Context: an optimization exercise on an open-source flow, tuned for small area and a short achievable clock period. The choices shown serve that exercise and are no tape-out recipe.
In this exercise RTL edits were held to simulation tests only and were not proved equivalent to the original.
Not every run is shown, and edits may drop behaviour that the tests do not exercise.

==> design/flow/config.mk <==
export PLATFORM = sky130hd
export DESIGN_NAME = alu16_reg
export DESIGN_NICKNAME = alu16_reg
export VERILOG_FILES = /design/flow/design.v
export SDC_FILE = /design/flow/constraint.sdc
export NUM_CORES = 4
export LEC_CHECK = 0
export CAP_MARGIN = 20
export CORE_MARGIN = 2
export CORE_UTILIZATION = 40
export SLEW_MARGIN = 20
==> design/flow/run.sh <==
#!/bin/bash
# synth_recipe.tcl (not shown) runs the flow's synth.tcl, then flattens the netlist and writes it again
# the make line also repeats each setting of config.mk as NAME=value (left out here)
make -C /OpenROAD-flow-scripts/flow DESIGN_CONFIG=/design/flow/config.mk WORK_HOME=/design/flow/orfs CLKGATE_MAP_FILE= SYNTH_SCRIPT=/design/flow/synth_recipe.tcl finish
==> design/flow/constraint.sdc <==
create_clock -name core_clock -period 8.5 [get_ports {clk}]
set_input_delay 1.7000 -clock core_clock [delete_from_list [all_inputs] [get_ports {clk}]]
set_output_delay 1.7000 -clock core_clock [all_outputs]
set_load 0.01 [all_outputs]
==> design/flow/design.v <==
module alu16_reg (
    input             clk,
    input      [15:0] valA,
    input      [15:0] valB,
    input      [ 3:0] aluop,
    input             shift_Dir,
    input             rotator_Dir,
    input             sub,
    output reg [ 3:0] cc,
    output reg [15:0] result
);
    reg [15:0] a_q, b_q;
    reg [ 3:0] op_q;
    reg        sd_q, rd_q, sub_q;
    wire [ 3:0] cc_d;
    wire [15:0] result_d;
    always @(posedge clk) begin
        a_q   <= valA;
        b_q   <= valB;
        op_q  <= aluop;
        sd_q  <= shift_Dir;
        rd_q  <= rotator_Dir;
        sub_q <= sub;
        cc     <= cc_d;
        result <= result_d;
    end
    ALU16 u_alu (a_q, b_q, op_q, sd_q, rd_q, sub_q, cc_d, result_d);
endmodule

module FA(a, b, c, cout, sum);
	input	a, b, c;
	output cout, sum;
	assign {cout,sum} = a + b + c;
endmodule
module HA(a, b, cout, sum);
	input	a, b;
	output	cout, sum;
	assign {cout,sum} = a + b;
endmodule
module BOOTH(data, sel);
	input[2:0]data;
	output[2:0]sel;
	reg[2:0]sel;
	always @(data) begin
		case(data)
			3'b000 : begin sel = 3'd3; end
			3'b010 : begin sel = 3'd4; end
			3'b100 : begin sel = 3'd1; end 
			3'b110 : begin sel = 3'd2; end 
			3'b001 : begin sel = 3'd4; end 
			3'b011 : begin sel = 3'd5; end 
			3'b101 : begin sel = 3'd2; end 
			3'b111 : begin sel = 3'd3; end 
		endcase
	end
endmodule
module PPGen (din, sel, dout, sign);
	input[15:0]	din;
	input[2:0]	sel;
	output[16:0]	dout;
	output	sign;
	reg[16:0]	dout;
	reg	sign;
	always @(sel or din) begin 
		casex(sel) 
			3'd1: begin dout = ~{din, 1'b0}; sign = 1'b1; end
			3'd2: begin dout = ~{din[15], din}; sign = 1'b1; end
			3'd3: begin dout = 17'b0; sign = 1'b0; end
			3'd4: begin dout = {din[15], din}; sign = 1'b0; end
			3'd5: begin dout = {din, 1'b0}; sign = 1'b0; end
			default : begin dout = 17'bX; sign = 1'bX; end
		endcase
	end
endmodule
module CSA20 (a, b, c, cout, sum);
	input[19:0]	a;
	input[19:0]	b;
	input[19:0]	c;
	output[19:0]	cout, sum;
	FA fadd19(a[19],b[19],c[19],cout[19],sum[19]);
	FA fadd18(a[18],b[18],c[18],cout[18],sum[18]);
	FA fadd17(a[17],b[17],c[17],cout[17],sum[17]);
	FA fadd16(a[16],b[16],c[16],cout[16],sum[16]);
	FA fadd15(a[15],b[15],c[15],cout[15],sum[15]);
	FA fadd14(a[14],b[14],c[14],cout[14],sum[14]);
	FA fadd13(a[13],b[13],c[13],cout[13],sum[13]);
	FA fadd12(a[12],b[12],c[12],cout[12],sum[12]);
	FA fadd11(a[11],b[11],c[11],cout[11],sum[11]);
	FA fadd10(a[10],b[10],c[10],cout[10],sum[10]);
	FA fadd9(a[9],b[9],c[9],cout[9],sum[9]);
	FA fadd8(a[8],b[8],c[8],cout[8],sum[8]);
	FA fadd7(a[7],b[7],c[7],cout[7],sum[7]);
	FA fadd6(a[6],b[6],c[6],cout[6],sum[6]);
	FA fadd5(a[5],b[5],c[5],cout[5],sum[5]);
	FA fadd4(a[4],b[4],c[4],cout[4],sum[4]);
	FA fadd3(a[3],b[3],c[3],cout[3],sum[3]);
	FA fadd2(a[2],b[2],c[2],cout[2],sum[2]);
	FA fadd1(a[1],b[1],c[1],cout[1],sum[1]);
	FA fadd0(a[0],b[0],c[0],cout[0],sum[0]);
endmodule
module CSA19_HA (a, b, cout, sum);
	input[18:0]a;
	input[18:0]b;
	output[18:0]cout, sum;
	HA hadd18(a[18],b[18],cout[18],sum[18]);
	HA hadd17(a[17],b[17],cout[17],sum[17]);
	HA hadd16(a[16],b[16],cout[16],sum[16]);
	HA hadd15(a[15],b[15],cout[15],sum[15]);
	HA hadd14(a[14],b[14],cout[14],sum[14]);
	HA hadd13(a[13],b[13],cout[13],sum[13]);
	HA hadd12(a[12],b[12],cout[12],sum[12]);
	HA hadd11(a[11],b[11],cout[11],sum[11]);
	HA hadd10(a[10],b[10],cout[10],sum[10]);
	HA hadd9(a[9],b[9],cout[9],sum[9]);
	HA hadd8(a[8],b[8],cout[8],sum[8]);
	HA hadd7(a[7],b[7],cout[7],sum[7]);
	HA hadd6(a[6],b[6],cout[6],sum[6]);
	HA hadd5(a[5],b[5],cout[5],sum[5]);
	HA hadd4(a[4],b[4],cout[4],sum[4]);
	HA hadd3(a[3],b[3],cout[3],sum[3]);
	HA hadd2(a[2],b[2],cout[2],sum[2]);
	HA hadd1(a[1],b[1],cout[1],sum[1]);
	HA hadd0(a[0],b[0],cout[0],sum[0]);
endmodule
module CPA32(x, y, cin, cout, sum);
   input [31:0] x, y;
   input cin;
   output [31:0] sum;
   output cout;
   wire [30:0] c;
   FA FA0(.a(x[0]), .b(y[0]), .c(cin), .sum(sum[0]), .cout(c[0]));
   FA FA1(.a(x[1]), .b(y[1]), .c(c[0]), .sum(sum[1]), .cout(c[1]));
   FA FA2(.a(x[2]), .b(y[2]), .c(c[1]), .sum(sum[2]), .cout(c[2]));
   FA FA3(.a(x[3]), .b(y[3]), .c(c[2]), .sum(sum[3]), .cout(c[3]));
   FA FA4(.a(x[4]), .b(y[4]), .c(c[3]), .sum(sum[4]), .cout(c[4]));
   FA FA5(.a(x[5]), .b(y[5]), .c(c[4]), .sum(sum[5]), .cout(c[5]));
   FA FA6(.a(x[6]), .b(y[6]), .c(c[5]), .sum(sum[6]), .cout(c[6]));
   FA FA7(.a(x[7]), .b(y[7]), .c(c[6]), .sum(sum[7]), .cout(c[7]));
   FA FA8(.a(x[8]), .b(y[8]), .c(c[7]), .sum(sum[8]), .cout(c[8]));
   FA FA9(.a(x[9]), .b(y[9]), .c(c[8]), .sum(sum[9]), .cout(c[9]));
   FA FA10(.a(x[10]), .b(y[10]), .c(c[9]), .sum(sum[10]), .cout(c[10]));
   FA FA11(.a(x[11]), .b(y[11]), .c(c[10]), .sum(sum[11]), .cout(c[11]));
   FA FA12(.a(x[12]), .b(y[12]), .c(c[11]), .sum(sum[12]), .cout(c[12]));
   FA FA13(.a(x[13]), .b(y[13]), .c(c[12]), .sum(sum[13]), .cout(c[13]));
   FA FA14(.a(x[14]), .b(y[14]), .c(c[13]), .sum(sum[14]), .cout(c[14]));
   FA FA15(.a(x[15]), .b(y[15]), .c(c[14]), .sum(sum[15]), .cout(c[15]));
	FA FA16(.a(x[16]), .b(y[16]), .c(c[15]), .sum(sum[16]), .cout(c[16]));
   FA FA17(.a(x[17]), .b(y[17]), .c(c[16]), .sum(sum[17]), .cout(c[17]));
   FA FA18(.a(x[18]), .b(y[18]), .c(c[17]), .sum(sum[18]), .cout(c[18]));
   FA FA19(.a(x[19]), .b(y[19]), .c(c[18]), .sum(sum[19]), .cout(c[19]));
   FA FA20(.a(x[20]), .b(y[20]), .c(c[19]), .sum(sum[20]), .cout(c[20]));
   FA FA21(.a(x[21]), .b(y[21]), .c(c[20]), .sum(sum[21]), .cout(c[21]));
   FA FA22(.a(x[22]), .b(y[22]), .c(c[21]), .sum(sum[22]), .cout(c[22]));
   FA FA23(.a(x[23]), .b(y[23]), .c(c[22]), .sum(sum[23]), .cout(c[23]));
	FA FA24(.a(x[24]), .b(y[24]), .c(c[23]), .sum(sum[24]), .cout(c[24]));
   FA FA25(.a(x[25]), .b(y[25]), .c(c[24]), .sum(sum[25]), .cout(c[25]));
   FA FA26(.a(x[26]), .b(y[26]), .c(c[25]), .sum(sum[26]), .cout(c[26]));
   FA FA27(.a(x[27]), .b(y[27]), .c(c[26]), .sum(sum[27]), .cout(c[27]));
   FA FA28(.a(x[28]), .b(y[28]), .c(c[27]), .sum(sum[28]), .cout(c[28]));
   FA FA29(.a(x[29]), .b(y[29]), .c(c[28]), .sum(sum[29]), .cout(c[29]));
   FA FA30(.a(x[30]), .b(y[30]), .c(c[29]), .sum(sum[30]), .cout(c[30]));
   FA FA31(.a(x[31]), .b(y[31]), .c(c[30]), .sum(sum[31]), .cout(cout));
endmodule
module BoothMultiplier(x, y, result, ov);
	input[15:0]x;		 
	input[15:0]y;		 
	output[15:0]result;		 
	output ov;
	wire [31:0] z;
	wire [2:0] sel0;	 
	wire [2:0] sel1;
	wire [2:0] sel2;
	wire [2:0] sel3;
	wire [2:0] sel4;
	wire [2:0] sel5;
	wire [2:0] sel6;
	wire [2:0] sel7;
	wire [16:0] psum0;  
	wire [16:0] psum1;
	wire [16:0] psum2;
	wire [16:0] psum3;
	wire [16:0] psum4;
	wire [16:0] psum5;
	wire [16:0] psum6;
	wire [16:0] psum7;
	wire [19:0] sum0;	  
	wire [19:0] sum1;
	wire [19:0] sum2;
	wire [19:0] sum3;
	wire [19:0] sum4;
	wire [19:0] sum5;
	wire [18:0] sum6;
	wire [19:0]carry0;	 
	wire [19:0]carry1;
	wire [19:0]carry2;
	wire [19:0]carry3;
	wire [19:0]carry4;
	wire [19:0]carry5;
	wire [18:0]carry6;
	wire cout; 			 
	wire sign0;	 
	wire sign1;
	wire sign2;
	wire sign3;
	wire sign4;
	wire sign5;
	wire sign6;
	wire sign7;
	BOOTH booth0(.data({y[1:0],1'b0}), .sel(sel0));
	BOOTH booth1(.data(y[3:1]), .sel(sel1));
	BOOTH booth2(.data(y[5:3]), .sel(sel2));
	BOOTH booth3(.data(y[7:5]), .sel(sel3));
	BOOTH booth4(.data(y[9:7]), .sel(sel4));
	BOOTH booth5(.data(y[11:9]), .sel(sel5));
	BOOTH booth6(.data(y[13:11]), .sel(sel6));
	BOOTH booth7(.data(y[15:13]), .sel(sel7));
	PPGen ppgen0(.din(x),.sel(sel0),.dout(psum0),.sign(sign0));
	PPGen ppgen1(.din(x),.sel(sel1),.dout(psum1),.sign(sign1));
	PPGen ppgen2(.din(x),.sel(sel2),.dout(psum2),.sign(sign2));
	PPGen ppgen3(.din(x),.sel(sel3),.dout(psum3),.sign(sign3));
	PPGen ppgen4(.din(x),.sel(sel4),.dout(psum4),.sign(sign4));
	PPGen ppgen5(.din(x),.sel(sel5),.dout(psum5),.sign(sign5));
	PPGen ppgen6(.din(x),.sel(sel6),.dout(psum6),.sign(sign6));
	PPGen ppgen7(.din(x),.sel(sel7),.dout(psum7),.sign(sign7));
	CSA20  csa0(
		.a ({3'b0,~psum0[16],psum0[16],psum0[16:2]}),
		.b ({2'b0,1'b1,~psum1[16],psum1[15:0]}),
		.c ({1'b1,~psum2[16],psum2[15:0],2'b0}),
		.cout (carry0),
		.sum (sum0));
	CSA20  csa1(
		.a ({2'b0, sum0[19:2]}),                    
		.b ({1'b0, carry0[19:2],sign2}),          
		.c ({1'b1, ~psum3[16],psum3[15:0],2'b0}), 
		.cout (carry1),
		.sum (sum1));
	CSA20  csa2(
		.a ({2'b0, sum1[19:2]}),                  
		.b ({1'b0, carry1[19:2],sign3}),          
		.c ({1'b1, ~psum4[16],psum4[15:0],2'b0}), 
		.cout (carry2),
		.sum (sum2));
	CSA20  csa3(
		.a ({2'b0, sum2[19:2]}),                  
		.b ({1'b0, carry2[19:2],sign4}),         
		.c ({1'b1, ~psum5[16],psum5[15:0],2'b0}), 
		.cout (carry3),
		.sum (sum3));
	CSA20  csa4(
		.a ({2'b0, sum3[19:2]}),                    
		.b ({1'b0, carry3[19:2],sign5}),          
		.c ({1'b1, ~psum6[16],psum6[15:0],2'b0}), 
		.cout (carry4),
		.sum (sum4));
	CSA20  csa5(
		.a ({2'b0, sum4[19:2]}),                  
		.b ({1'b0, carry4[19:2],sign6}),          
		.c ({1'b1, ~psum7[16],psum7[15:0],2'b0}), 
		.cout (carry5),
		.sum (sum5));
	CSA19_HA  csa6(
		.a ({1'b0,sum5[19:2]}),                
		.b ({carry5[19:2],sign7}),                  
		.cout (carry6),
		.sum (sum6));
	CPA32 cpa0(
		.x ({sum6[17:0],sum5[1:0],sum4[1:0],sum3[1:0],sum2[1:0],sum1[1:0],sum0[1:0],psum0[1:0]}),
		.y ({carry6[16:0],carry5[1:0],carry4[1:0],carry3[1:0],carry2[1:0],carry1[1:0],carry0[1:0],sign1,1'b0,sign0}),
		.cin (1'b0),
		.sum (z),
		.cout (cout));
	assign ov = z[16];
	assign result = z[15:0];
endmodule
module KoggeStoneAdder(x, y, cin, cout, sum);
	input [15:0] x, y; 
	input cin;  
	output cout; 
	output [15:0] sum; 
	wire [15:0] G_Z, P_Z;  
	wire [15:0] G_A, P_A;  
	wire [15:0] G_B, P_B;  
	wire [15:0] G_C, P_C;  
	wire [15:0] G_D, P_D;  
	wire [15:0] G_E, P_E;  
	wire [16:1] c;			  
	input_cell level_Z0(x[0], y[0], P_Z[0], G_Z[0]); 
	input_cell level_Z1(x[1], y[1], P_Z[1], G_Z[1]); 
	input_cell level_Z2(x[2], y[2], P_Z[2], G_Z[2]); 
	input_cell level_Z3(x[3], y[3], P_Z[3], G_Z[3]); 
	input_cell level_Z4(x[4], y[4], P_Z[4], G_Z[4]); 
	input_cell level_Z5(x[5], y[5], P_Z[5], G_Z[5]); 
	input_cell level_Z6(x[6], y[6], P_Z[6], G_Z[6]); 
	input_cell level_Z7(x[7], y[7], P_Z[7], G_Z[7]); 
	input_cell level_Z8(x[8], y[8], P_Z[8], G_Z[8]); 
	input_cell level_Z9(x[9], y[9], P_Z[9], G_Z[9]); 
	input_cell level_Z10(x[10], y[10], P_Z[10], G_Z[10]); 
	input_cell level_Z11(x[11], y[11], P_Z[11], G_Z[11]); 
	input_cell level_Z12(x[12], y[12], P_Z[12], G_Z[12]); 
	input_cell level_Z13(x[13], y[13], P_Z[13], G_Z[13]); 
	input_cell level_Z14(x[14], y[14], P_Z[14], G_Z[14]); 
	input_cell level_Z15(x[15], y[15], P_Z[15], G_Z[15]); 
	black_cell level_0A(P_Z[0], G_Z[0], 0, cin, P_A[0], G_A[0]);
	black_cell level_1A(P_Z[1], G_Z[1], P_Z[0], G_Z[0], P_A[1], G_A[1]);
	black_cell level_2A(P_Z[2], G_Z[2], P_Z[1], G_Z[1], P_A[2], G_A[2]);
	black_cell level_3A(P_Z[3], G_Z[3], P_Z[2], G_Z[2], P_A[3], G_A[3]);
	black_cell level_4A(P_Z[4], G_Z[4], P_Z[3], G_Z[3], P_A[4], G_A[4]);
	black_cell level_5A(P_Z[5], G_Z[5], P_Z[4], G_Z[4], P_A[5], G_A[5]);
	black_cell level_6A(P_Z[6], G_Z[6], P_Z[5], G_Z[5], P_A[6], G_A[6]);
	black_cell level_7A(P_Z[7], G_Z[7], P_Z[6], G_Z[6], P_A[7], G_A[7]);
	black_cell level_8A(P_Z[8], G_Z[8], P_Z[7], G_Z[7], P_A[8], G_A[8]);
	black_cell level_9A(P_Z[9], G_Z[9], P_Z[8], G_Z[8], P_A[9], G_A[9]);
	black_cell level_10A(P_Z[10], G_Z[10], P_Z[9], G_Z[9], P_A[10], G_A[10]);
	black_cell level_11A(P_Z[11], G_Z[11], P_Z[10], G_Z[10], P_A[11], G_A[11]);
	black_cell level_12A(P_Z[12], G_Z[12], P_Z[11], G_Z[11], P_A[12], G_A[12]);
	black_cell level_13A(P_Z[13], G_Z[13], P_Z[12], G_Z[12], P_A[13], G_A[13]);
	black_cell level_14A(P_Z[14], G_Z[14], P_Z[13], G_Z[13], P_A[14], G_A[14]);
	black_cell level_15A(P_Z[15], G_Z[15], P_Z[14], G_Z[14], P_A[15], G_A[15]);
	black_cell level_1B(P_A[1], G_A[1], 0, cin, P_B[1], G_B[1]);
	black_cell level_2B(P_A[2], G_A[2], P_A[0], G_A[0], P_B[2], G_B[2]);
	black_cell level_3B(P_A[3], G_A[3], P_A[1], G_A[1], P_B[3], G_B[3]);
	black_cell level_4B(P_A[4], G_A[4], P_A[2], G_A[2], P_B[4], G_B[4]);
	black_cell level_5B(P_A[5], G_A[5], P_A[3], G_A[3], P_B[5], G_B[5]);
	black_cell level_6B(P_A[6], G_A[6], P_A[4], G_A[4], P_B[6], G_B[6]);
	black_cell level_7B(P_A[7], G_A[7], P_A[5], G_A[5], P_B[7], G_B[7]);
	black_cell level_8B(P_A[8], G_A[8], P_A[6], G_A[6], P_B[8], G_B[8]);
	black_cell level_9B(P_A[9], G_A[9], P_A[7], G_A[7], P_B[9], G_B[9]);
	black_cell level_10B(P_A[10], G_A[10], P_A[8], G_A[8], P_B[10], G_B[10]);
	black_cell level_11B(P_A[11], G_A[11], P_A[9], G_A[9], P_B[11], G_B[11]);
	black_cell level_12B(P_A[12], G_A[12], P_A[10], G_A[10], P_B[12], G_B[12]);
	black_cell level_13B(P_A[13], G_A[13], P_A[11], G_A[11], P_B[13], G_B[13]);
	black_cell level_14B(P_A[14], G_A[14], P_A[12], G_A[12], P_B[14], G_B[14]);
	black_cell level_15B(P_A[15], G_A[15], P_A[13], G_A[13], P_B[15], G_B[15]);
	black_cell level_3C(P_B[3], G_B[3], 0, cin, P_C[3], G_C[3]);
	black_cell level_4C(P_B[4], G_B[4], P_A[0], G_A[0], P_C[4], G_C[4]);
	black_cell level_5C(P_B[5], G_B[5], P_B[1], G_B[1], P_C[5], G_C[5]);
	black_cell level_6C(P_B[6], G_B[6], P_B[2], G_B[2], P_C[6], G_C[6]);
	black_cell level_7C(P_B[7], G_B[7], P_B[3], G_B[3], P_C[7], G_C[7]);
	black_cell level_8C(P_B[8], G_B[8], P_B[4], G_B[4], P_C[8], G_C[8]);
	black_cell level_9C(P_B[9], G_B[9], P_B[5], G_B[5], P_C[9], G_C[9]);
	black_cell level_10C(P_B[10], G_B[10], P_B[6], G_B[6], P_C[10], G_C[10]);
	black_cell level_11C(P_B[11], G_B[11], P_B[7], G_B[7], P_C[11], G_C[11]);
	black_cell level_12C(P_B[12], G_B[12], P_B[8], G_B[8], P_C[12], G_C[12]);
	black_cell level_13C(P_B[13], G_B[13], P_B[9], G_B[9], P_C[13], G_C[13]);
	black_cell level_14C(P_B[14], G_B[14], P_B[10], G_B[10], P_C[14], G_C[14]);
	black_cell level_15C(P_B[15], G_B[15], P_B[11], G_B[11], P_C[15], G_C[15]);
	black_cell level_7D(P_C[7], G_C[7], 0, cin, P_D[7], G_D[7]);
	black_cell level_8D(P_C[8], G_C[8], P_A[0], G_A[0], P_D[8], G_D[8]);
	black_cell level_9D(P_C[9], G_C[9], P_B[1], G_B[1], P_D[9], G_D[9]);
	black_cell level_10D(P_C[10], G_C[10], P_B[2], G_B[2], P_D[10], G_D[10]);
	black_cell level_11D(P_C[11], G_C[11], P_C[3], G_C[3], P_D[11], G_D[11]);
	black_cell level_12D(P_C[12], G_C[12], P_C[4], G_C[4], P_D[12], G_D[12]);
	black_cell level_13D(P_C[13], G_C[13], P_C[5], G_C[5], P_D[13], G_D[13]);
	black_cell level_14D(P_C[14], G_C[14], P_C[6], G_C[6], P_D[14], G_D[14]);
	black_cell level_15D(P_C[15], G_C[15], P_C[7], G_C[7], P_D[15], G_D[15]);
	black_cell level_15E(P_D[15], G_D[15], 0, cin, P_E[15], G_E[15]);	
	carry_eval_cell carry_1(P_A[0],G_A[0],cin,c[1]);
	carry_eval_cell carry_2(P_B[1],G_B[1],cin,c[2]);
	carry_eval_cell carry_3(P_B[2],G_B[2],cin,c[3]);
	carry_eval_cell carry_4(P_C[3],G_C[3],cin,c[4]);
	carry_eval_cell carry_5(P_C[4],G_C[4],cin,c[5]);
	carry_eval_cell carry_6(P_C[5],G_C[5],cin,c[6]);
	carry_eval_cell carry_7(P_C[6],G_C[6],cin,c[7]);
	carry_eval_cell carry_8(P_D[7],G_D[7],cin,c[8]);
	carry_eval_cell carry_9(P_D[8],G_D[8],cin,c[9]);
	carry_eval_cell carry_10(P_D[9],G_D[9],cin,c[10]);
	carry_eval_cell carry_11(P_D[10],G_D[10],cin,c[11]);
	carry_eval_cell carry_12(P_D[11],G_D[11],cin,c[12]);
	carry_eval_cell carry_13(P_D[12],G_D[12],cin,c[13]);
	carry_eval_cell carry_14(P_D[13],G_D[13],cin,c[14]);
	carry_eval_cell carry_15(P_D[14],G_D[14],cin,c[15]);
	carry_eval_cell carry_16(P_E[15],G_E[15],cin,c[16]);
	assign sum[0] = cin ^ P_Z[0];
	assign sum[1] = c[1] ^ P_Z[1];
	assign sum[2] = c[2] ^ P_Z[2];
	assign sum[3] = c[3] ^ P_Z[3];
	assign sum[4] = c[4] ^ P_Z[4];
	assign sum[5] = c[5] ^ P_Z[5];
	assign sum[6] = c[6] ^ P_Z[6];
	assign sum[7] = c[7] ^ P_Z[7];
	assign sum[8] = c[8] ^ P_Z[8];
	assign sum[9] = c[9] ^ P_Z[9];
	assign sum[10] = c[10] ^ P_Z[10];
	assign sum[11] = c[11] ^ P_Z[11];
	assign sum[12] = c[12] ^ P_Z[12];
	assign sum[13] = c[13] ^ P_Z[13];
	assign sum[14] = c[14] ^ P_Z[14];
	assign sum[15] = c[15] ^ P_Z[15];
	assign cout = c[16];  
endmodule  
module input_cell(a,b,p,g);
	input a, b;
	output p,g;
	assign p = a ^ b;
	assign g = a & b;
endmodule
module black_cell(Pim, Gim, Pmj, Gmj, P, G);  
	input Pim, Gim, Pmj, Gmj;
	output G, P; 
	assign P = Pim & Pmj;
	assign G = Gim | (Pim & Gmj); 
endmodule
module carry_eval_cell(Pi0, Gi0, c0, ci);  
	input Pi0, Gi0, c0;
	output ci;
	assign ci = Gi0 | (Pi0 & c0);
endmodule
module Shift_16bit_Ar (shift, lr, in, ov, out);
	output[15:0]out;								 
	output ov;
	input[3:0]shift;								 
	input lr;										 
	input[15:0]in;
	wire[15:0]ta;
	wire[15:0]tb;
	wire[15:0]tc;
	wire[15:0]td;
	wire ov0, ov1, ov2, ov3;
	assign ov0 = lr ? 1'b0 : (shift[0] ? (in[15:15] ? 1'b1 : 1'b0) :1'b0);
	assign ov1 = lr ? 1'b0 : (shift[1] ? (in[15:15] ? 1'b1 : 1'b0) :1'b0);
	assign ov2 = lr ? 1'b0 : (shift[2] ? (in[15:15] ? 1'b1 : 1'b0) :1'b0);
	assign ov3 = lr ? 1'b0 : (shift[3] ? (in[15:15] ? 1'b1 : 1'b0) :1'b0);
	assign ta = shift[0] ? (lr ? {in[14:0], 1'b0} : {in[15:15], in[15:1]}) : in;  
	assign tb = shift[1] ? (lr ? {ta[13:0], 2'b0} : {in[15:15],in[15:15], ta[15:2]}) : ta;  
	assign tc = shift[2] ? (lr ? {tb[11:0], 4'b0} : {in[15:15],in[15:15],in[15:15],in[15:15], tb[15:4]}) : tb;  
	assign td = shift[3] ? (lr ? {tc[7:0], 8'b0} : {in[15:15],in[15:15],in[15:15],in[15:15],in[15:15],in[15:15],in[15:15],in[15:15], tc[15:8]}) : tc;  
	assign ov = ov0 | ov1 | ov2 | ov3;
	assign out = td;
endmodule
module Shift_16bit_Lo (shift, lr, in, ov, out);
	output[15:0]out;								 
	output ov;
	input[3:0]shift;								 
	input lr;										 
	input[15:0]in;
	wire[15:0]ta;
	wire[15:0]tb;
	wire[15:0]tc;
	wire[15:0]td;
	wire ov0, ov1, ov2, ov3;
	assign ov0 = lr ? 1'b0 : (shift[0] ? (in[15:15] ? 1'b1 : 1'b0) :1'b0);
	assign ov1 = lr ? 1'b0 : (shift[1] ? (in[15:15] ? 1'b1 : 1'b0) :1'b0);
	assign ov2 = lr ? 1'b0 : (shift[2] ? (in[15:15] ? 1'b1 : 1'b0) :1'b0);
	assign ov3 = lr ? 1'b0 : (shift[3] ? (in[15:15] ? 1'b1 : 1'b0) :1'b0);
	assign ta = shift[0] ? (lr ? {in[14:0], 1'b0} : {1'b0, in[15:1]}) : in;  
	assign tb = shift[1] ? (lr ? {ta[13:0], 2'b0} : {2'b0, ta[15:2]}) : ta;  
	assign tc = shift[2] ? (lr ? {tb[11:0], 4'b0} : {4'b0, tb[15:4]}) : tb;  
	assign td = shift[3] ? (lr ? {tc[7:0], 8'b0} : {8'b0, tc[15:8]}) : tc;  
	assign ov = ov0 | ov1 | ov2 | ov3;
	assign out = td;
endmodule
module Rotator_16bit (shift, lr, in, out);
	output[15:0]out;								 
	input[3:0]shift;								 
	input lr;										 
	input[15:0]in;
	wire[15:0]ta;
	wire[15:0]tb;
	wire[15:0]tc;
	wire[15:0]td;
	assign ta = shift[0] ? (lr ? {in[14:0], in[15]} : {in[0], in[15:1]}) : in;  
	assign tb = shift[1] ? (lr ? {ta[13:0], ta[15:14]} : {ta[1:0], ta[15:2]}) : ta;  
	assign tc = shift[2] ? (lr ? {tb[11:0], tb[15:12]} : {tb[3:0], tb[15:4]}) : tb;  
	assign td = shift[3] ? (lr ? {tc[7:0], tc[15:8]} : {tc[7:0], tc[15:8]}) : tc;  
	assign out = td;
endmodule
module ALU16 (valA, valB, aluop, shift_Dir, rotator_Dir, sub, cc, result);
	input [15:0] valA;
	input [15:0] valB;
	input [ 3:0] aluop;
	input          sub;
	input shift_Dir;
	input rotator_Dir;
	output [ 3:0] cc;
	output [15:0] result;
	wire [15:0] and16b, or16b, add_out, svalB, result;
	wire [15:0] Ar_out, Lo_out, rotator_out, Mul_out, not16b, xor16b;
	wire shift_co, add_co, mul_co;
	wire shift_ov_Lo, shift_ov_Ar;
	wire [3:0] cc;
	wire N,Z,C,V;
	assign and16b = valA & valB;																 
	assign or16b = valA | valB;																 
	assign not16b = ~valB;																		 
	assign xor16b = valA ^ valB;																 
	Shift_16bit_Ar myShifterAr (valB, shift_Dir, valA, shift_ov_Lo, Ar_out);	 
	Shift_16bit_Lo myShifterLo (valB, shift_Dir, valA, shift_ov_Ar, Lo_out);	 
	Rotator_16bit myRotator (valB, rotator_Dir, valA, rotator_out); 
	assign svalB = sub ? ~valB : valB;
	KoggeStoneAdder myAdder(valA, svalB, sub, add_co, add_out);						 
	BoothMultiplier myBooth (valA, valB, Mul_out, mul_co);							 
	assign result =
		(aluop == 4'd0) ? add_out :														 
		(aluop == 4'd1) ? add_out :														 
		(aluop == 4'd2) ? Lo_out :															 
		(aluop == 4'd3) ? Ar_out :															 
		(aluop == 4'd4) ? Lo_out :															 
		(aluop == 4'd5) ? rotator_out :													 
		(aluop == 4'd6) ? rotator_out :													 
		(aluop == 4'd7) ? Mul_out :														 
		(aluop == 4'd8) ? and16b :															 
		(aluop == 4'd9) ? or16b :															 
		(aluop == 4'd10) ? not16b :														 
		(aluop == 4'd11) ? xor16b : 16'd0;												 
	assign N = result[15];																	 
	assign Z = ~|result;																		 
	assign C =	(aluop==4'd0) ? add_co :												 
					(aluop==4'd7) ? mul_co : 1'b0;										 
	assign V =  (aluop == 4'd2 ) ? shift_ov_Lo :							 
					(aluop == 4'd4) ? shift_ov_Ar :										 
					(aluop == 4'd0 ) ? (~valA[15] & ~svalB[15] & add_out[15]) | (valA[15] & svalB[15] & ~add_out[15]) : 1'b0;  
	assign cc = {N,Z,C,V};
endmodule
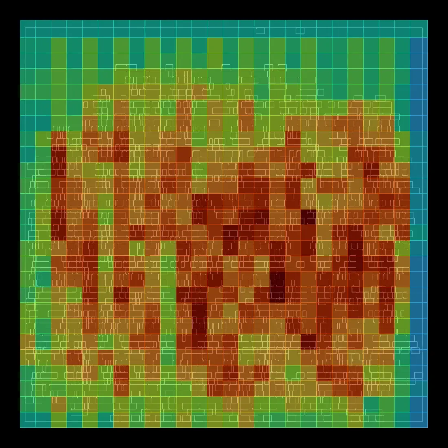
Figure 1: run 1, routing congestion map.
DR WL/cell: 24.0 um
met3 usage: 4.18%
GR Layer Usage met2: 46.2%

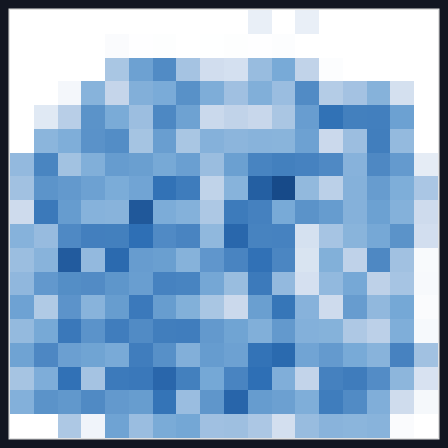
Figure 2: run 1, local utilization.
The die is cut into 18 by 18 equal tiles; white is low, dark blue is high, 0 to 100% covered.
nearly empty tiles: 16%
fullest tile: 90%
emptiest ninth of the die: north-west
mean over tiles: 41%

==> impl_results.md, run 1 <==
- Crit Path Category: reg -> reg
- Fmax: roughly 120 MHz
- Commonest non-fill, non-tap cells in the layout: 148 x nand2_1, 134 x o21ai_0, 121 x nor2_1, 116 x a21oi_1, 115 x inv_1
- I/O pins: 60
- Async SR Flop Fraction: 0%
- Worst slew pin tran: approximately 1.1 ns
- Row count: 64
- # nets final: around 1.8k
- TritonCTS clock tree: built
- Via count: 12.8k
- Mapped Cells: about 1.6k
- Starting DRC count in detailed routing: roughly 1.5k
- Most common cell after layout, fill and taps aside: nand2_1
- Core Region: 30,600 um^2
- Critical path arrival: roughly 8.4 ns
- Number of fill cells in the layout: 3,122
- TritonCTS buffer count: 9
- CP most frequent cell: fa_1
- Layout cell share with drive strength beyond 1: 10.7%
- EDFF count, synth: 0
- Yosys top cell area share: 13.2%
- Post-CTS Hold Fix Bufs: 0
- Yosys reg bits: 82
- Worst endpoint required time: approximately 8.8 ns
- Vias in the first global route: ~12k
- RR Startpoint: u_alu.myBooth.ppgen1.sel[1]
- First-pass GRT wire length: 73.5 mm
- Initial core utilization: ~40%
- Cell Count Post-Placement: about 2.0k
- Total wire length: between 40 and 50 mm
- HP Start: op_q[2]
- # clock sinks: around 80
- Count leader, synth: nand2_1
- Final slew viol count: 0
- Routability cong.: about 1
- H-tree depth: 3
- Antenna violations before repair: 0
- Post-DP HPWL: between 30 and 40 mm
- Max cap viols: 0
- P&R area growth vs syn: 10.9%
- Clock skew: 0.0149 ns
- Warnings from Yosys: 11
- RSZ-0062 raised after global routing: false
- Pre-Repair DR Iteration Count: 6
- Clk slew on worst S/H paths: 0.09 ns
- Port bufs: ~60
- Setup TNS: 0 ns
- Crit path capture type: flip-flop
- Root buf cell: clkbuf_16
- Slowest-stage cell, CP: fa_1
- Syn Nets: 1,810
- Top post-synthesis cells by area: dfxtp_1 13%, fa_1 9.0%, ha_1 8.0%, mux4_2 6.2%, mux2i_1 6.0%
- Mean Syn Cell Area: 7.60 um^2
- HP Class: reg -> reg
- Register area share after synthesis: between 10% and 20%
- Routed Antenna Nets: 0
- Antenna cell count: 0
- Slowest stage delay, CP: between 0.5 and 0.6 ns
- Post-CTS Resized: 0
- Post-Syn Area: approximately 12,000 um^2
- Relative slew slack: between 20% and 30%
- Status: finished clean
- CP Launch Type: flip-flop
- Longest Clk Path Bufs: 2
- Total grt overflow: 0
- Largest net degree at the start of global routing: between 70 and 80
- Setup repair bufs after CTS: 0
- Drt via density: 6.32
- Final Non-Filler Cells: between 2k and 2.5k
- Setup violators final: 0
- Die X: about 180 um
- Worst Path Max Fanout: 13
- Crit path time final: around 8 ns
- DRC Markers: 0
- Synth unique cells: 69
- Cell family with most CP delay: adder cells
- CP bufs+invs: 2
- Worst skew pair latency: 0.37 ns
- Total track usage: 29.3%
- Largest area contributor in the synthesized netlist: dfxtp_1
- Commonest cells post-synth: 148 x nand2_1, 135 x o21ai_0, 121 x nor2_1
- Die area: between 30,000 and 40,000 um^2
- Endpoints failing hold: 0
- Critical Path Source: u_alu.myBooth.ppgen1.sel[1]
- Main synth FF type: dfxtp_1
- Crit share post-route: 95.9%
- Chip height: 180 um
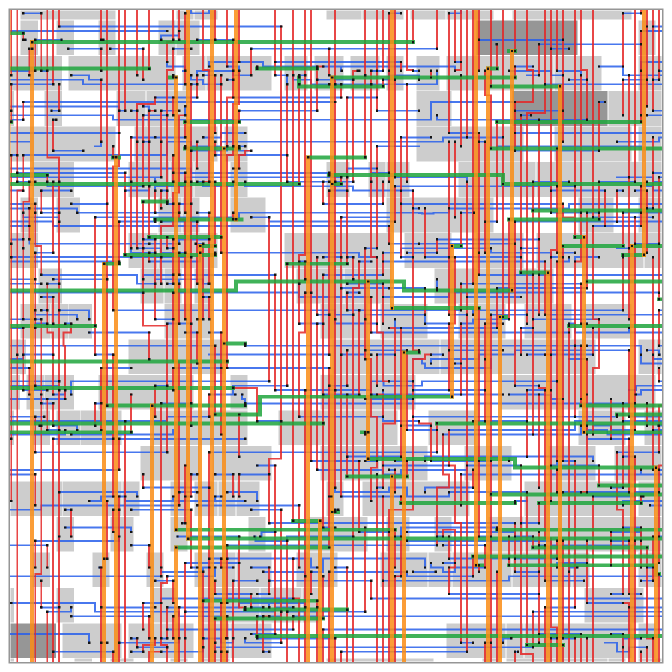
Figure 3: run 1, zoomed window.
Region (65, 65) to (115, 115) um. Cells in gray, sequential cells in the stronger gray; small squares are vias.
[met4] orange
[met3] green
[met2] red
[met1] blue
cells with their middle in the window: 149
netlist names of flops here include: a_q (2)
sequential cells in the window: 2
most frequent: mux2i_1 (19), nand2_1 (16)

==> run 1: final cells by class <==
type / instances / area (um^2) / share of cell area, %
clock inverter: 7 / 81.3 / 0.591
multi-input combinational: 1265 / 9650 / 70.1
tap: 396 / 495 / 3.60
sequential: 82 / 1660 / 12.0
timing repair buffer: 139 / 1190 / 8.68
inverter: 124 / 465 / 3.38
clock buffer: 9 / 225 / 1.64
==> run 1: layer usage <==
layer / global-route usage, % / vias to the layer above / wire length (um) / share of wire [%]
met5: 0 / - / 0 / 0
met4: 16.8 / 0 / 3110 / 6.4
met3: 4.18 / 152 / 3570 / 7.4
met2: 46.2 / 665 / 21900 / 45
met1: 38.3 / 6080 / 20000 / 41
li1: - / 5876 / - / -
==> run 1: cell families after synthesis <==
| group | after synthesis | share of synthesized area [%] |
|---|---|---|
| AO/OA/AOI/OAI | 551 | 28.5 |
| XOR/XNOR | 48 | 3.38 |
| adder cells (fa/ha/maj) | 135 | 17.0 |
| buffers and inverters | 288 | 9.26 |
| flip-flops | 82 | 13.2 |
| multiplexers | 132 | 14.4 |
| AND/OR/NAND/NOR | 399 | 14.3 |
==> run 1: path summary, 6_finish.rpt <==
path | endpoint | slack (ns) | cells past startpoint
hold / removal | cc[0] | 0.83 | 2
hold reg to reg | cc[0] | 0.83 | 2
setup reg to reg | cc[2] | 0.35 | 25
setup / recovery | cc[2] | 0.35 | 25
==> run 1: sequential cells by signal, summed over array words and instances, names as in the netlist <==
signal and flops:
rd_q 1, a_q 16, u_alu.myBooth.ppgen3.sel 3, sub_q 1, cc 4, u_alu.myBooth.ppgen0.sel 3, result 15, b_q 16
u_alu.myBooth.ppgen6.sel 3, u_alu.myBooth.ppgen1.sel 3, u_alu.myBooth.ppgen4.sel 3, u_alu.myBooth.ppgen7.sel 3, u_alu.myBooth.ppgen2.sel 3, op_q 4, sd_q 1, u_alu.myBooth.ppgen5.sel 3
==> run 1: stage by stage <==
stage	utilization, %	hold slack [ns]	worst slack (ns)	area (um^2)
2_1_floorplan	-	0.656	0.00925	12400
3_3_place_gp	43.9	0.805	0.214	13400
3_5_place_dp	43.9	0.808	0.0631	13400
4_1_cts	44.9	0.808	0.0198	13700
5_1_grt	45.0	0.862	0.00827	13800
6_report	45.0	0.832	0.350	13800
==> run 2: a larger rewrite; changed files in full <==
==> design/flow/design.v <==
module alu16_reg (
    input             clk,
    input      [15:0] valA,
    input      [15:0] valB,
    input      [ 3:0] aluop,
    input             shift_Dir,
    input             rotator_Dir,
    input             sub,
    output reg [ 3:0] cc,
    output reg [15:0] result
);
    reg [15:0] a_q, b_q;
    reg [ 3:0] op_q;
    reg        sd_q, rd_q, sub_q;
    wire [ 3:0] cc_d;
    wire [15:0] result_d;
    always @(posedge clk) begin
        a_q   <= valA;
        b_q   <= valB;
        op_q  <= aluop;
        sd_q  <= shift_Dir;
        rd_q  <= rotator_Dir;
        sub_q <= sub;
        cc     <= cc_d;
        result <= result_d;
    end
    ALU16 u_alu (a_q, b_q, op_q, sd_q, rd_q, sub_q, cc_d, result_d);
endmodule

module ALU16 (valA, valB, aluop, shift_Dir, rotator_Dir, sub, cc, result);
	input  [15:0] valA;
	input  [15:0] valB;
	input  [ 3:0] aluop;
	input         shift_Dir;
	input         rotator_Dir;
	input         sub;
	output [ 3:0] cc;
	output [15:0] result;
	wire [15:0] sb = valB ^ {16{sub}};
	wire [16:0] addr = {1'b0, valA} + {1'b0, sb} + {16'd0, sub};
	wire [15:0] sum = addr[15:0];
	wire        co  = addr[16];
	wire [3:0]  s     = valB[3:0];
	wire        isrot = (aluop == 4'd5) | (aluop == 4'd6);
	wire        left  = isrot ? rotator_Dir : shift_Dir;
	wire [3:0]  r     = left ? s : (4'd0 - s);
	wire [31:0] dbl   = {valA, valA} << r;
	wire [15:0] rot   = dbl[31:16];
	wire [15:0] mleft = 16'hFFFF << s;
	wire [15:0] mright = 16'hFFFF >> s;
	wire [15:0] keep  = isrot ? 16'hFFFF : (left ? mleft : mright);
	wire        fill  = (aluop == 4'd3) & ~left & valA[15];
	wire [15:0] shr   = (rot & keep) | ({16{fill}} & ~keep);
	wire signed [15:0] ma = valA;
	wire signed [15:0] mb = valB;
	wire signed [16:0] prod = ma * mb;
	reg [15:0] res;
	always @(*) begin
		case (aluop)
			4'd0, 4'd1: res = sum;
			4'd2, 4'd3, 4'd4, 4'd5, 4'd6: res = shr;
			4'd7: res = prod[15:0];
			4'd8: res = valA & valB;
			4'd9: res = valA | valB;
			4'd10: res = ~valB;
			4'd11: res = valA ^ valB;
			default: res = 16'd0;
		endcase
	end
	assign result = res;
	wire N = res[15];
	wire Z = ~|res;
	wire C = (aluop == 4'd0) ? co : (aluop == 4'd7) ? prod[16] : 1'b0;
	wire V = (aluop == 4'd0) ? ((~valA[15] & ~sb[15] & sum[15]) | (valA[15] & sb[15] & ~sum[15])) :
	         ((aluop == 4'd2) | (aluop == 4'd4)) ? (~shift_Dir & (s != 4'd0) & valA[15]) : 1'b0;
	assign cc = {N, Z, C, V};
endmodule
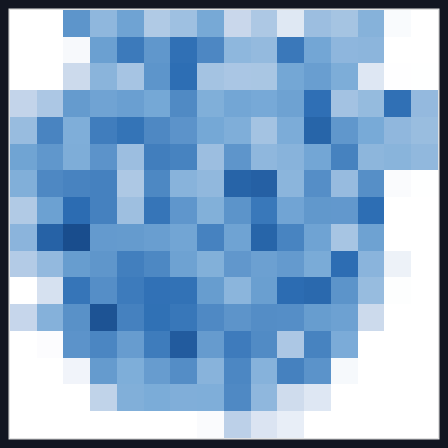
Figure 4: run 2, local utilization.
The die is cut into 16 by 16 equal tiles; white is low, dark blue is high, 0 to 100% covered.
nearly empty tiles: 20%
emptiest ninth of the die: south-east
mean over tiles: 41%
tiles over 75% full: 5.1%
fullest tile: 88%

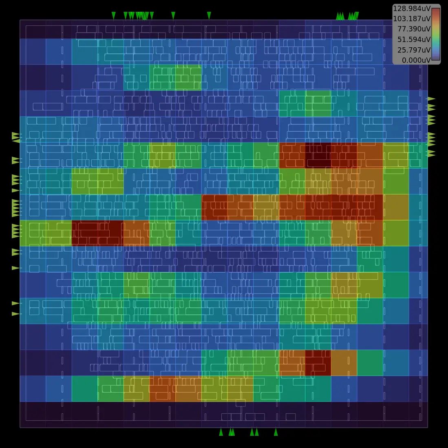
Figure 5: run 2, static IR drop.

==> run 2 against run 1 <==
- maximum frequency is 26% higher
- clock-buffer cell count up 3
- final cell count fell by 27%
- clock skew is 0.0055 ns lower
- critical endpoint unchanged
- critical path depth fell by 4
- design area decreased by 23%
==> impl_results.md, run 2 <==
- FF-to-FF path depth: 21 (-16%)
- Crit Path Category: reg -> reg
- Register area share after synthesis: 12.4% (-0.85 points)
- Clock skew: 0.00936 ns (-0.00553 ns)
- Yosys top cell area share: 20.3% (+7.0 points)
- Total track usage: 25.9% (-3.4 points)
- Metal3 WL: 3.00 mm (-16%)
- Pre-Repair DR Iteration Count: 5 (-1)
- Post-CTS Hold Fix Bufs: 0 (unchanged)
- Crit path time final: 6.45 ns (-1.70 ns)
- RSZ-0062 raised after global routing: false
- Reg2Reg Setup Slack: 2.05 ns (+1.70 ns)
- TritonCTS clock tree: built
- CP Launch Type: flip-flop
- R2r endpoint: cc[2]
- Die X: 157 um (-13%)
- Die area: 24,700 um^2 (-24%)
- Routability cong.: 0.947 (-3.0%)
- Post-DP HPWL: 24.4 mm (-32%)
- Post-DP Area: 10,200 um^2 (-24%)
- Synth unique cells: 71 (+2.9%)
- Register area: 1160 um^2 (-30%)
- Final slew viol count: 0 (unchanged)
- Async SR Flop Fraction: 0% (unchanged)
- EDFF count, synth: 0 (unchanged)
- Worst Path Max Fanout: 10 (-3)
- Post-Syn Area: 9390 um^2 (-24%)
- First-pass GRT wire length: 47.3 mm (-36%)
- Met3 usage: 6.99% (+2.8 points)
- Worst slew pin tran: 0.925 ns (-0.200 ns)
- Number of fill cells in the layout: 2,370 (-24%)
- Mean Syn Cell Area: 8.35 um^2 (+9.9%)
- DR WL/cell: 20.9 um (-13%)
- CP bufs+invs: 5 (+3)
- Commonest cells post-synth: 196 x inv_1, 114 x ha_1, 110 x nand2_1
- Core Region: 23,300 um^2 (-24%)
- Commonest non-fill, non-tap cells in the layout: 196 x inv_1, 114 x ha_1, 110 x nand2_1, 97 x nor2_1, 95 x fa_1
- Routed wl met2: 13.5 mm (-38%)
- Antenna violations before repair: 0 (unchanged)
- Worst endpoint required time: 8.77 ns (-0.02 ns)
- Worst Setup Slack, final: 2.05 ns (+1.70 ns)
- Relative slew slack: 38.2% (+14 points)
- Row count: 56 (-13%)
- Vias in the first global route: 8,170 (-31%)
- Clk slew on worst S/H paths: 0.06 ns (-0.03 ns)
- Top Registers: a_q (16), b_q (16), result (15)
- Antenna cell count: 0 (unchanged)
- Fin area: 10,600 um^2 (-23%)
- Setup violators final: 0 (unchanged)
- TritonCTS buffer count: 9 (unchanged)
- Hold Path Cell Cnt: 4 (+2)
- Status: finished clean
- Chip height: 157 um (-13%)
- Worst skew pair latency: 0.36 ns (about the same)
- H-tree depth: 3 (unchanged)
- Longest Clk Path Bufs: 2 (unchanged)
- Post-CTS Resized: 0 (unchanged)
- Total wire length: 30.9 mm (-36%)
- Port bufs: 59 (unchanged)
- Hold EP: cc[0]
- CP most frequent cell: fa_1
- Layout cell share with drive strength beyond 1: 5.36% (-5.3 points)
- Slowest stage delay, CP: 0.63 ns (+0.09 ns)
- Mapped Cells: 1,124 (-31%)
- Largest area contributor in the synthesized netlist: fa_1
- Starting DRC count in detailed routing: 682 (-54%)
- Syn Nets: 1,373 (-24%)
- RR Startpoint: a_q[3]
- Yosys reg bits: 58 (-29%)
- Setup TNS: 0 ns (unchanged)
- Setup Slack @ Placement: 2.12 ns (+2.05 ns)
- Slowest-stage cell, CP: dfxtp_1
- Top Layer Used: met4
- # nets final: 1,401 (-22%)
- Hold Worst Slack: 0.862 ns (+0.0302 ns)
- Root buf cell: clkbuf_16
- Fmax: 155 MHz (+26%)
- # clock sinks: 58 (-29%)
- Crit share post-route: 75.9% (-20 points)
- Critical path arrival: 6.73 ns (-1.71 ns)
- Total grt overflow: 0 (unchanged)
- HP Class: reg -> reg
- Via count: 8,134 (-36%)
- Most common cell after layout, fill and taps aside: inv_1
- Drt via density: 5.51 (-13%)
- Cell family with most CP delay: adder cells
- Area occupied by multi-input gates: 7230 um^2 (-25%)
- Initial core utilization: 40.4% (-0.25 points)
- GRT met1 Usage: 34.8% (-3.6 points)
- P&R area growth vs syn: 12.4%
- Crit path capture type: flip-flop
- GR Layer Usage met2: 39.8% (-6.4 points)
- Max cap viols: 0 (unchanged)
- Largest net degree at the start of global routing: 37 (-51%)
- Count leader, synth: inv_1
- GRT Max-Usage Layer: met2
- DRC Markers: 0 (unchanged)
- Main synth FF type: dfxtp_1
- Warnings from Yosys: 2 (-9)
- Top post-synthesis cells by area: fa_1 20%, ha_1 15%, dfxtp_1 12%, inv_1 7.8%, nand2_1 4.4%
- Endpoints failing hold: 0 (unchanged)
## run 2: worst reg2reg max path, stage by stage, from the launching register on
cell      delay [ns]
dfxtp_1         0.63
clkinv_1        0.40
nor2_1          0.24
fa_1            0.44
inv_1           0.08
fa_1            0.40
inv_1           0.06
ha_1            0.15
fa_1            0.44
fa_1            0.54
inv_1           0.05
fa_1            0.48
inv_1           0.04
ha_1            0.21
or3_1           0.41
or3_1           0.32
o211ai_1        0.26
xnor2_1         0.13
a22oi_1         0.17
o211ai_1        0.14
or4_1           0.56
nor4b_2         0.22
## run 2: final cells by class
cell class | count | share of cell area, %
clock buffers | 12 | 2.43
repair buffers | 70 | 6.38
inverters | 202 | 7.19
well taps | 319 | 3.78
clock inverters | 4 | 0.700
multi-input cells | 811 | 68.5
flip-flops and latches | 58 | 11.0
## run 2: metrics by stage
step | utilization (%) | cells
2_1_floorplan | - | 1124
3_3_place_gp | 43.9 | 1460
3_5_place_dp | 43.9 | 1460
4_1_cts | 45.4 | 1476
5_1_grt | 45.4 | 1476
6_report | 45.4 | 1476
## run 2: cells by family (layout without fill, tap and decap cells)
family                   Yosys count  count (layout)  share of synthesized area, %
AND/OR/NAND/NOR                  294             294                          14.2
AO/OA/AOI/OAI                    204             204                          14.8
flip-flops                        58              58                          12.4
buffers and inverters            255             288                          10.6
multiplexers                      38              38                          6.26
adder cells (fa/ha/maj)          209             209                          35.5
XOR/XNOR                          66              66                          6.36
## run 2: worst max path at each step
stage / from / end / slack (ns) / cells after the start
after floorplan: b_q[3] / cc[2] / 2.03 / 23
after global placement: b_q[2] / cc[2] / 2.23 / 22
after detailed placement: a_q[3] / cc[2] / 2.12 / 21
after CTS: a_q[3] / cc[2] / 2.12 / 21
after global routing: a_q[3] / cc[2] / 1.73 / 21
final: a_q[3] / cc[2] / 2.05 / 21
--- run 3 (changed files replaced; the others as in run 2) ---
==> design/flow/design.v <==
module alu16_reg (
    input             clk,
    input      [15:0] valA,
    input      [15:0] valB,
    input      [ 3:0] aluop,
    input             shift_Dir,
    input             rotator_Dir,
    input             sub,
    output reg [ 3:0] cc,
    output reg [15:0] result
);
    reg [15:0] a_q, b_q;
    reg [ 3:0] op_q;
    reg        sd_q, rd_q, sub_q;
    wire [ 3:0] cc_d;
    wire [15:0] result_d;
    always @(posedge clk) begin
        a_q   <= valA;
        b_q   <= valB;
        op_q  <= aluop;
        sd_q  <= shift_Dir;
        rd_q  <= rotator_Dir;
        sub_q <= sub;
        cc     <= cc_d;
        result <= result_d;
    end
    ALU16 u_alu (a_q, b_q, op_q, sd_q, rd_q, sub_q, cc_d, result_d);
endmodule

module ALU16 (valA, valB, aluop, shift_Dir, rotator_Dir, sub, cc, result);
	input  [15:0] valA;
	input  [15:0] valB;
	input  [ 3:0] aluop;
	input         shift_Dir;
	input         rotator_Dir;
	input         sub;
	output [ 3:0] cc;
	output [15:0] result;
	wire op_add = (aluop == 4'd0);
	wire op_ar  = (aluop[3:1] == 3'd0);           
	wire op_lsh = (aluop == 4'd2) | (aluop == 4'd4);
	wire op_ash = (aluop == 4'd3);
	wire op_rot = (aluop == 4'd5) | (aluop == 4'd6);
	wire op_sh  = op_lsh | op_ash | op_rot;
	wire op_mul = (aluop == 4'd7);
	wire op_and = (aluop == 4'd8);
	wire op_or  = (aluop == 4'd9);
	wire op_not = (aluop == 4'd10);
	wire op_xor = (aluop == 4'd11);
	wire        inv = (op_ar & sub) | op_not;
	wire [15:0] sb  = valB ^ {16{inv}};
	wire [15:0] ap  = valA ^ sb;
	wire [15:0] ag  = valA & sb;
	wire [15:0] ad_s;
	wire [16:0] ad_c;
	wire ad_g0 = ag[0] | (ap[0] & (op_ar & sub));
	wire ad_G1 = ag[1] | (ap[1] & ad_g0);
	wire ad_G2 = ag[3] | (ap[3] & ag[2]);
	wire ad_P2 = ap[3] & ap[2];
	wire ad_G3 = ag[5] | (ap[5] & ag[4]);
	wire ad_P3 = ap[5] & ap[4];
	wire ad_G4 = ag[7] | (ap[7] & ag[6]);
	wire ad_P4 = ap[7] & ap[6];
	wire ad_G5 = ag[9] | (ap[9] & ag[8]);
	wire ad_P5 = ap[9] & ap[8];
	wire ad_G6 = ag[11] | (ap[11] & ag[10]);
	wire ad_P6 = ap[11] & ap[10];
	wire ad_G7 = ag[13] | (ap[13] & ag[12]);
	wire ad_P7 = ap[13] & ap[12];
	wire ad_G8 = ag[15] | (ap[15] & ag[14]);
	wire ad_P8 = ap[15] & ap[14];
	wire ad_G9 = ag[2] | (ap[2] & ad_G1);
	wire ad_G10 = ad_G2 | (ad_P2 & ad_G1);
	wire ad_G11 = ag[6] | (ap[6] & ad_G3);
	wire ad_P11 = ap[6] & ad_P3;
	wire ad_G12 = ad_G4 | (ad_P4 & ad_G3);
	wire ad_P12 = ad_P4 & ad_P3;
	wire ad_G13 = ag[10] | (ap[10] & ad_G5);
	wire ad_P13 = ap[10] & ad_P5;
	wire ad_G14 = ad_G6 | (ad_P6 & ad_G5);
	wire ad_P14 = ad_P6 & ad_P5;
	wire ad_G15 = ag[14] | (ap[14] & ad_G7);
	wire ad_P15 = ap[14] & ad_P7;
	wire ad_G16 = ad_G8 | (ad_P8 & ad_G7);
	wire ad_P16 = ad_P8 & ad_P7;
	wire ad_G17 = ag[4] | (ap[4] & ad_G10);
	wire ad_G18 = ad_G3 | (ad_P3 & ad_G10);
	wire ad_G19 = ad_G11 | (ad_P11 & ad_G10);
	wire ad_G20 = ad_G12 | (ad_P12 & ad_G10);
	wire ad_G21 = ag[12] | (ap[12] & ad_G14);
	wire ad_P21 = ap[12] & ad_P14;
	wire ad_G22 = ad_G7 | (ad_P7 & ad_G14);
	wire ad_P22 = ad_P7 & ad_P14;
	wire ad_G23 = ad_G15 | (ad_P15 & ad_G14);
	wire ad_P23 = ad_P15 & ad_P14;
	wire ad_G24 = ad_G16 | (ad_P16 & ad_G14);
	wire ad_P24 = ad_P16 & ad_P14;
	wire ad_G25 = ag[8] | (ap[8] & ad_G20);
	wire ad_G26 = ad_G5 | (ad_P5 & ad_G20);
	wire ad_G27 = ad_G13 | (ad_P13 & ad_G20);
	wire ad_G28 = ad_G14 | (ad_P14 & ad_G20);
	wire ad_G29 = ad_G21 | (ad_P21 & ad_G20);
	wire ad_G30 = ad_G22 | (ad_P22 & ad_G20);
	wire ad_G31 = ad_G23 | (ad_P23 & ad_G20);
	wire ad_G32 = ad_G24 | (ad_P24 & ad_G20);
	assign ad_c[0] = (op_ar & sub);
	assign ad_c[1] = ad_g0;
	assign ad_c[2] = ad_G1;
	assign ad_c[3] = ad_G9;
	assign ad_c[4] = ad_G10;
	assign ad_c[5] = ad_G17;
	assign ad_c[6] = ad_G18;
	assign ad_c[7] = ad_G19;
	assign ad_c[8] = ad_G20;
	assign ad_c[9] = ad_G25;
	assign ad_c[10] = ad_G26;
	assign ad_c[11] = ad_G27;
	assign ad_c[12] = ad_G28;
	assign ad_c[13] = ad_G29;
	assign ad_c[14] = ad_G30;
	assign ad_c[15] = ad_G31;
	assign ad_c[16] = ad_G32;
	assign ad_s = ap ^ ad_c[15:0];
	wire [15:0] sum = ad_s;
	wire        co  = ad_c[16];
	wire        vad = ad_c[16] ^ ad_c[15];
	wire [3:0]  s    = valB[3:0];
	wire        left = op_rot ? rotator_Dir : shift_Dir;
	wire [3:0]  r;
	assign r[0] = s[0];
	assign r[1] = s[1] ^ (~left & s[0]);
	assign r[2] = s[2] ^ (~left & (s[1] | s[0]));
	assign r[3] = s[3] ^ (~left & (s[2] | s[1] | s[0]));
	wire [15:0] r1 = r[0] ? {valA[14:0], valA[15]}  : valA;
	wire [15:0] r2 = r[1] ? {r1[13:0], r1[15:14]}   : r1;
	wire [15:0] r3 = r[2] ? {r2[11:0], r2[15:12]}   : r2;
	wire [15:0] rot = r[3] ? {r3[7:0], r3[15:8]}    : r3;
	wire [15:0] therm;
	genvar k;
	generate for (k = 0; k < 16; k = k + 1) begin : th
		assign therm[k] = (s <= k);
	end endgenerate
	wire [15:0] keep;
	generate for (k = 0; k < 16; k = k + 1) begin : kp
		assign keep[k] = op_rot | (left ? therm[k] : therm[15-k]);
	end endgenerate
	wire        fill = op_ash & ~left & valA[15];
	wire [15:0] shr  = (rot & keep) | ({16{fill}} & ~keep);
	wire        vsh  = ~shift_Dir & (s != 4'd0) & valA[15];
	wire [16:0] ax = {valA[15], valA};
	wire [17:0] yb = {valB[15], valB, 1'b0};
	wire [7:0] one, two, ng;
	genvar j;
	generate for (j = 0; j < 8; j = j + 1) begin : enc
		assign one[j] = yb[2*j+1] ^ yb[2*j];
		assign two[j] = (yb[2*j+2] & ~yb[2*j+1] & ~yb[2*j]) | (~yb[2*j+2] & yb[2*j+1] & yb[2*j]);
		assign ng[j]  = yb[2*j+2];
	end endgenerate
	wire [16:0] pp0;
	assign pp0[0] = (one[0] & ax[0]) ^ ng[0];
	generate for (j = 1; j < 17; j = j + 1) begin : ppg0
		assign pp0[j] = ((one[0] & ax[j]) | (two[0] & ax[j-1])) ^ ng[0];
	end endgenerate
	wire [14:0] pp1;
	assign pp1[0] = (one[1] & ax[0]) ^ ng[1];
	generate for (j = 1; j < 15; j = j + 1) begin : ppg1
		assign pp1[j] = ((one[1] & ax[j]) | (two[1] & ax[j-1])) ^ ng[1];
	end endgenerate
	wire [12:0] pp2;
	assign pp2[0] = (one[2] & ax[0]) ^ ng[2];
	generate for (j = 1; j < 13; j = j + 1) begin : ppg2
		assign pp2[j] = ((one[2] & ax[j]) | (two[2] & ax[j-1])) ^ ng[2];
	end endgenerate
	wire [10:0] pp3;
	assign pp3[0] = (one[3] & ax[0]) ^ ng[3];
	generate for (j = 1; j < 11; j = j + 1) begin : ppg3
		assign pp3[j] = ((one[3] & ax[j]) | (two[3] & ax[j-1])) ^ ng[3];
	end endgenerate
	wire [8:0] pp4;
	assign pp4[0] = (one[4] & ax[0]) ^ ng[4];
	generate for (j = 1; j < 9; j = j + 1) begin : ppg4
		assign pp4[j] = ((one[4] & ax[j]) | (two[4] & ax[j-1])) ^ ng[4];
	end endgenerate
	wire [6:0] pp5;
	assign pp5[0] = (one[5] & ax[0]) ^ ng[5];
	generate for (j = 1; j < 7; j = j + 1) begin : ppg5
		assign pp5[j] = ((one[5] & ax[j]) | (two[5] & ax[j-1])) ^ ng[5];
	end endgenerate
	wire [4:0] pp6;
	assign pp6[0] = (one[6] & ax[0]) ^ ng[6];
	generate for (j = 1; j < 5; j = j + 1) begin : ppg6
		assign pp6[j] = ((one[6] & ax[j]) | (two[6] & ax[j-1])) ^ ng[6];
	end endgenerate
	wire [2:0] pp7;
	assign pp7[0] = (one[7] & ax[0]) ^ ng[7];
	generate for (j = 1; j < 3; j = j + 1) begin : ppg7
		assign pp7[j] = ((one[7] & ax[j]) | (two[7] & ax[j-1])) ^ ng[7];
	end endgenerate
	wire s1, c2;
	assign {c2, s1} = pp0[10] + pp1[8];
	wire s3, c4;
	assign {c4, s3} = pp0[11] + pp1[9];
	wire s5, c6;
	assign {c6, s5} = pp0[12] + pp1[10] + pp2[8];
	wire s7, c8;
	assign {c8, s7} = pp3[6] + pp4[4];
	wire s9, c10;
	assign {c10, s9} = pp0[13] + pp1[11] + pp2[9];
	wire s11, c12;
	assign {c12, s11} = pp3[7] + pp4[5];
	wire s13, c14;
	assign {c14, s13} = pp0[14] + pp1[12] + pp2[10];
	wire s15, c16;
	assign {c16, s15} = pp3[8] + pp4[6] + pp5[4];
	wire s17, c18;
	assign {c18, s17} = pp6[2] + pp7[0];
	wire s19, c20;
	assign {c20, s19} = pp0[15] + pp1[13] + pp2[11];
	wire s21, c22;
	assign {c22, s21} = pp3[9] + pp4[7] + pp5[5];
	wire s23, c24;
	assign {c24, s23} = pp6[3] + pp7[1];
	wire s25, c26;
	assign {c26, s25} = pp0[6] + pp1[4];
	wire s27, c28;
	assign {c28, s27} = pp0[7] + pp1[5];
	wire s29, c30;
	assign {c30, s29} = pp0[8] + pp1[6] + pp2[4];
	wire s31, c32;
	assign {c32, s31} = pp3[2] + pp4[0];
	wire s33, c34;
	assign {c34, s33} = pp0[9] + pp1[7] + pp2[5];
	wire s35, c36;
	assign {c36, s35} = pp3[3] + pp4[1];
	wire s37, c38;
	assign {c38, s37} = s1 + pp2[6] + pp3[4];
	wire s39, c40;
	assign {c40, s39} = pp4[2] + pp5[0] + ng[5];
	wire s41, c42;
	assign {c42, s41} = s3 + pp2[7] + pp3[5];
	wire s43, c44;
	assign {c44, s43} = pp4[3] + pp5[1] + c2;
	wire s45, c46;
	assign {c46, s45} = s5 + s7 + pp5[2];
	wire s47, c48;
	assign {c48, s47} = pp6[0] + ng[6] + c4;
	wire s49, c50;
	assign {c50, s49} = s9 + s11 + pp5[3];
	wire s51, c52;
	assign {c52, s51} = pp6[1] + c6 + c8;
	wire s53, c54;
	assign {c54, s53} = s13 + s15 + s17;
	wire s55, c56;
	assign {c56, s55} = ng[7] + c10 + c12;
	wire s57, c58;
	assign {c58, s57} = s19 + s21 + s23;
	wire s59, c60;
	assign {c60, s59} = c14 + c16 + c18;
	wire s61, c62;
	assign {c62, s61} = pp0[4] + pp1[2];
	wire s63, c64;
	assign {c64, s63} = pp0[5] + pp1[3];
	wire s65, c66;
	assign {c66, s65} = s25 + pp2[2] + pp3[0];
	wire s67, c68;
	assign {c68, s67} = s27 + pp2[3] + pp3[1];
	wire s69, c70;
	assign {c70, s69} = s29 + s31 + ng[4];
	wire s71, c72;
	assign {c72, s71} = s33 + s35 + c30;
	wire s73, c74;
	assign {c74, s73} = s37 + s39 + c34;
	wire s75, c76;
	assign {c76, s75} = s41 + s43 + c38;
	wire s77, c78;
	assign {c78, s77} = s45 + s47 + c42;
	wire s79, c80;
	assign {c80, s79} = s49 + s51 + c46;
	wire s81, c82;
	assign {c82, s81} = s53 + s55 + c50;
	wire s83, c84;
	assign {c84, s83} = s57 + s59 + c54;
	wire s85, c86;
	assign {c86, s85} = pp0[2] + pp1[0];
	wire s87, c88;
	assign {c88, s87} = pp0[3] + pp1[1];
	wire s89, c90;
	assign {c90, s89} = s61 + pp2[0] + ng[2];
	wire s91, c92;
	assign {c92, s91} = s63 + pp2[1] + c62;
	wire s93, c94;
	assign {c94, s93} = s65 + ng[3] + c64;
	wire s95, c96;
	assign {c96, s95} = s67 + c26 + c66;
	wire s97, c98;
	assign {c98, s97} = s69 + c28 + c68;
	wire s99, c100;
	assign {c100, s99} = s71 + c32 + c70;
	wire s101, c102;
	assign {c102, s101} = s73 + c36 + c72;
	wire s103, c104;
	assign {c104, s103} = s75 + c40 + c74;
	wire s105, c106;
	assign {c106, s105} = s77 + c44 + c76;
	wire s107, c108;
	assign {c108, s107} = s79 + c48 + c78;
	wire s109, c110;
	assign {c110, s109} = s81 + c52 + c80;
	wire s111, c112;
	assign {c112, s111} = s83 + c56 + c82;
	wire [15:0] mx = {s111, s109, s107, s105, s103, s101, s99, s97, s95, s93, s91, s89, s87, s85, pp0[1], pp0[0]};
	wire [15:0] my = {c110, c108, c106, c104, c102, c100, c98, c96, c94, c92, c90, c88, c86, ng[1], 1'b0, ng[0]};
	wire [15:0] cp_s;
	wire [16:0] cp_c;
	wire [15:0] cp_p = mx ^ my;
	wire [15:0] cp_g = mx & my;
	wire cp_G1 = cp_g[1] | (cp_p[1] & cp_g[0]);
	wire cp_G2 = cp_g[3] | (cp_p[3] & cp_g[2]);
	wire cp_P2 = cp_p[3] & cp_p[2];
	wire cp_G3 = cp_g[5] | (cp_p[5] & cp_g[4]);
	wire cp_P3 = cp_p[5] & cp_p[4];
	wire cp_G4 = cp_g[7] | (cp_p[7] & cp_g[6]);
	wire cp_P4 = cp_p[7] & cp_p[6];
	wire cp_G5 = cp_g[9] | (cp_p[9] & cp_g[8]);
	wire cp_P5 = cp_p[9] & cp_p[8];
	wire cp_G6 = cp_g[11] | (cp_p[11] & cp_g[10]);
	wire cp_P6 = cp_p[11] & cp_p[10];
	wire cp_G7 = cp_g[13] | (cp_p[13] & cp_g[12]);
	wire cp_P7 = cp_p[13] & cp_p[12];
	wire cp_G8 = cp_g[15] | (cp_p[15] & cp_g[14]);
	wire cp_P8 = cp_p[15] & cp_p[14];
	wire cp_G9 = cp_g[2] | (cp_p[2] & cp_G1);
	wire cp_G10 = cp_G2 | (cp_P2 & cp_G1);
	wire cp_G11 = cp_g[6] | (cp_p[6] & cp_G3);
	wire cp_P11 = cp_p[6] & cp_P3;
	wire cp_G12 = cp_G4 | (cp_P4 & cp_G3);
	wire cp_P12 = cp_P4 & cp_P3;
	wire cp_G13 = cp_g[10] | (cp_p[10] & cp_G5);
	wire cp_P13 = cp_p[10] & cp_P5;
	wire cp_G14 = cp_G6 | (cp_P6 & cp_G5);
	wire cp_P14 = cp_P6 & cp_P5;
	wire cp_G15 = cp_g[14] | (cp_p[14] & cp_G7);
	wire cp_P15 = cp_p[14] & cp_P7;
	wire cp_G16 = cp_G8 | (cp_P8 & cp_G7);
	wire cp_P16 = cp_P8 & cp_P7;
	wire cp_G17 = cp_g[4] | (cp_p[4] & cp_G10);
	wire cp_G18 = cp_G3 | (cp_P3 & cp_G10);
	wire cp_G19 = cp_G11 | (cp_P11 & cp_G10);
	wire cp_G20 = cp_G12 | (cp_P12 & cp_G10);
	wire cp_G21 = cp_g[12] | (cp_p[12] & cp_G14);
	wire cp_P21 = cp_p[12] & cp_P14;
	wire cp_G22 = cp_G7 | (cp_P7 & cp_G14);
	wire cp_P22 = cp_P7 & cp_P14;
	wire cp_G23 = cp_G15 | (cp_P15 & cp_G14);
	wire cp_P23 = cp_P15 & cp_P14;
	wire cp_G24 = cp_G16 | (cp_P16 & cp_G14);
	wire cp_P24 = cp_P16 & cp_P14;
	wire cp_G25 = cp_g[8] | (cp_p[8] & cp_G20);
	wire cp_G26 = cp_G5 | (cp_P5 & cp_G20);
	wire cp_G27 = cp_G13 | (cp_P13 & cp_G20);
	wire cp_G28 = cp_G14 | (cp_P14 & cp_G20);
	wire cp_G29 = cp_G21 | (cp_P21 & cp_G20);
	wire cp_G30 = cp_G22 | (cp_P22 & cp_G20);
	wire cp_G31 = cp_G23 | (cp_P23 & cp_G20);
	wire cp_G32 = cp_G24 | (cp_P24 & cp_G20);
	assign cp_c[0] = 1'b0;
	assign cp_c[1] = cp_g[0];
	assign cp_c[2] = cp_G1;
	assign cp_c[3] = cp_G9;
	assign cp_c[4] = cp_G10;
	assign cp_c[5] = cp_G17;
	assign cp_c[6] = cp_G18;
	assign cp_c[7] = cp_G19;
	assign cp_c[8] = cp_G20;
	assign cp_c[9] = cp_G25;
	assign cp_c[10] = cp_G26;
	assign cp_c[11] = cp_G27;
	assign cp_c[12] = cp_G28;
	assign cp_c[13] = cp_G29;
	assign cp_c[14] = cp_G30;
	assign cp_c[15] = cp_G31;
	assign cp_c[16] = cp_G32;
	assign cp_s = cp_p ^ cp_c[15:0];
	wire p16 = pp0[16] ^ pp1[14] ^ pp2[12] ^ pp3[10] ^ pp4[8] ^ pp5[6] ^ pp6[4] ^ pp7[2] ^ c20 ^ c22 ^ c24 ^ c58 ^ c60 ^ c84 ^ c112 ^ cp_c[16];
	wire [16:0] prod = {p16, cp_s};
	wire [3:0] tt = {op_and | op_or, op_or | op_xor | op_not, op_or | op_xor, op_not};
	wire [15:0] lgo;
	generate for (k = 0; k < 16; k = k + 1) begin : lu
		assign lgo[k] = valA[k] ? (valB[k] ? tt[3] : tt[2]) : (valB[k] ? tt[1] : tt[0]);
	end endgenerate
	wire [15:0] res =
		({16{op_ar}}  & sum) |
		({16{op_sh}}  & shr) |
		({16{op_mul}} & prod[15:0]) |
		lgo;
	assign result = res;
	wire N = res[15];
	wire Z = ~|res;
	wire C = (op_add & co) | (op_mul & prod[16]);
	wire V = (op_add & vad) | (op_lsh & vsh);
	assign cc = {N, Z, C, V};
endmodule
==> design/flow/config.mk <==
export PLATFORM = sky130hd
export DESIGN_NAME = alu16_reg
export DESIGN_NICKNAME = alu16_reg
export VERILOG_FILES = /design/flow/design.v
export SDC_FILE = /design/flow/constraint.sdc
export NUM_CORES = 4
export LEC_CHECK = 0
export ABC_AREA = 1
export CAP_MARGIN = 20
export CORE_MARGIN = 2
export CORE_UTILIZATION = 40
export CTS_BUF_LIST = sky130_fd_sc_hd__clkbuf_4 sky130_fd_sc_hd__clkbuf_8
export SLEW_MARGIN = 20
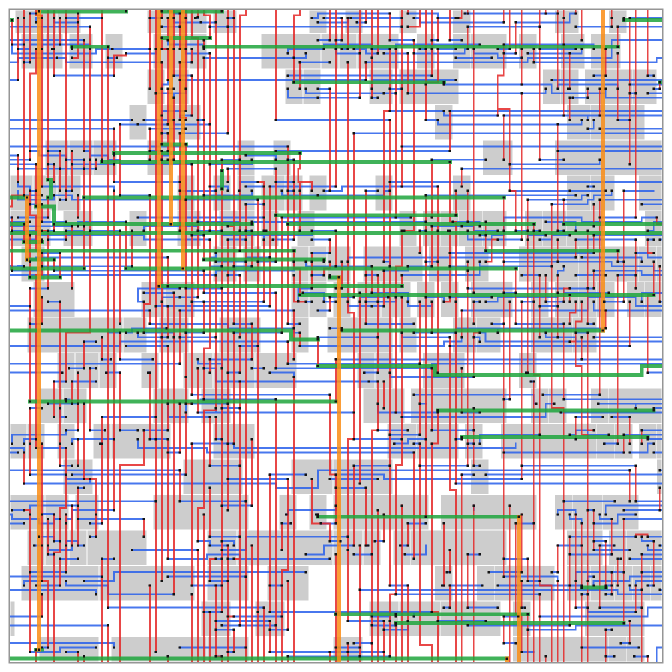
Figure 6: run 3, zoomed window.
Region (47, 47) to (97, 97) um. Cells in gray, sequential cells in the stronger gray; small squares are vias.
[met3] green
[met1] blue
[met4] orange
[met2] red
cells with their middle in the window: 212
sequential cells in the window: 0
most frequent: nand2_1 (42), inv_1 (32), a21oi_1 (23)

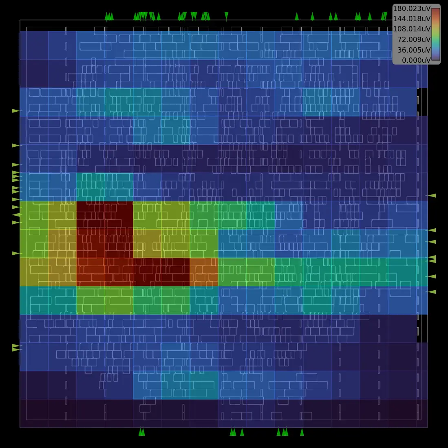
Figure 7: run 3, static IR drop.

==> run 3 against run 2 <==
- still clean on timing, DRC and antenna
- flip-flop and latch count did not move
- clock-buffer cell count is 2 lower
- utilization rose by 0.20 points
- non-clock buffer count shrank 3
- synthesized cell count increased by 2.8%
- register-to-register slack improved by 0.25 ns
- final cell count shrank 1.4%
- worst setup slack improved by 0.25 ns
- critical path depth increased by 1
- largest cell class unchanged
==> impl_results.md, run 3 <==
- Status: finished clean
- Final slew viol count: 0 (unchanged)
- # nets final: 1,321 (-5.7%)
- Root buf cell: clkbuf_8
- Top post-synthesis cells by area: dfxtp_1 15%, fa_1 12%, nand2_1 11%, xor2_1 8.9%, nand3_1 7.8%
- Slowest stage delay, CP: 0.76 ns (+0.13 ns)
- Largest net degree at the start of global routing: 35 (-5.4%)
- Async SR Flop Fraction: 0% (unchanged)
- H-tree depth: 3 (unchanged)
- Max cap viols: 0 (unchanged)
- Longest Clk Path Bufs: 2 (unchanged)
- Total track usage: 26.2% (+0.25 points)
- CP Launch Type: flip-flop
- Count leader, synth: nand2_1
- Top Registers: a_q (16), b_q (16), result (15)
- Pre-Repair DR Iteration Count: 6 (+1)
- Setup repair bufs after CTS: 0
- HP Class: reg -> reg
- Drt via density: 5.42 (-1.7%)
- Total grt overflow: 0 (unchanged)
- Largest area contributor in the synthesized netlist: dfxtp_1
- TritonCTS buffer count: 9 (unchanged)
- Commonest cells post-synth: 223 x nand2_1, 146 x inv_1, 122 x nand3_1
- Yosys top cell area share: 14.8% (-5.4 points)
- Mapped Cells: 1,155 (+2.8%)
- Worst Setup Slack, final: 2.29 ns (+0.249 ns)
- Layout cell share with drive strength beyond 1: 5.12% (-0.24 points)
- Worst Path Max Fanout: 29 (+19)
- Crit path capture type: flip-flop
- Routed Antenna Nets: 0
- Initial core utilization: 40.5% (+0.16 points)
- DR WL/cell: 18.0 um (-14%)
- Vias in the first global route: 7,247 (-11%)
- Slowest-stage cell, CP: o31ai_1
- Chip height: 144 um (-8.4%)
- Worst skew pair latency: 0.39 ns (+0.03 ns)
- Crit Path Category: reg -> reg
- Relative slew slack: 26.2% (-12 points)
- Main synth FF type: dfxtp_1
- First-pass GRT wire length: 40.9 mm (-13%)
- Antenna cell count: 0 (unchanged)
- Core Region: 19,300 um^2 (-17%)
- Die area: 20,700 um^2 (-16%)
- Post-CTS Hold Fix Bufs: 0 (unchanged)
- Routability cong.: 0.987 (+4.2%)
- Worst endpoint required time: 8.80 ns (+0.03 ns)
- RSZ-0062 raised after global routing: false
- Warnings from Yosys: 1 (-1)
- I/O pins: 60
- Die X: 144 um (-8.4%)
- Critical path arrival: 6.51 ns (-0.22 ns)
- P&R area growth vs syn: 12.4% (about the same)
- Most common cell after layout, fill and taps aside: nand2_1
- Crit share post-route: 73.0% (-2.9 points)
- DRC Markers: 0 (unchanged)
- Mean Syn Cell Area: 6.78 um^2 (-19%)
- Register area share after synthesis: 14.8% (+2.5 points)
- Syn Nets: 1,290 (-6.0%)
- Endpoints failing hold: 0 (unchanged)
- Crit path time final: 6.21 ns (-0.249 ns)
- Post-Syn Area: 7830 um^2 (-17%)
- Starting DRC count in detailed routing: 674 (-1.2%)
- CP cell instances: buf_4 -> inv_1 -> ha_1 -> inv_1 -> o22ai_1 -> xor2_1 -> ha_1 -> inv_1 -> fa_1 -> inv_1 -> fa_1 -> ha_1 -> nand2_1 -> o31ai_1 -> inv_1 -> fa_1 -> o22ai_1 -> nor3_1 -> nand2_1 -> nor2_1 -> nand3_1 -> nor3_2
- Setup TNS: 0 ns (unchanged)
- Antenna violations before repair: 0 (unchanged)
- # clock sinks: 58 (unchanged)
- Total wire length: 26.2 mm (-15%)
- Via count: 7,886 (-3.0%)
- TritonCTS clock tree: built
- Worst slew pin tran: 1.10 ns (+0.177 ns)
- Fmax: 161 MHz (+4.0%)
- Commonest non-fill, non-tap cells in the layout: 223 x nand2_1, 146 x inv_1, 122 x nand3_1, 80 x xor2_1, 72 x nor2_1
- Synth unique cells: 49 (-31%)
- EDFF count, synth: 0 (unchanged)
- Post-DP HPWL: 20.8 mm (-15%)
- Yosys reg bits: 58 (unchanged)
- Post-CTS Resized: 0 (unchanged)
- Clk slew on worst S/H paths: 0.08 ns (+0.02 ns)
- CP most frequent cell: inv_1
- Setup violators final: 0 (unchanged)
- Clock skew: 0.0167 ns (+0.00730 ns)
- Row count: 51 (-8.9%)
- Final core utilization: 45.6% (+0.20 points)
- Setup Slack @ Placement: 2.40 ns (+0.282 ns)
- Port bufs: 59 (unchanged)
run 3: logic make-up after synthesis:
logic type | share of synthesized area [%]
adders and majority gates | 19.7
buffers and inverters | 10.7
xor gates and xnor gates | 11.1
AOI/OAI and AO/OA | 17.6
and+or+nand+nor | 26.0
DFF | 14.8
muxes | 0.128
run 3: critical path: cells and delay by family (launching register included):
| family | cells | cell delay (ns) |
|---|---|---|
| xor gates and xnor gates | 1 | 0.18 |
| adders and majority gates | 6 | 2.54 |
| DFF | 1 | 0.30 |
| and+or+nand+nor | 6 | 0.74 |
| AOI/OAI and AO/OA | 3 | 0.99 |
| buffers and inverters | 6 | 1.35 |
run 3: through the flow:
step | hold slack, ns | instances | cell area, um^2
finish | 0.696 | 1456 | 8810
global route | 0.717 | 1456 | 8810
CTS | 0.694 | 1456 | 8810
detailed placement | 0.684 | 1440 | 8580
global placement | 0.677 | 1440 | 8580
floorplan | 0.556 | 1155 | 7830
run 3: area by class of cell:
type	instances	area [um^2]
fillers	2033	10500
clock buffers	10	138
repair buffers	67	651
clock inverters	6	88.8
flip-flops and latches	58	1160
multi-input cells	891	5840
inverters	159	602
well taps	265	332
run 3: worst paths after layout:
path	startpoint	end	slack [ns]	cells past startpoint
setup / recovery	b_q[1]	cc[2]	2.29	22
hold / removal	a_q[15]	cc[0]	0.70	1
setup reg to reg	b_q[1]	cc[2]	2.29	22
hold reg to reg	a_q[15]	cc[0]	0.70	1
run 3: routing by layer:
metal  part of all wire (%)  wire, um  GRT usage [%]  vias to the layer above
met5                      0         0              0                        -
li1                       -         -              -                     3863
met2                     46     12100           42.2                      286
met4                    2.4       622           7.53                        0
met1                     45     11800           36.1                     3698
met3                    6.5      1700           4.23                       39
## Run 4: what changed since run 3
--- a/design/flow/config.mk
+++ b/design/flow/config.mk
@@ -11,3 +11,4 @@
 export CORE_UTILIZATION = 40
 export CTS_BUF_LIST = sky130_fd_sc_hd__clkbuf_4 sky130_fd_sc_hd__clkbuf_8
+export SETUP_SLACK_MARGIN = 4
 export SLEW_MARGIN = 20
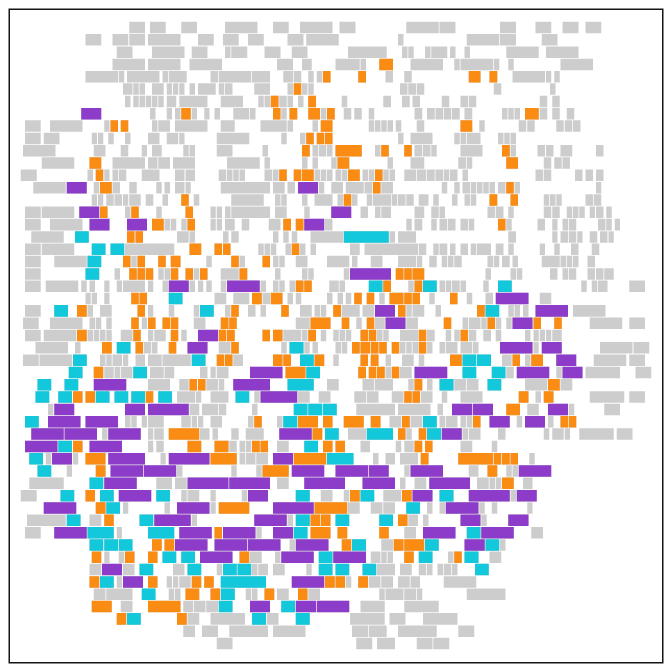
Figure 8: run 4, selected gate families.
[inverting AOI/OAI gates] orange | cells: 230 | most used: o21ai_0
[XOR/XNOR gates] cyan | cells: 97 | most used: xor2_1
[adder and majority cells] purple | cells: 95 | most used: fa_1

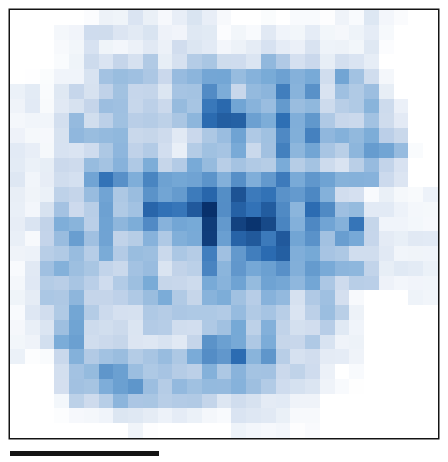
Figure 9: run 4, routed metal per tile.
Bar = 50 um. The die is cut into 29 by 29 equal tiles; white is low, dark blue is high, scaled to the fullest tile. Values are wire area over tile area, all layers added.
densest ninth of the die: center
fullest tile: 0.91
tiles over half the peak: 14%

==> run 4 against run 3 <==
- still clean
- routed wire length grew 12%
- via count grew 9.1%
- flip-flop and latch count is the same
- critical path depth is the same
- register-to-register slack gained 1.4 ns
- maximum frequency grew 29%
- critical path type unchanged
- critical endpoint unchanged
==> impl_results.md, run 4 <==
- Worst endpoint required time: 8.81 ns (about the same)
- Max cap viols: 0 (unchanged)
- Chip height: 144 um (unchanged)
- # nets final: 1,393 (+5.5%)
- Crit Path Category: reg -> reg
- Critical path arrival: 5.11 ns (-1.40 ns)
- Slowest stage delay, CP: 0.56 ns (-0.20 ns)
- I/O pins: 60 (unchanged)
- Commonest cells post-synth: 223 x nand2_1, 146 x inv_1, 122 x nand3_1
- TritonCTS buffer count: 9 (unchanged)
- Fmax: 208 MHz (+29%)
- Starting DRC count in detailed routing: 1,012 (+50%)
- Total grt overflow: 0 (unchanged)
- Synth unique cells: 49 (unchanged)
- First-pass GRT wire length: 44.4 mm (+8.5%)
- Vias in the first global route: 8,020 (+11%)
- Final Non-Filler Cells: 1,528 (+4.9%)
- Antenna violations before repair: 0 (unchanged)
- Initial core utilization: 40.5% (unchanged)
- Count leader, synth: nand2_1
- DR WL/cell: 19.1 um (+6.3%)
- Layout cell share with drive strength beyond 1: 18.7% (+14 points)
- Post-DP HPWL: 21.3 mm (+2.1%)
- Mapped Cells: 1,155 (unchanged)
- GRT met1 Usage: 39.0% (+2.8 points)
- Register area share after synthesis: 14.8% (unchanged)
- Die X: 144 um (unchanged)
- Top Registers: a_q (16), b_q (16), result (15)
- Cell family with most CP delay: adder cells
- HP Class: reg -> reg
- Syn Nets: 1,290 (unchanged)
- Drt via density: 5.63 (+3.9%)
- Commonest non-fill, non-tap cells in the layout: 204 x nand2_1, 132 x inv_1, 119 x nand3_1, 75 x xor2_1, 68 x buf_4
- Largest area contributor in the synthesized netlist: dfxtp_1
- Routability cong.: 0.978 (-0.94%)
- TritonCTS clock tree: built
- Final core utilization: 52.0% (+6.5 points)
- Largest net degree at the start of global routing: 35 (unchanged)
- Worst skew pair latency: 0.39 ns (about the same)
- Slowest-stage cell, CP: fa_1
- Endpoints failing hold: 0 (unchanged)
- CP Launch Type: flip-flop
- Warnings from Yosys: 1 (unchanged)
- Yosys top cell area share: 14.8% (unchanged)
- Setup violators final: 0 (unchanged)
- Core Region: 19,300 um^2 (unchanged)
- Port bufs: 59 (unchanged)
- Total track usage: 28.6% (+2.4 points)
- Number of fill cells in the layout: 1,893 (-6.9%)
- Longest Clk Path Bufs: 2 (unchanged)
- RSZ-0062 raised after global routing: true
- Main synth FF type: dfxtp_1
- Die area: 20,700 um^2 (unchanged)
- Pre-Repair DR Iteration Count: 7 (+1)
- Async SR Flop Fraction: 0% (unchanged)
- Setup TNS: 0 ns (unchanged)
- Cell Count Post-Placement: 1,439 (-0.069%)
- Crit share post-route: 56.5% (-17 points)
- Status: finished clean
- Relative slew slack: 50.3% (+24 points)
- CP cell instances: clkinvlp_4 -> buf_6 -> o21ai_4 -> nand2_8 -> o22ai_2 -> xor2_2 -> fa_1 -> fa_1 -> fa_1 -> fa_1 -> inv_2 -> ha_4 -> a21oi_4 -> o21bai_4 -> a21oi_2 -> nand2_2 -> or2_4 -> nand3_4 -> nand4_1 -> nor2_1 -> nand2_1 -> nor3_2
- EDFF count, synth: 0 (unchanged)
- Most common cell after layout, fill and taps aside: nand2_1
- Final slew viol count: 0 (unchanged)
- Row count: 51 (unchanged)
- Root buf cell: clkbuf_8
- H-tree depth: 3 (unchanged)
- P&R area growth vs syn: 28.3%
- Crit path capture type: flip-flop
- Via count: 8,600 (+9.1%)
- Met3 usage: 4.33% (+0.10 points)
- Top post-synthesis cells by area: dfxtp_1 15%, fa_1 12%, nand2_1 11%, xor2_1 8.9%, nand3_1 7.8%
- DRC Markers: 0 (unchanged)
- Worst slew pin tran: 0.745 ns (-0.357 ns)
- Routed Antenna Nets: 0 (unchanged)
- Mean Syn Cell Area: 6.78 um^2 (unchanged)
- CP most frequent cell: fa_1
- Post-Syn Area: 7830 um^2 (unchanged)
- # clock sinks: 58 (unchanged)
- Worst Path Max Fanout: 7 (-76%)
- GRT Max-Usage Layer: met2
- GR Layer Usage met2: 44.9% (+2.7 points)
- Total wire length: 29.2 mm (+12%)
- Clk slew on worst S/H paths: 0.08 ns (about the same)
- Clock skew: 0.0177 ns (+0.00106 ns)
- CP bufs+invs: 3 (-3)
- Yosys reg bits: 58 (unchanged)
- Antenna cell count: 0 (unchanged)
- Crit path time final: 4.80 ns (-1.40 ns)
[run 4: cell counts after synthesis]
Identical to the previous run, type by type.
[run 4: layer usage]
layer / vias up / wire length (um)
met5: - / 0
met4: 0 / 1390
met3: 100 / 2270
met2: 444 / 13100
met1: 4025 / 12500
li1: 4031 / -
[run 4: area by class of cell]
type                    count  area [um^2]  share of cell area (%)
multi-input cells         893         6370                    63.4
repair buffers            135         1240                    12.3
clock buffers               9          124                    1.23
repair inverters            2         12.5                   0.124
flip-flops and latches     58         1200                    11.9
well taps                 265          332                    3.30
clock inverters             7          101                    1.01
inverters                 159          681                    6.77
[run 4: final timing paths]
path	startpoint	endpoint	cells after the start	slack [ns]
worst max-delay path	b_q[3]	cc[2]	22	3.70
worst min-delay path	a_q[15]	cc[0]	1	0.71
worst max register to register	b_q[3]	cc[2]	22	3.70
worst min register to register	a_q[15]	cc[0]	1	0.71
[run 4: per-stage QoR]
step	area, um^2	hold WS, ns	worst slack [ns]
finish	10100	0.708	3.70
global route	10100	0.720	3.56
CTS	9600	0.696	3.79
detailed placement	8680	0.675	2.80
global placement	8680	0.682	2.91
floorplan	7980	0.556	3.65
[run 4: cells by family (layout without fill, tap and decap cells)]
logic type | after synthesis | after routing | share of synthesized area, %
adders and majority gates | 95 | 95 | 19.7
muxes | 1 | 1 | 0.128
DFF | 58 | 58 | 14.8
and+or+nand+nor | 459 | 461 | 26.0
buffers and inverters | 206 | 312 | 10.7
AOI/OAI and AO/OA | 239 | 239 | 17.6
xor gates and xnor gates | 97 | 97 | 11.1
[run 4: what timing repair did]
item | in CTS | in global routing
pin swaps | 18 | 43
gates resized for setup | 83 | 62
endpoints found under the setup margin | 17 | 12
setup buffers | 45 | 23
hold endpoints to repair | 0 | 0
hold buffers | 0 | 0
gates cloned | 4 | 1
## Run 5: what changed since run 4
--- a/design/flow/config.mk
+++ b/design/flow/config.mk
@@ -10,5 +10,4 @@
 export CORE_MARGIN = 2
 export CORE_UTILIZATION = 40
-export CTS_BUF_LIST = sky130_fd_sc_hd__clkbuf_4 sky130_fd_sc_hd__clkbuf_8
-export SETUP_SLACK_MARGIN = 4
+export SETUP_SLACK_MARGIN = 2.5
 export SLEW_MARGIN = 20
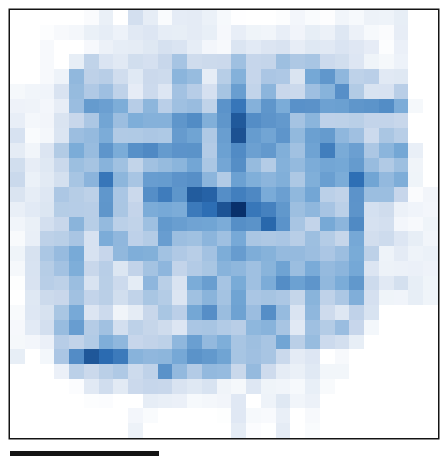
Figure 10: run 5, routed metal per tile.
Bar = 50 um. The die is cut into 29 by 29 equal tiles; white is low, dark blue is high, scaled to the fullest tile. Values are wire area over tile area, all layers added.
fullest tile: 0.81
densest ninth of the die: center
tiles over half the peak: 15%
mean over tiles: 0.21
nearly empty tiles: 18%

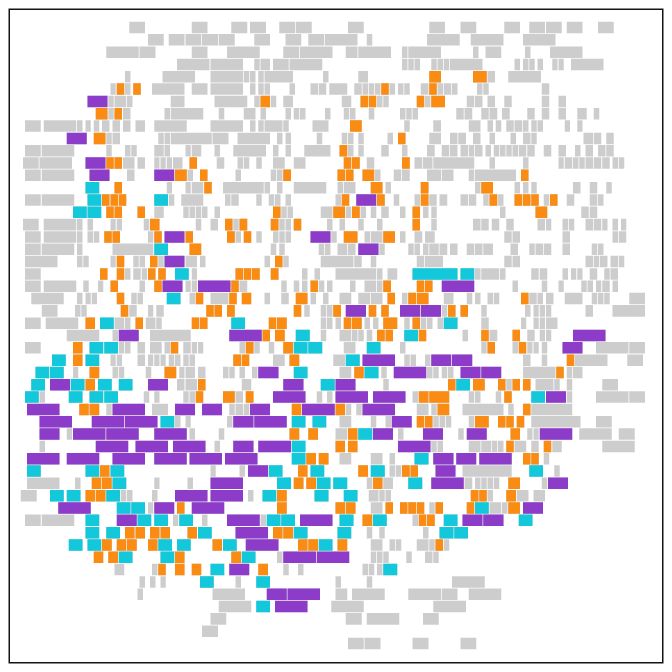
Figure 11: run 5, selected gate families.
[inverting AOI/OAI gates] orange | cells: 230 | most used: o21ai_0
[XOR/XNOR gates] cyan | cells: 97 | most used: xor2_1
[adder and majority cells] purple | cells: 95 | most used: ha_1

==> run 5 against run 4 <==
- critical path depth up 2
- final cell count is 3.7% lower
- register-to-register slack got worse by 0.82 ns
- worst setup slack worse by 0.82 ns
- clock skew is 0.0068 ns lower
- sequential share of layout area grew 0.90 points
- maximum frequency is 15% lower
- design area fell by 9.9%
- global-route usage decreased by 2.5 points
- synthesized cell count stayed put
- critical path type unchanged
==> impl_results.md, run 5 <==
- Fmax: 178 MHz (-15%)
- # clock sinks: 58 (unchanged)
- Post-DP Area: 8580 um^2 (-1.2%)
- Crit Path Category: reg -> reg
- Yosys top cell area share: 14.8% (unchanged)
- TritonCTS clock tree: built
- Synth unique cells: 49 (unchanged)
- HP Class: reg -> reg
- Row count: 51 (unchanged)
- Largest area contributor in the synthesized netlist: dfxtp_1
- Routed wl met2: 12.1 mm (-7.8%)
- Slowest stage delay, CP: 0.54 ns (-0.02 ns)
- Total track usage: 26.0% (-2.5 points)
- Endpoints failing hold: 0 (unchanged)
- Layout cell share with drive strength beyond 1: 6.97% (-12 points)
- EDFF count, synth: 0 (unchanged)
- Longest Clk Path Bufs: 2 (unchanged)
- # nets final: 1,336 (-4.1%)
- Worst skew pair latency: 0.35 ns (-0.04 ns)
- Main synth FF type: dfxtp_1
- Fin area: 9060 um^2 (-9.9%)
- Count leader, synth: nand2_1
- Register area share after synthesis: 14.8% (unchanged)
- I/O pins: 60 (unchanged)
- First-pass GRT wire length: 40.9 mm (-8.0%)
- CP Launch Type: flip-flop
- Core Region: 19,300 um^2 (unchanged)
- Crit path capture type: flip-flop
- Mean Syn Cell Area: 6.78 um^2 (unchanged)
- CP cell instances: buf_12 -> clkinvlp_4 -> ha_1 -> clkinvlp_4 -> buf_4 -> o22ai_1 -> xor2_1 -> ha_1 -> inv_1 -> fa_1 -> fa_1 -> inv_1 -> fa_1 -> ha_1 -> a21oi_1 -> o21bai_1 -> a21oi_1 -> nand2_1 -> or2_2 -> nand3_1 -> nand4_1 -> nor2_1 -> nand2_1 -> nor3_2
- Worst Path Max Fanout: 30 (+23)
- Routed Antenna Nets: 0 (unchanged)
- Status: finished clean
- Crit share post-route: 66.1% (+9.6 points)
- Vias in the first global route: 7,255 (-9.5%)
- Post-Syn Area: 7830 um^2 (unchanged)
- Yosys reg bits: 58 (unchanged)
- Syn Nets: 1,290 (unchanged)
- Root buf cell: clkbuf_16
- Post-CTS Hold Fix Bufs: 0 (unchanged)
- Crit path time final: 5.62 ns (+0.819 ns)
- Pre-Repair DR Iteration Count: 7 (unchanged)
- Die area: 20,700 um^2 (unchanged)
- P&R area growth vs syn: 15.7%
- Async SR Flop Fraction: 0% (unchanged)
- Top Registers: a_q (16), b_q (16), result (15)
- Commonest non-fill, non-tap cells in the layout: 220 x nand2_1, 142 x inv_1, 122 x nand3_1, 80 x xor2_1, 72 x nor2_1
- Mapped Cells: 1,155 (unchanged)
- Chip height: 144 um (unchanged)
- Commonest cells post-synth: 223 x nand2_1, 146 x inv_1, 122 x nand3_1
- Clk slew on worst S/H paths: 0.06 ns (-0.02 ns)
- Slowest-stage cell, CP: fa_1
- Cell family with most CP delay: adder cells
- Largest net degree at the start of global routing: 35 (unchanged)
- CP bufs+invs: 6 (+3)
- Setup violators final: 0 (unchanged)
- Warnings from Yosys: 1 (unchanged)
- Drt via density: 5.42 (-3.7%)
- Antenna cell count: 0 (unchanged)
- Via count: 7,970 (-7.3%)
- DRC Markers: 0 (unchanged)
- Total wire length: 26.3 mm (-10%)
- M1 wire length: 11.5 mm (-7.7%)
- H-tree depth: 3 (unchanged)
- Die X: 144 um (unchanged)
- Worst slew pin tran: 1.10 ns (+0.359 ns)
- Port bufs: 59 (unchanged)
- Total grt overflow: 0 (unchanged)
- Max cap viols: 0 (unchanged)
- Post-DP HPWL: 20.8 mm (-2.1%)
- Most common cell after layout, fill and taps aside: nand2_1
- Top post-synthesis cells by area: dfxtp_1 15%, fa_1 12%, nand2_1 11%, xor2_1 8.9%, nand3_1 7.8%
- Worst endpoint required time: 8.77 ns (-0.04 ns)
- Starting DRC count in detailed routing: 729 (-28%)
- Critical path arrival: 5.89 ns (+0.78 ns)
- Metal3 WL: 2.01 mm (-12%)
- Worst Setup Slack, final: 2.88 ns (-0.819 ns)
- Top Layer Used: met4
- Clock skew: 0.0109 ns (-0.00682 ns)
- Initial core utilization: 40.5% (unchanged)
- TritonCTS buffer count: 9 (unchanged)
- Setup Slack @ Placement: 2.40 ns (-0.407 ns)
- RSZ-0062 raised after global routing: false
- Relative slew slack: 26.1% (-24 points)
- Final slew viol count: 0 (unchanged)
- DR WL/cell: 17.9 um (-6.6%)
- Antenna violations before repair: 0 (unchanged)
- Routability cong.: 0.987 (+0.95%)
- Setup TNS: 0 ns (unchanged)
[run 5: cell types whose count changed in the layout (fill, tap and decap cells not counted), sizes merged]
cell,change
buf,-53
bufbuf,-1
clkbuf,+1
clkinvlp,-2
nand2,-2
[run 5: worst paths after layout]
| kind | end | slack (ns) | startpoint | depth (start not counted) |
|---|---|---|---|---|
| max | cc[2] | 2.88 | b_q[1] | 24 |
| min | cc[0] | 0.69 | a_q[15] | 1 |
| min reg2reg | cc[0] | 0.69 | a_q[15] | 1 |
| max reg2reg | cc[2] | 2.88 | b_q[1] | 24 |
[run 5: logic make-up (layout without fill, tap and decap cells)]
kind of cell             count (synthesis)  count (layout)  share of synthesized area, %
AND/OR/NAND/NOR                        459             459                          26.0
AO/OA/AOI/OAI                          239             239                          17.6
buffers and inverters                  206             257                          10.7
XOR/XNOR                                97              97                          11.1
adder cells (fa/ha/maj)                 95              95                          19.7
flip-flops                              58              58                          14.8
multiplexers                             1               1                         0.128
[run 5: layout make-up]
class                           count  area (um^2)
Clock buffer                       10          239
Timing Repair inverter              1         5.00
Sequential cell                    58         1160
Inverter                          159          617
Fill cell                        2011        10300
Timing Repair Buffer               81          772
Tap cell                          265          332
Multi-Input combinational cell    891         5850
Clock inverter                      6         88.8
[run 5: repair_timing]
action,in CTS,in global routing
buffers inserted,0,14
cloned,0,1
gates resized for setup,1,11
endpoints found under the setup margin,1,4
[run 5: per-stage QoR]
stage               cells  utilization (%)  hold WS [ns]
floorplan            1155                -         0.556
global placement     1440             44.4         0.677
detailed placement   1440             44.4         0.684
CTS                  1456             46.1         0.691
global route         1471             46.9         0.713
finish               1471             46.9         0.692
[run 5: layer usage]
layer / track usage (%) / vias up
li1: - / 3898
met1: 36.0 / 3700
met2: 42.0 / 328
met3: 4.27 / 44
met4: 7.17 / 0
met5: 0 / -
## Run 6: what changed since run 5
--- a/design/flow/design.v
+++ b/design/flow/design.v
@@ -384,14 +384,12 @@
 	wire p16 = pp0[16] ^ pp1[14] ^ pp2[12] ^ pp3[10] ^ pp4[8] ^ pp5[6] ^ pp6[4] ^ pp7[2] ^ c20 ^ c22 ^ c24 ^ c58 ^ c60 ^ c84 ^ c112 ^ cp_c[16];
 	wire [16:0] prod = {p16, cp_s};
-	wire [3:0] tt = {op_and | op_or, op_or | op_xor | op_not, op_or | op_xor, op_not};
-	wire [15:0] lgo;
-	generate for (k = 0; k < 16; k = k + 1) begin : lu
-		assign lgo[k] = valA[k] ? (valB[k] ? tt[3] : tt[2]) : (valB[k] ? tt[1] : tt[0]);
-	end endgenerate
 	wire [15:0] res =
 		({16{op_ar}}  & sum) |
 		({16{op_sh}}  & shr) |
 		({16{op_mul}} & prod[15:0]) |
-		lgo;
+		({16{op_and}} & ag) |
+		({16{op_or}}  & (ap | ag)) |
+		({16{op_xor}} & ap) |
+		({16{op_not}} & sb);
 	assign result = res;
 	wire N = res[15];
--- a/design/flow/config.mk
+++ b/design/flow/config.mk
@@ -10,4 +10,3 @@
 export CORE_MARGIN = 2
 export CORE_UTILIZATION = 40
-export SETUP_SLACK_MARGIN = 2.5
 export SLEW_MARGIN = 20
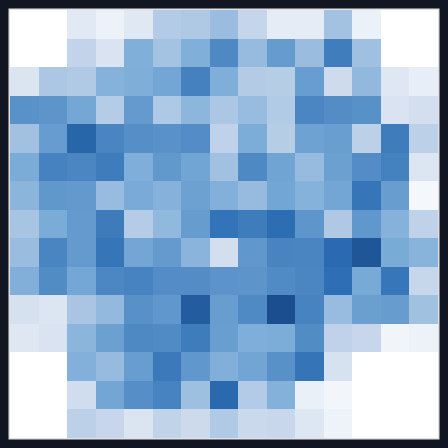
Figure 12: run 6, local utilization.
The die is cut into 15 by 15 equal tiles; white is low, dark blue is high, 0 to 100% covered.
emptiest ninth of the die: south-east
nearly empty tiles: 10%
fullest tile: 88%
mean over tiles: 41%
tiles over 75% full: 3.6%
final core utilization: 46.0%
Core Region: 20,200 um^2
initial core utilization: 40.7%

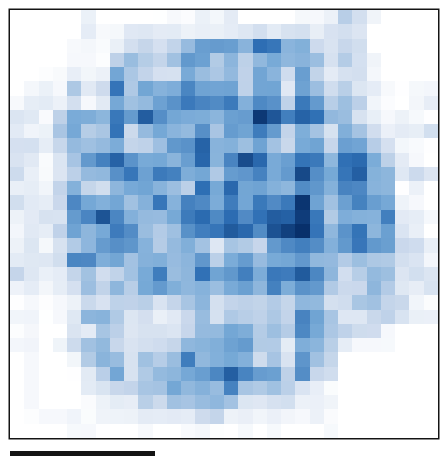
Figure 13: run 6, routed metal per tile.
Bar = 50 um. The die is cut into 30 by 30 equal tiles; white is low, dark blue is high, scaled to the fullest tile. Values are wire area over tile area, all layers added.
tiles over half the peak: 23%
fullest tile: 0.69
mean over tiles: 0.20
densest ninth of the die: center
nearly empty tiles: 17%
total track usage: 25.1%
via count: 8,046

==> run 6 against run 5 <==
- worst setup slack lost 0.77 ns
- flip-flop and latch count is the same
- critical path type unchanged
- critical endpoint unchanged
- highest routed layer unchanged
==> impl_results.md, run 6 <==
- Worst endpoint required time: 8.78 ns (about the same)
- Critical path arrival: 6.67 ns (+0.78 ns)
- Crit path capture type: flip-flop
- Synth unique cells: 56 (+14%)
- Worst skew pair latency: 0.35 ns (about the same)
- Port bufs: 59 (unchanged)
- Starting DRC count in detailed routing: 786 (+7.8%)
- HP Class: reg -> reg
- Slowest-stage cell, CP: inv_1
- Levels on crit path: 26 (+8.3%)
- Setup violators final: 0 (unchanged)
- Post-DP Area: 8980 um^2 (+4.7%)
- Total wire length: 27.1 mm (+3.2%)
- Clock skew: 0.00923 ns (-0.00168 ns)
- Setup repair bufs after CTS: 0 (unchanged)
- First-pass GRT wire length: 42.0 mm (+2.9%)
- RSZ-0062 raised after global routing: false
- Relative slew slack: 34.1% (+8.1 points)
- Count leader, synth: nand2_1
- Chip height: 148 um (+2.5%)
- Root buf cell: clkbuf_16
- Fmax: 157 MHz (-12%)
- TritonCTS buffer count: 9 (unchanged)
- Final Non-Filler Cells: 1,483 (+0.82%)
- Drt via density: 5.43 (+0.14%)
- Post-CTS Hold Fix Bufs: 0 (unchanged)
- Mean Syn Cell Area: 6.99 um^2 (+3.1%)
- Top post-synthesis cells by area: dfxtp_1 14%, fa_1 11%, ha_1 10%, nand2_1 9.1%, inv_1 9.0%
- Cell family with most CP delay: adder cells
- Total grt overflow: 0 (unchanged)
- Routed Antenna Nets: 0 (unchanged)
- Endpoints failing hold: 0 (unchanged)
- Worst Path Max Fanout: 30 (unchanged)
- Largest area contributor in the synthesized netlist: dfxtp_1
- Crit Path Category: reg -> reg
- I/O pins: 60 (unchanged)
- Antenna cell count: 0 (unchanged)
- Status: finished clean
- Most common cell after layout, fill and taps aside: nand2_1
- Pre-Repair DR Iteration Count: 5 (-2)
- EDFF count, synth: 0 (unchanged)
- CP most frequent cell: inv_1
- Cell Count Post-Placement: 1,468 (+1.9%)
- Warnings from Yosys: 1 (unchanged)
- DR WL/cell: 18.3 um (+2.4%)
- Yosys top cell area share: 14.1% (-0.73 points)
- Row count: 52 (+2.0%)
- Number of fill cells in the layout: 2,122 (+5.5%)
- Largest net degree at the start of global routing: 42 (+20%)
- Final slew viol count: 0 (unchanged)
- Worst slew pin tran: 0.982 ns (-0.122 ns)
- Layout cell share with drive strength beyond 1: 6.92% (-0.040 points)
- Clk slew on worst S/H paths: 0.06 ns (about the same)
- Hold Path Cell Cnt: 2 (+1)
- DRC Markers: 0 (unchanged)
- # nets final: 1,362 (+1.9%)
- Fin area: 9300 um^2 (+2.6%)
- Syn Nets: 1,331 (+3.2%)
- Vias in the first global route: 7,364 (+1.5%)
- Register area share after synthesis: 14.1% (-0.73 points)
- Yosys reg bits: 58 (unchanged)
- Max cap viols: 0 (unchanged)
- P&R area growth vs syn: 12.9%
- Routability cong.: 0.984 (-0.31%)
- Mapped Cells: 1,178 (+2.0%)
- Async SR Flop Fraction: 0% (unchanged)
- Antenna violations before repair: 0 (unchanged)
- Post-DP HPWL: 21.2 mm (+1.8%)
- CP bufs+invs: 6 (unchanged)
- Crit path time final: 6.39 ns (+0.766 ns)
- FF-to-FF path depth: 26 (+8.3%)
- Slowest stage delay, CP: 0.67 ns (+0.13 ns)
- # clock sinks: 58 (unchanged)
- Commonest non-fill, non-tap cells in the layout: 200 x nand2_1, 197 x inv_1, 112 x nand3_1, 84 x xor2_1, 72 x o22ai_1
- Post-Syn Area: 8240 um^2 (+5.2%)
- Commonest cells post-synth: 200 x nand2_1, 197 x inv_1, 112 x nand3_1
- H-tree depth: 3 (unchanged)
- Main synth FF type: dfxtp_1
- Crit share post-route: 75.1% (+9.0 points)
- Top Registers: a_q (16), b_q (16), result (15)
- Post-CTS Resized: 0 (-1)
- TritonCTS clock tree: built
- Longest Clk Path Bufs: 2 (unchanged)
- Setup TNS: 0 ns (unchanged)
- Die X: 148 um (+2.5%)
- CP Launch Type: flip-flop
- Die area: 21,800 um^2 (+5.0%)
## run 6: cell count changes after synthesis, sizes merged, moves of 6 or more
| cell | change |
|---|---|
| clkbuf | +6 |
| inv | +51 |
| a211oi | +6 |
| a221oi | +10 |
| o21ai | -31 |
| nand2 | -13 |
| ha | +18 |
| a21oi | -30 |
| o22ai | +9 |
## run 6: per-stage QoR
| step | hold slack [ns] | worst slack, ns | utilization (%) |
|---|---|---|---|
| 2_1_floorplan | 0.555 | 2.93 | - |
| 3_3_place_gp | 0.713 | 2.41 | 44.4 |
| 3_5_place_dp | 0.721 | 2.29 | 44.4 |
| 4_1_cts | 0.732 | 2.26 | 46.0 |
| 5_1_grt | 0.774 | 1.71 | 46.0 |
| 6_report | 0.720 | 2.11 | 46.0 |
## run 6: worst paths after layout
kind              startpoint  endpoint  slack [ns]
setup / recovery      b_q[1]     cc[2]        2.11
hold / removal       a_q[15]     cc[0]        0.72
setup reg to reg      b_q[1]     cc[2]        2.11
hold reg to reg      a_q[15]     cc[0]        0.72
## run 6: worst min-delay path, stage by stage (launching register included)
cell	delay [ns]
dfxtp_1	0.36
inv_1	0.19
o31ai_1	0.12
## run 6: cell type report
type	instances	area (um^2)	share of cell area [%]
flip-flops and latches	58	1160	12.5
clock buffers	11	243	2.61
repair buffers	69	666	7.16
well taps	270	338	3.63
inverters	208	783	8.42
clock inverters	4	76.3	0.821
multi-input cells	863	6030	64.9
## run 6: cells by family after synthesis
| kind of cell | Yosys count | share of synthesized area (%) |
|---|---|---|
| fa+ha+maj | 113 | 21.4 |
| simple gates | 445 | 25.5 |
| xor+xnor | 96 | 10.4 |
| flops | 58 | 14.1 |
| buf+inv | 257 | 12.7 |
| compound gates | 208 | 15.8 |
| mux | 1 | 0.121 |
## run 6: per-layer routing
metal	GRT usage [%]	up-vias	share of wire, %
li1	-	3900	-
met5	0	-	0
met3	3.52	43	7.4
met4	7.40	0	2.4
met2	39.4	341	45
met1	36.0	3762	45
## Run 7: what changed since run 6
--- a/design/flow/design.v
+++ b/design/flow/design.v
@@ -384,12 +384,14 @@
 	wire p16 = pp0[16] ^ pp1[14] ^ pp2[12] ^ pp3[10] ^ pp4[8] ^ pp5[6] ^ pp6[4] ^ pp7[2] ^ c20 ^ c22 ^ c24 ^ c58 ^ c60 ^ c84 ^ c112 ^ cp_c[16];
 	wire [16:0] prod = {p16, cp_s};
+	wire [3:0] tt = {op_and | op_or, op_or | op_xor | op_not, op_or | op_xor, op_not};
+	wire [15:0] lgo;
+	generate for (k = 0; k < 16; k = k + 1) begin : lu
+		assign lgo[k] = valA[k] ? (valB[k] ? tt[3] : tt[2]) : (valB[k] ? tt[1] : tt[0]);
+	end endgenerate
 	wire [15:0] res =
 		({16{op_ar}}  & sum) |
 		({16{op_sh}}  & shr) |
 		({16{op_mul}} & prod[15:0]) |
-		({16{op_and}} & ag) |
-		({16{op_or}}  & (ap | ag)) |
-		({16{op_xor}} & ap) |
-		({16{op_not}} & sb);
+		lgo;
 	assign result = res;
 	wire N = res[15];
==> design/flow/flow/run.sh (new file) <==
#!/bin/bash
set -euo pipefail
W=$PWD
rm -rf "$W/scripts_amap"
cp -r "$FLOW_HOME/scripts" "$W/scripts_amap"
cp "$W/flow/abc_area.script" "$W/scripts_amap/abc_area.script"
bash "$W/standard.sh" "SCRIPTS_DIR=$W/scripts_amap" synth > "$W/synth.log" 2>&1
bash "$W/standard.sh" "BUFFER_PORTS_ARGS=-buffer_cell sky130_fd_sc_hd__buf_1" finish > "$W/layout.log" 2>&1
==> design/flow/flow/abc_area.script (new file) <==
strash
dch
amap
topo
stime -c
buffer -c
upsize -c
dnsize -c
==> design/flow/standard.sh (new file) <==
#!/bin/bash
# synth_recipe.tcl (not shown) runs the flow's synth.tcl, then flattens the netlist and writes it again
# the make line also repeats each setting of config.mk as NAME=value (left out here)
make -C /OpenROAD-flow-scripts/flow DESIGN_CONFIG=/design/flow/config.mk WORK_HOME=/design/flow/orfs CLKGATE_MAP_FILE= SYNTH_SCRIPT=/design/flow/synth_recipe.tcl "${@:-finish}"
--- a/design/flow/config.mk
+++ b/design/flow/config.mk
@@ -10,3 +10,5 @@
 export CORE_MARGIN = 2
 export CORE_UTILIZATION = 40
+export CTS_BUF_LIST = sky130_fd_sc_hd__clkbuf_4 sky130_fd_sc_hd__clkbuf_8
+export SETUP_SLACK_MARGIN = 3
 export SLEW_MARGIN = 20
removed: design/flow/run.sh
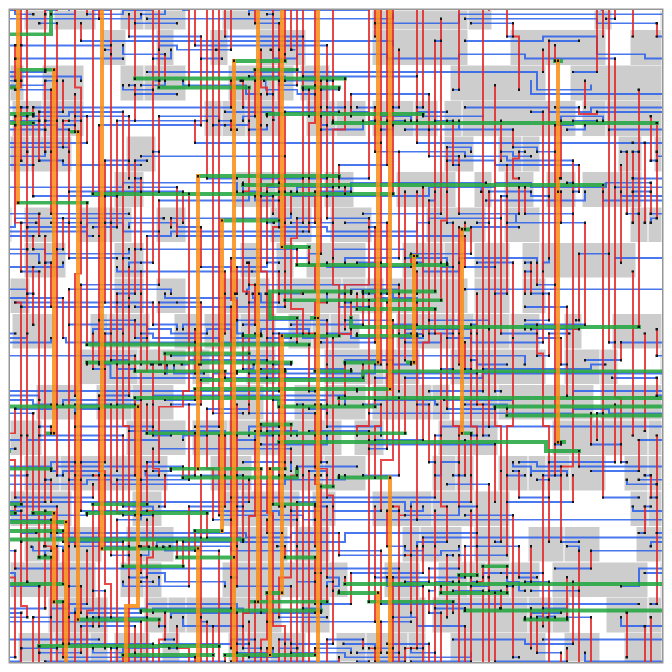
Figure 14: run 7, zoomed window.
Region (44, 44) to (94, 94) um. Cells in gray, sequential cells in the stronger gray; small squares are vias.
[met4] orange
[met3] green
[met1] blue
[met2] red
sequential cells in the window: 0
most frequent: nor2_1 (28), o22ai_1 (27), buf_4 (22)
cells with their middle in the window: 202

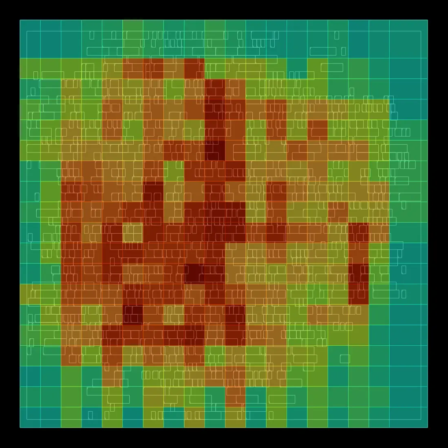
Figure 15: run 7, routing congestion map.
total track usage: 27.3%
GRT met1 Usage: 37.8%
met3 usage: 5.11%
GRT Max-Usage Layer: met2

==> run 7 against run 6 <==
- routed wire length shrank 4.6%
- via count shrank 2.5%
- synthesized cell count shrank 17%
- area after synthesis shrank 14%
- first-iteration DRC count shrank 2.0%
- utilization grew 3.8 points
- clock skew grew 0.0025 ns
- critical endpoint unchanged
- largest cell class unchanged
==> impl_results.md, run 7 <==
- Core Region: 17,300 um^2 (-15%)
- Final core utilization: 49.7% (+3.8 points)
- Antenna violations before repair: 0 (unchanged)
- CP Launch Type: flip-flop
- TritonCTS clock tree: built
- Total grt overflow: 0 (unchanged)
- Routed Antenna Nets: 0 (unchanged)
- CP bufs+invs: 4 (-2)
- Crit path capture type: flip-flop
- Post-Syn Area: 7080 um^2 (-14%)
- Most common cell after layout, fill and taps aside: nor2_1
- Crit share post-route: 65.4% (-9.8 points)
- RSZ-0062 raised after global routing: true
- Number of fill cells in the layout: 1,758 (-17%)
- Synth unique cells: 57 (+1.8%)
- Routability cong.: 0.969 (-1.5%)
- Status: finished clean
- Async SR Flop Fraction: 0% (unchanged)
- EDFF count, synth: 0 (unchanged)
- Metal3 WL: 2.35 mm (+16%)
- Die area: 18,800 um^2 (-14%)
- Die X: 137 um (-7.1%)
- Post-DP HPWL: 18.2 mm (-14%)
- Slowest-stage cell, CP: fa_1
- Top post-synthesis cells by area: dfxtp_1 16%, fa_1 13%, o22ai_1 11%, nor2_1 8.7%, ha_1 8.5%
- Levels on crit path: 21 (-19%)
- Mean Syn Cell Area: 7.25 um^2 (+3.6%)
- Endpoints failing hold: 0 (unchanged)
- Crit path time final: 5.56 ns (-0.832 ns)
- I/O pins: 60 (unchanged)
- Worst slew pin tran: 1.10 ns (+0.122 ns)
- FF-to-FF path depth: 21 (-19%)
- Worst Path Max Fanout: 25 (-17%)
- Total wire length: 25.9 mm (-4.6%)
- TritonCTS buffer count: 9 (unchanged)
- Pre-Repair DR Iteration Count: 8 (+3)
- Syn Nets: 1,112 (-16%)
- Vias in the first global route: 6,941 (-5.7%)
- Commonest non-fill, non-tap cells in the layout: 157 x nor2_1, 110 x o22ai_1, 85 x inv_1, 76 x a21oi_1, 64 x buf_4
- # clock sinks: 58 (unchanged)
- CP most frequent cell: fa_1
- Fmax: 180 MHz (+15%)
- # nets final: 1,188 (-13%)
- Largest area contributor in the synthesized netlist: dfxtp_1
- Final slew viol count: 0 (unchanged)
- Warnings from Yosys: 1 (unchanged)
- Top Registers: a_q (16), b_q (16), result (15)
- Worst skew pair latency: 0.39 ns (+0.04 ns)
- Layout cell share with drive strength beyond 1: 18.6% (+12 points)
- Main synth FF type: dfxtp_1
- Slowest stage delay, CP: 0.55 ns (-0.12 ns)
- Longest Clk Path Bufs: 2 (unchanged)
- Starting DRC count in detailed routing: 770 (-2.0%)
- Max cap viols: 0 (unchanged)
- Port bufs: 59 (unchanged)
- Mapped Cells: 977 (-17%)
- Antenna cell count: 0 (unchanged)
- First-pass GRT wire length: 38.8 mm (-7.8%)
- Register area share after synthesis: 16.4% (+2.3 points)
- Critical path arrival: 5.83 ns (-0.84 ns)
- Setup violators final: 0 (unchanged)
- Cell family with most CP delay: adder cells
- DRC Markers: 0 (unchanged)
- Top Layer Used: met4
- Yosys reg bits: 58 (unchanged)
- Root buf cell: clkbuf_8
- Clk slew on worst S/H paths: 0.08 ns (+0.02 ns)
- Routed wl met2: 11.2 mm (-7.6%)
==> run 7: changes by cell type after synthesis, moves of 18 or more <==
cell and change:
nand2_1 -157, nand3_1 -109, inv_1 -100, nor2_1 +97, xor2_1 -83, o22ai_1 +49, a21oi_1 +48, clkbuf_1 +27
o22a_1 +19, ha_1 -18, nor3_1 +18
==> run 7: metal layers <==
layer | vias to the layer above | GRT usage [%]
met5 | - | 0
met4 | 0 | 10.7
met3 | 89 | 5.11
met2 | 420 | 41.8
met1 | 3598 | 37.8
li1 | 3734 | -
==> run 7: worst paths after layout <==
path | from | end | slack (ns)
worst max-delay path | b_q[1] | cc[2] | 2.94
worst min-delay path | sd_q | cc[0] | 0.52
worst max register to register | b_q[1] | cc[2] | 2.94
worst min register to register | sd_q | cc[0] | 0.52
==> run 7: per-stage QoR <==
step           setup slack, ns  cell area, um^2  std cells  hold slack [ns]
2_1_floorplan             3.01             7120        977            0.440
3_3_place_gp              1.95             7400       1202            0.522
3_5_place_dp              1.76             7400       1202            0.525
4_1_cts                   3.01             7970       1240            0.547
5_1_grt                   2.68             8600       1283            0.556
6_report                  2.94             8600       1283            0.521
==> run 7: cells by family after synthesis <==
logic type | synth area share, %
AO/OA/AOI/OAI | 36.3
XOR/XNOR | 0.247
adder cells (fa/ha/maj) | 21.8
buffers and inverters | 9.93
flip-flops | 16.4
AND/OR/NAND/NOR | 15.4
==> run 7: final cells by class <==
class                           count  area, um^2  share of cell area, %
Sequential cell                    58        1200                   13.9
Clock inverter                      7         101                   1.18
Timing Repair inverter              4        26.3                  0.305
Inverter                          112         494                   5.74
Timing Repair Buffer              130         816                   9.48
Clock buffer                        9         124                   1.44
Tap cell                          225         282                   3.27
Multi-Input combinational cell    738        5560                   64.7
==> run 7: repair_timing <==
action,CTS,global route
hold buffers,0,0
cloned,3,2
gates resized for setup,49,61
buffers inserted,19,41
pin swaps,7,27
setup endpoints to repair,11,3
## Run 8: what changed since run 7
--- a/design/flow/config.mk
+++ b/design/flow/config.mk
@@ -9,6 +9,7 @@
 export CAP_MARGIN = 20
 export CORE_MARGIN = 2
-export CORE_UTILIZATION = 40
+export CORE_UTILIZATION = 65
 export CTS_BUF_LIST = sky130_fd_sc_hd__clkbuf_4 sky130_fd_sc_hd__clkbuf_8
+export PLACE_DENSITY = 0.75
 export SETUP_SLACK_MARGIN = 3
 export SLEW_MARGIN = 20
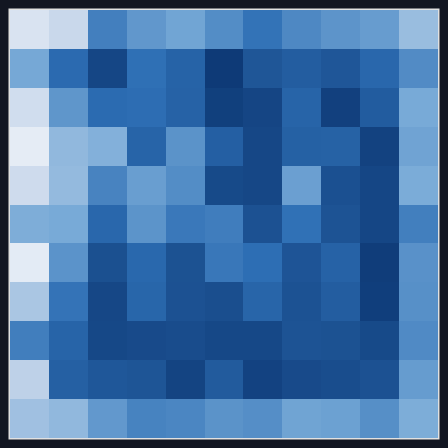
Figure 16: run 8, local utilization.
The die is cut into 11 by 11 equal tiles; white is low, dark blue is high, 0 to 100% covered.
tiles over 75% full: 51%
mean over tiles: 70%
fullest tile: 96%

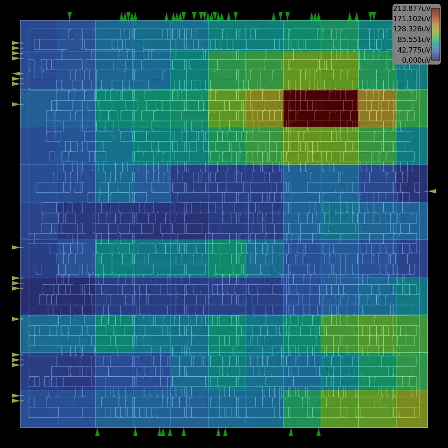
Figure 17: run 8, static IR drop.

==> run 8 against run 7 <==
- utilization rose by 28 points
- register-to-register slack lost 0.04 ns
- worst setup slack got worse by 0.038 ns
- non-clock buffer count down 19
- die area is 37% lower
- first-iteration DRC count increased to 2.6 times the previous value
- critical path type unchanged
- critical endpoint unchanged
- highest routed layer unchanged
==> impl_results.md, run 8 <==
- Status: finished clean
- Mean Syn Cell Area: 7.25 um^2 (unchanged)
- Top Registers: a_q (16), b_q (16), result (15)
- Syn Nets: 1,112 (unchanged)
- Crit path capture type: flip-flop
- Die area: 11,700 um^2 (-37%)
- Commonest non-fill, non-tap cells in the layout: 151 x nor2_1, 113 x o22ai_1, 85 x inv_1, 74 x a21oi_1, 59 x buf_1
- Total grt overflow: 0 (unchanged)
- Pre-Repair DR Iteration Count: 10 (+2)
- Antenna cell count: 0 (unchanged)
- Most common cell after layout, fill and taps aside: nor2_1
- Max cap viols: 0 (unchanged)
- DR WL/cell: about 24 um
- Layout cell share with drive strength beyond 1: 17.3% (-1.4 points)
- Vias in the first global route: 8,137 (+17%)
- Post-DP HPWL: 18.9 mm (+3.7%)
- CP Launch Type: flip-flop
- Post-DP Area: 7290 um^2 (-1.5%)
- First-pass GRT wire length: 41.5 mm (+7.0%)
- Endpoints failing hold: 0 (unchanged)
- Critical path arrival: 5.90 ns (+0.07 ns)
- Main synth FF type: dfxtp_1
- Core Region: 10,700 um^2 (-38%)
- Worst Path Max Fanout: 8 (-68%)
- Worst Setup Slack, final: 2.91 ns (-0.0385 ns)
- Area occupied by multi-input gates: 5590 um^2 (+0.38%)
- Cell Count Post-Placement: 1,116 (-7.2%)
- # clock sinks: 58 (unchanged)
- Starting DRC count in detailed routing: 2,016 (+160%)
- Setup Slack @ Placement: 2.03 ns (+0.264 ns)
- Hold Worst Slack: 0.518 ns (-0.00309 ns)
- Largest area contributor in the synthesized netlist: dfxtp_1
- Register area: 1190 um^2 (-0.73%)
- Fin area: 8400 um^2 (-2.4%)
- # nets final: 1,167 (-1.8%)
- Crit share post-route: 65.8% (+0.45 points)
- Setup violators final: 0 (unchanged)
- RSZ-0062 raised after global routing: true
- Fmax: 179 MHz (-0.69%)
- Drt via density: 7.37
- Crit path time final: 5.59 ns (+0.0385 ns)
- TritonCTS clock tree: built
- Row count: 38
- Setup TNS: 0 ns
- Register area share after synthesis: 16.4% (unchanged)
- Worst endpoint required time: 8.81 ns
- Total wire length: 28.6 mm (+10%)
- Yosys reg bits: 58 (unchanged)
- Die X: 108 um (-21%)
- Async SR Flop Fraction: 0% (unchanged)
- Top post-synthesis cells by area: dfxtp_1 16%, fa_1 13%, o22ai_1 11%, nor2_1 8.7%, ha_1 8.5%
- Final core utilization: 78.2% (+28 points)
- Longest Clk Path Bufs: 2 (unchanged)
- Reg2Reg Setup Slack: 2.91 ns (-0.04 ns)
- Worst slew pin tran: 1.01 ns (-0.0949 ns)
- Relative slew slack: 31.9%
- Clock skew: approximately 0.011 ns
- Warnings from Yosys: 1 (unchanged)
- Initial core utilization: roughly 66%
- Post-Syn Area: 7080 um^2 (unchanged)
- Post-CTS Hold Fix Bufs: 0 (unchanged)
- Clk slew on worst S/H paths: 0.08 ns (about the same)
- Final Non-Filler Cells: 1,177 (-8.3%)
- Yosys top cell area share: approximately 16%
- Chip height: between 100 and 150 um
- Antenna violations before repair: 0 (unchanged)
- EDFF count, synth: 0 (unchanged)
- Root buf cell: clkbuf_8
- P&R area growth vs syn: 18.7%
- TritonCTS buffer count: 9 (unchanged)
- Port bufs: 59 (unchanged)
- Final slew viol count: 0 (unchanged)
- Largest net degree at the start of global routing: 37
- Routability cong.: 1.10 (+13%)
- FF-to-FF path depth: 25 (+19%)
- Number of fill cells in the layout: 740 (-58%)
- Worst skew pair latency: 0.38 ns (about the same)
- Routed Antenna Nets: 0 (unchanged)
- Synth unique cells: 57 (unchanged)
- DRC Markers: 0 (unchanged)
- Total track usage: 47.0% (+20 points)
- Mapped Cells: 977 (unchanged)
- I/O pins: 60 (unchanged)
==> run 8: cell counts after synthesis <==
No cell type changed its count.
==> run 8: worst paths after layout <==
check	from	to
worst min-delay path	sd_q	cc[0]
worst max-delay path	b_q[0]	cc[2]
worst max register to register	b_q[0]	cc[2]
worst min register to register	sd_q	cc[0]
==> run 8: critical path: stages (launching register included) <==
cell	delay (ns)
dfxtp_4	0.36
buf_12	0.10
clkinvlp_4	0.20
buf_8	0.21
buf_4	0.15
nor2_1	0.17
a21oi_1	0.07
a22o_1	0.26
ha_1	0.32
inv_1	0.08
o22ai_1	0.27
nor2_1	0.11
a21oi_2	0.20
inv_1	0.07
ha_1	0.28
nand2_1	0.05
o21ai_1	0.22
and2_1	0.23
o21a_1	0.20
nor2_4	0.06
fa_2	0.35
xnor2_2	0.17
a222oi_1	0.56
o311ai_2	0.27
nor4_1	0.31
and4b_1	0.26
==> run 8: cells by family after synthesis <==
kind of cell | after synthesis | synth area share, %
xor gates and xnor gates | 2 | 0.247
adders and majority gates | 95 | 21.8
buffers and inverters | 182 | 9.93
DFF | 58 | 16.4
and+or+nand+nor | 260 | 15.4
AOI/OAI and AO/OA | 380 | 36.3
==> run 8: metal layers <==
layer	routed length [um]	share of wire (%)	global-route usage, %	vias to the layer above
li1	-	-	-	3682
met1	9470	33	50.9	3826
met2	12300	43	73.0	863
met3	3960	14	18.4	309
met4	2860	10	37.2	0
met5	0	0	1.34	-
==> run 8: cell type report <==
type                            instances  area share (%)
Multi-Input combinational cell        738            66.5
Sequential cell                        58            14.1
Timing Repair Buffer                  111            8.71
Inverter                              112            5.69
Tap cell                              140            2.09
Clock buffer                           12            1.89
Clock inverter                          4           0.879
Timing Repair inverter                  2           0.119
==> run 8: repair_timing <==
action | in CTS | in global routing
cloned | 5 | 1
setup endpoints to repair | 9 | 7
pin swaps | 14 | 31
resized for setup | 65 | 57
buffers inserted | 23 | 16

==> afterwards: timing with drivers on the ports <==
Ports are ideal in the flow. The routed layouts listed here were re-timed in OpenROAD. Step 1, drivers: a clkbuf_16 drives clk and a buf_2 each remaining input, both assumed. Step 2 times the ports against the registers' clock, not the clock port: input delays grow and output delays shrink by t, the midpoint of the rising clock arrivals with the driver on. Three values: no drivers, after step 1, after step 2; two values: the first two.
run | t (ns) | setup WS [ns] | worst data-port slew with drivers (ns) | pins driven straight from the clock port
run 1 | 0.416 | 0.350 / 0.350 / 0.350 | 0.07 | 1
run 2 | 0.401 | 2.045 / 2.045 / 2.045 | 0.04 | 1
run 3 | 0.415 | 2.294 / 2.294 / 2.294 | 0.04 | 1
run 4 | 0.418 | 3.698 / 3.698 / 3.698 | 0.05 | 1
run 5 | 0.392 | 2.879 / 2.879 / 2.879 | 0.04 | 1
run 6 | 0.388 | 2.113 / 2.113 / 2.113 | 0.04 | 1
run 7 | 0.418 | 2.945 / 2.945 / 2.945 | 0.03 | 1
run 8 | 0.410 | 2.906 / 2.906 / 2.906 | 0.04 | 1
After both steps every run listed still meets setup and hold.
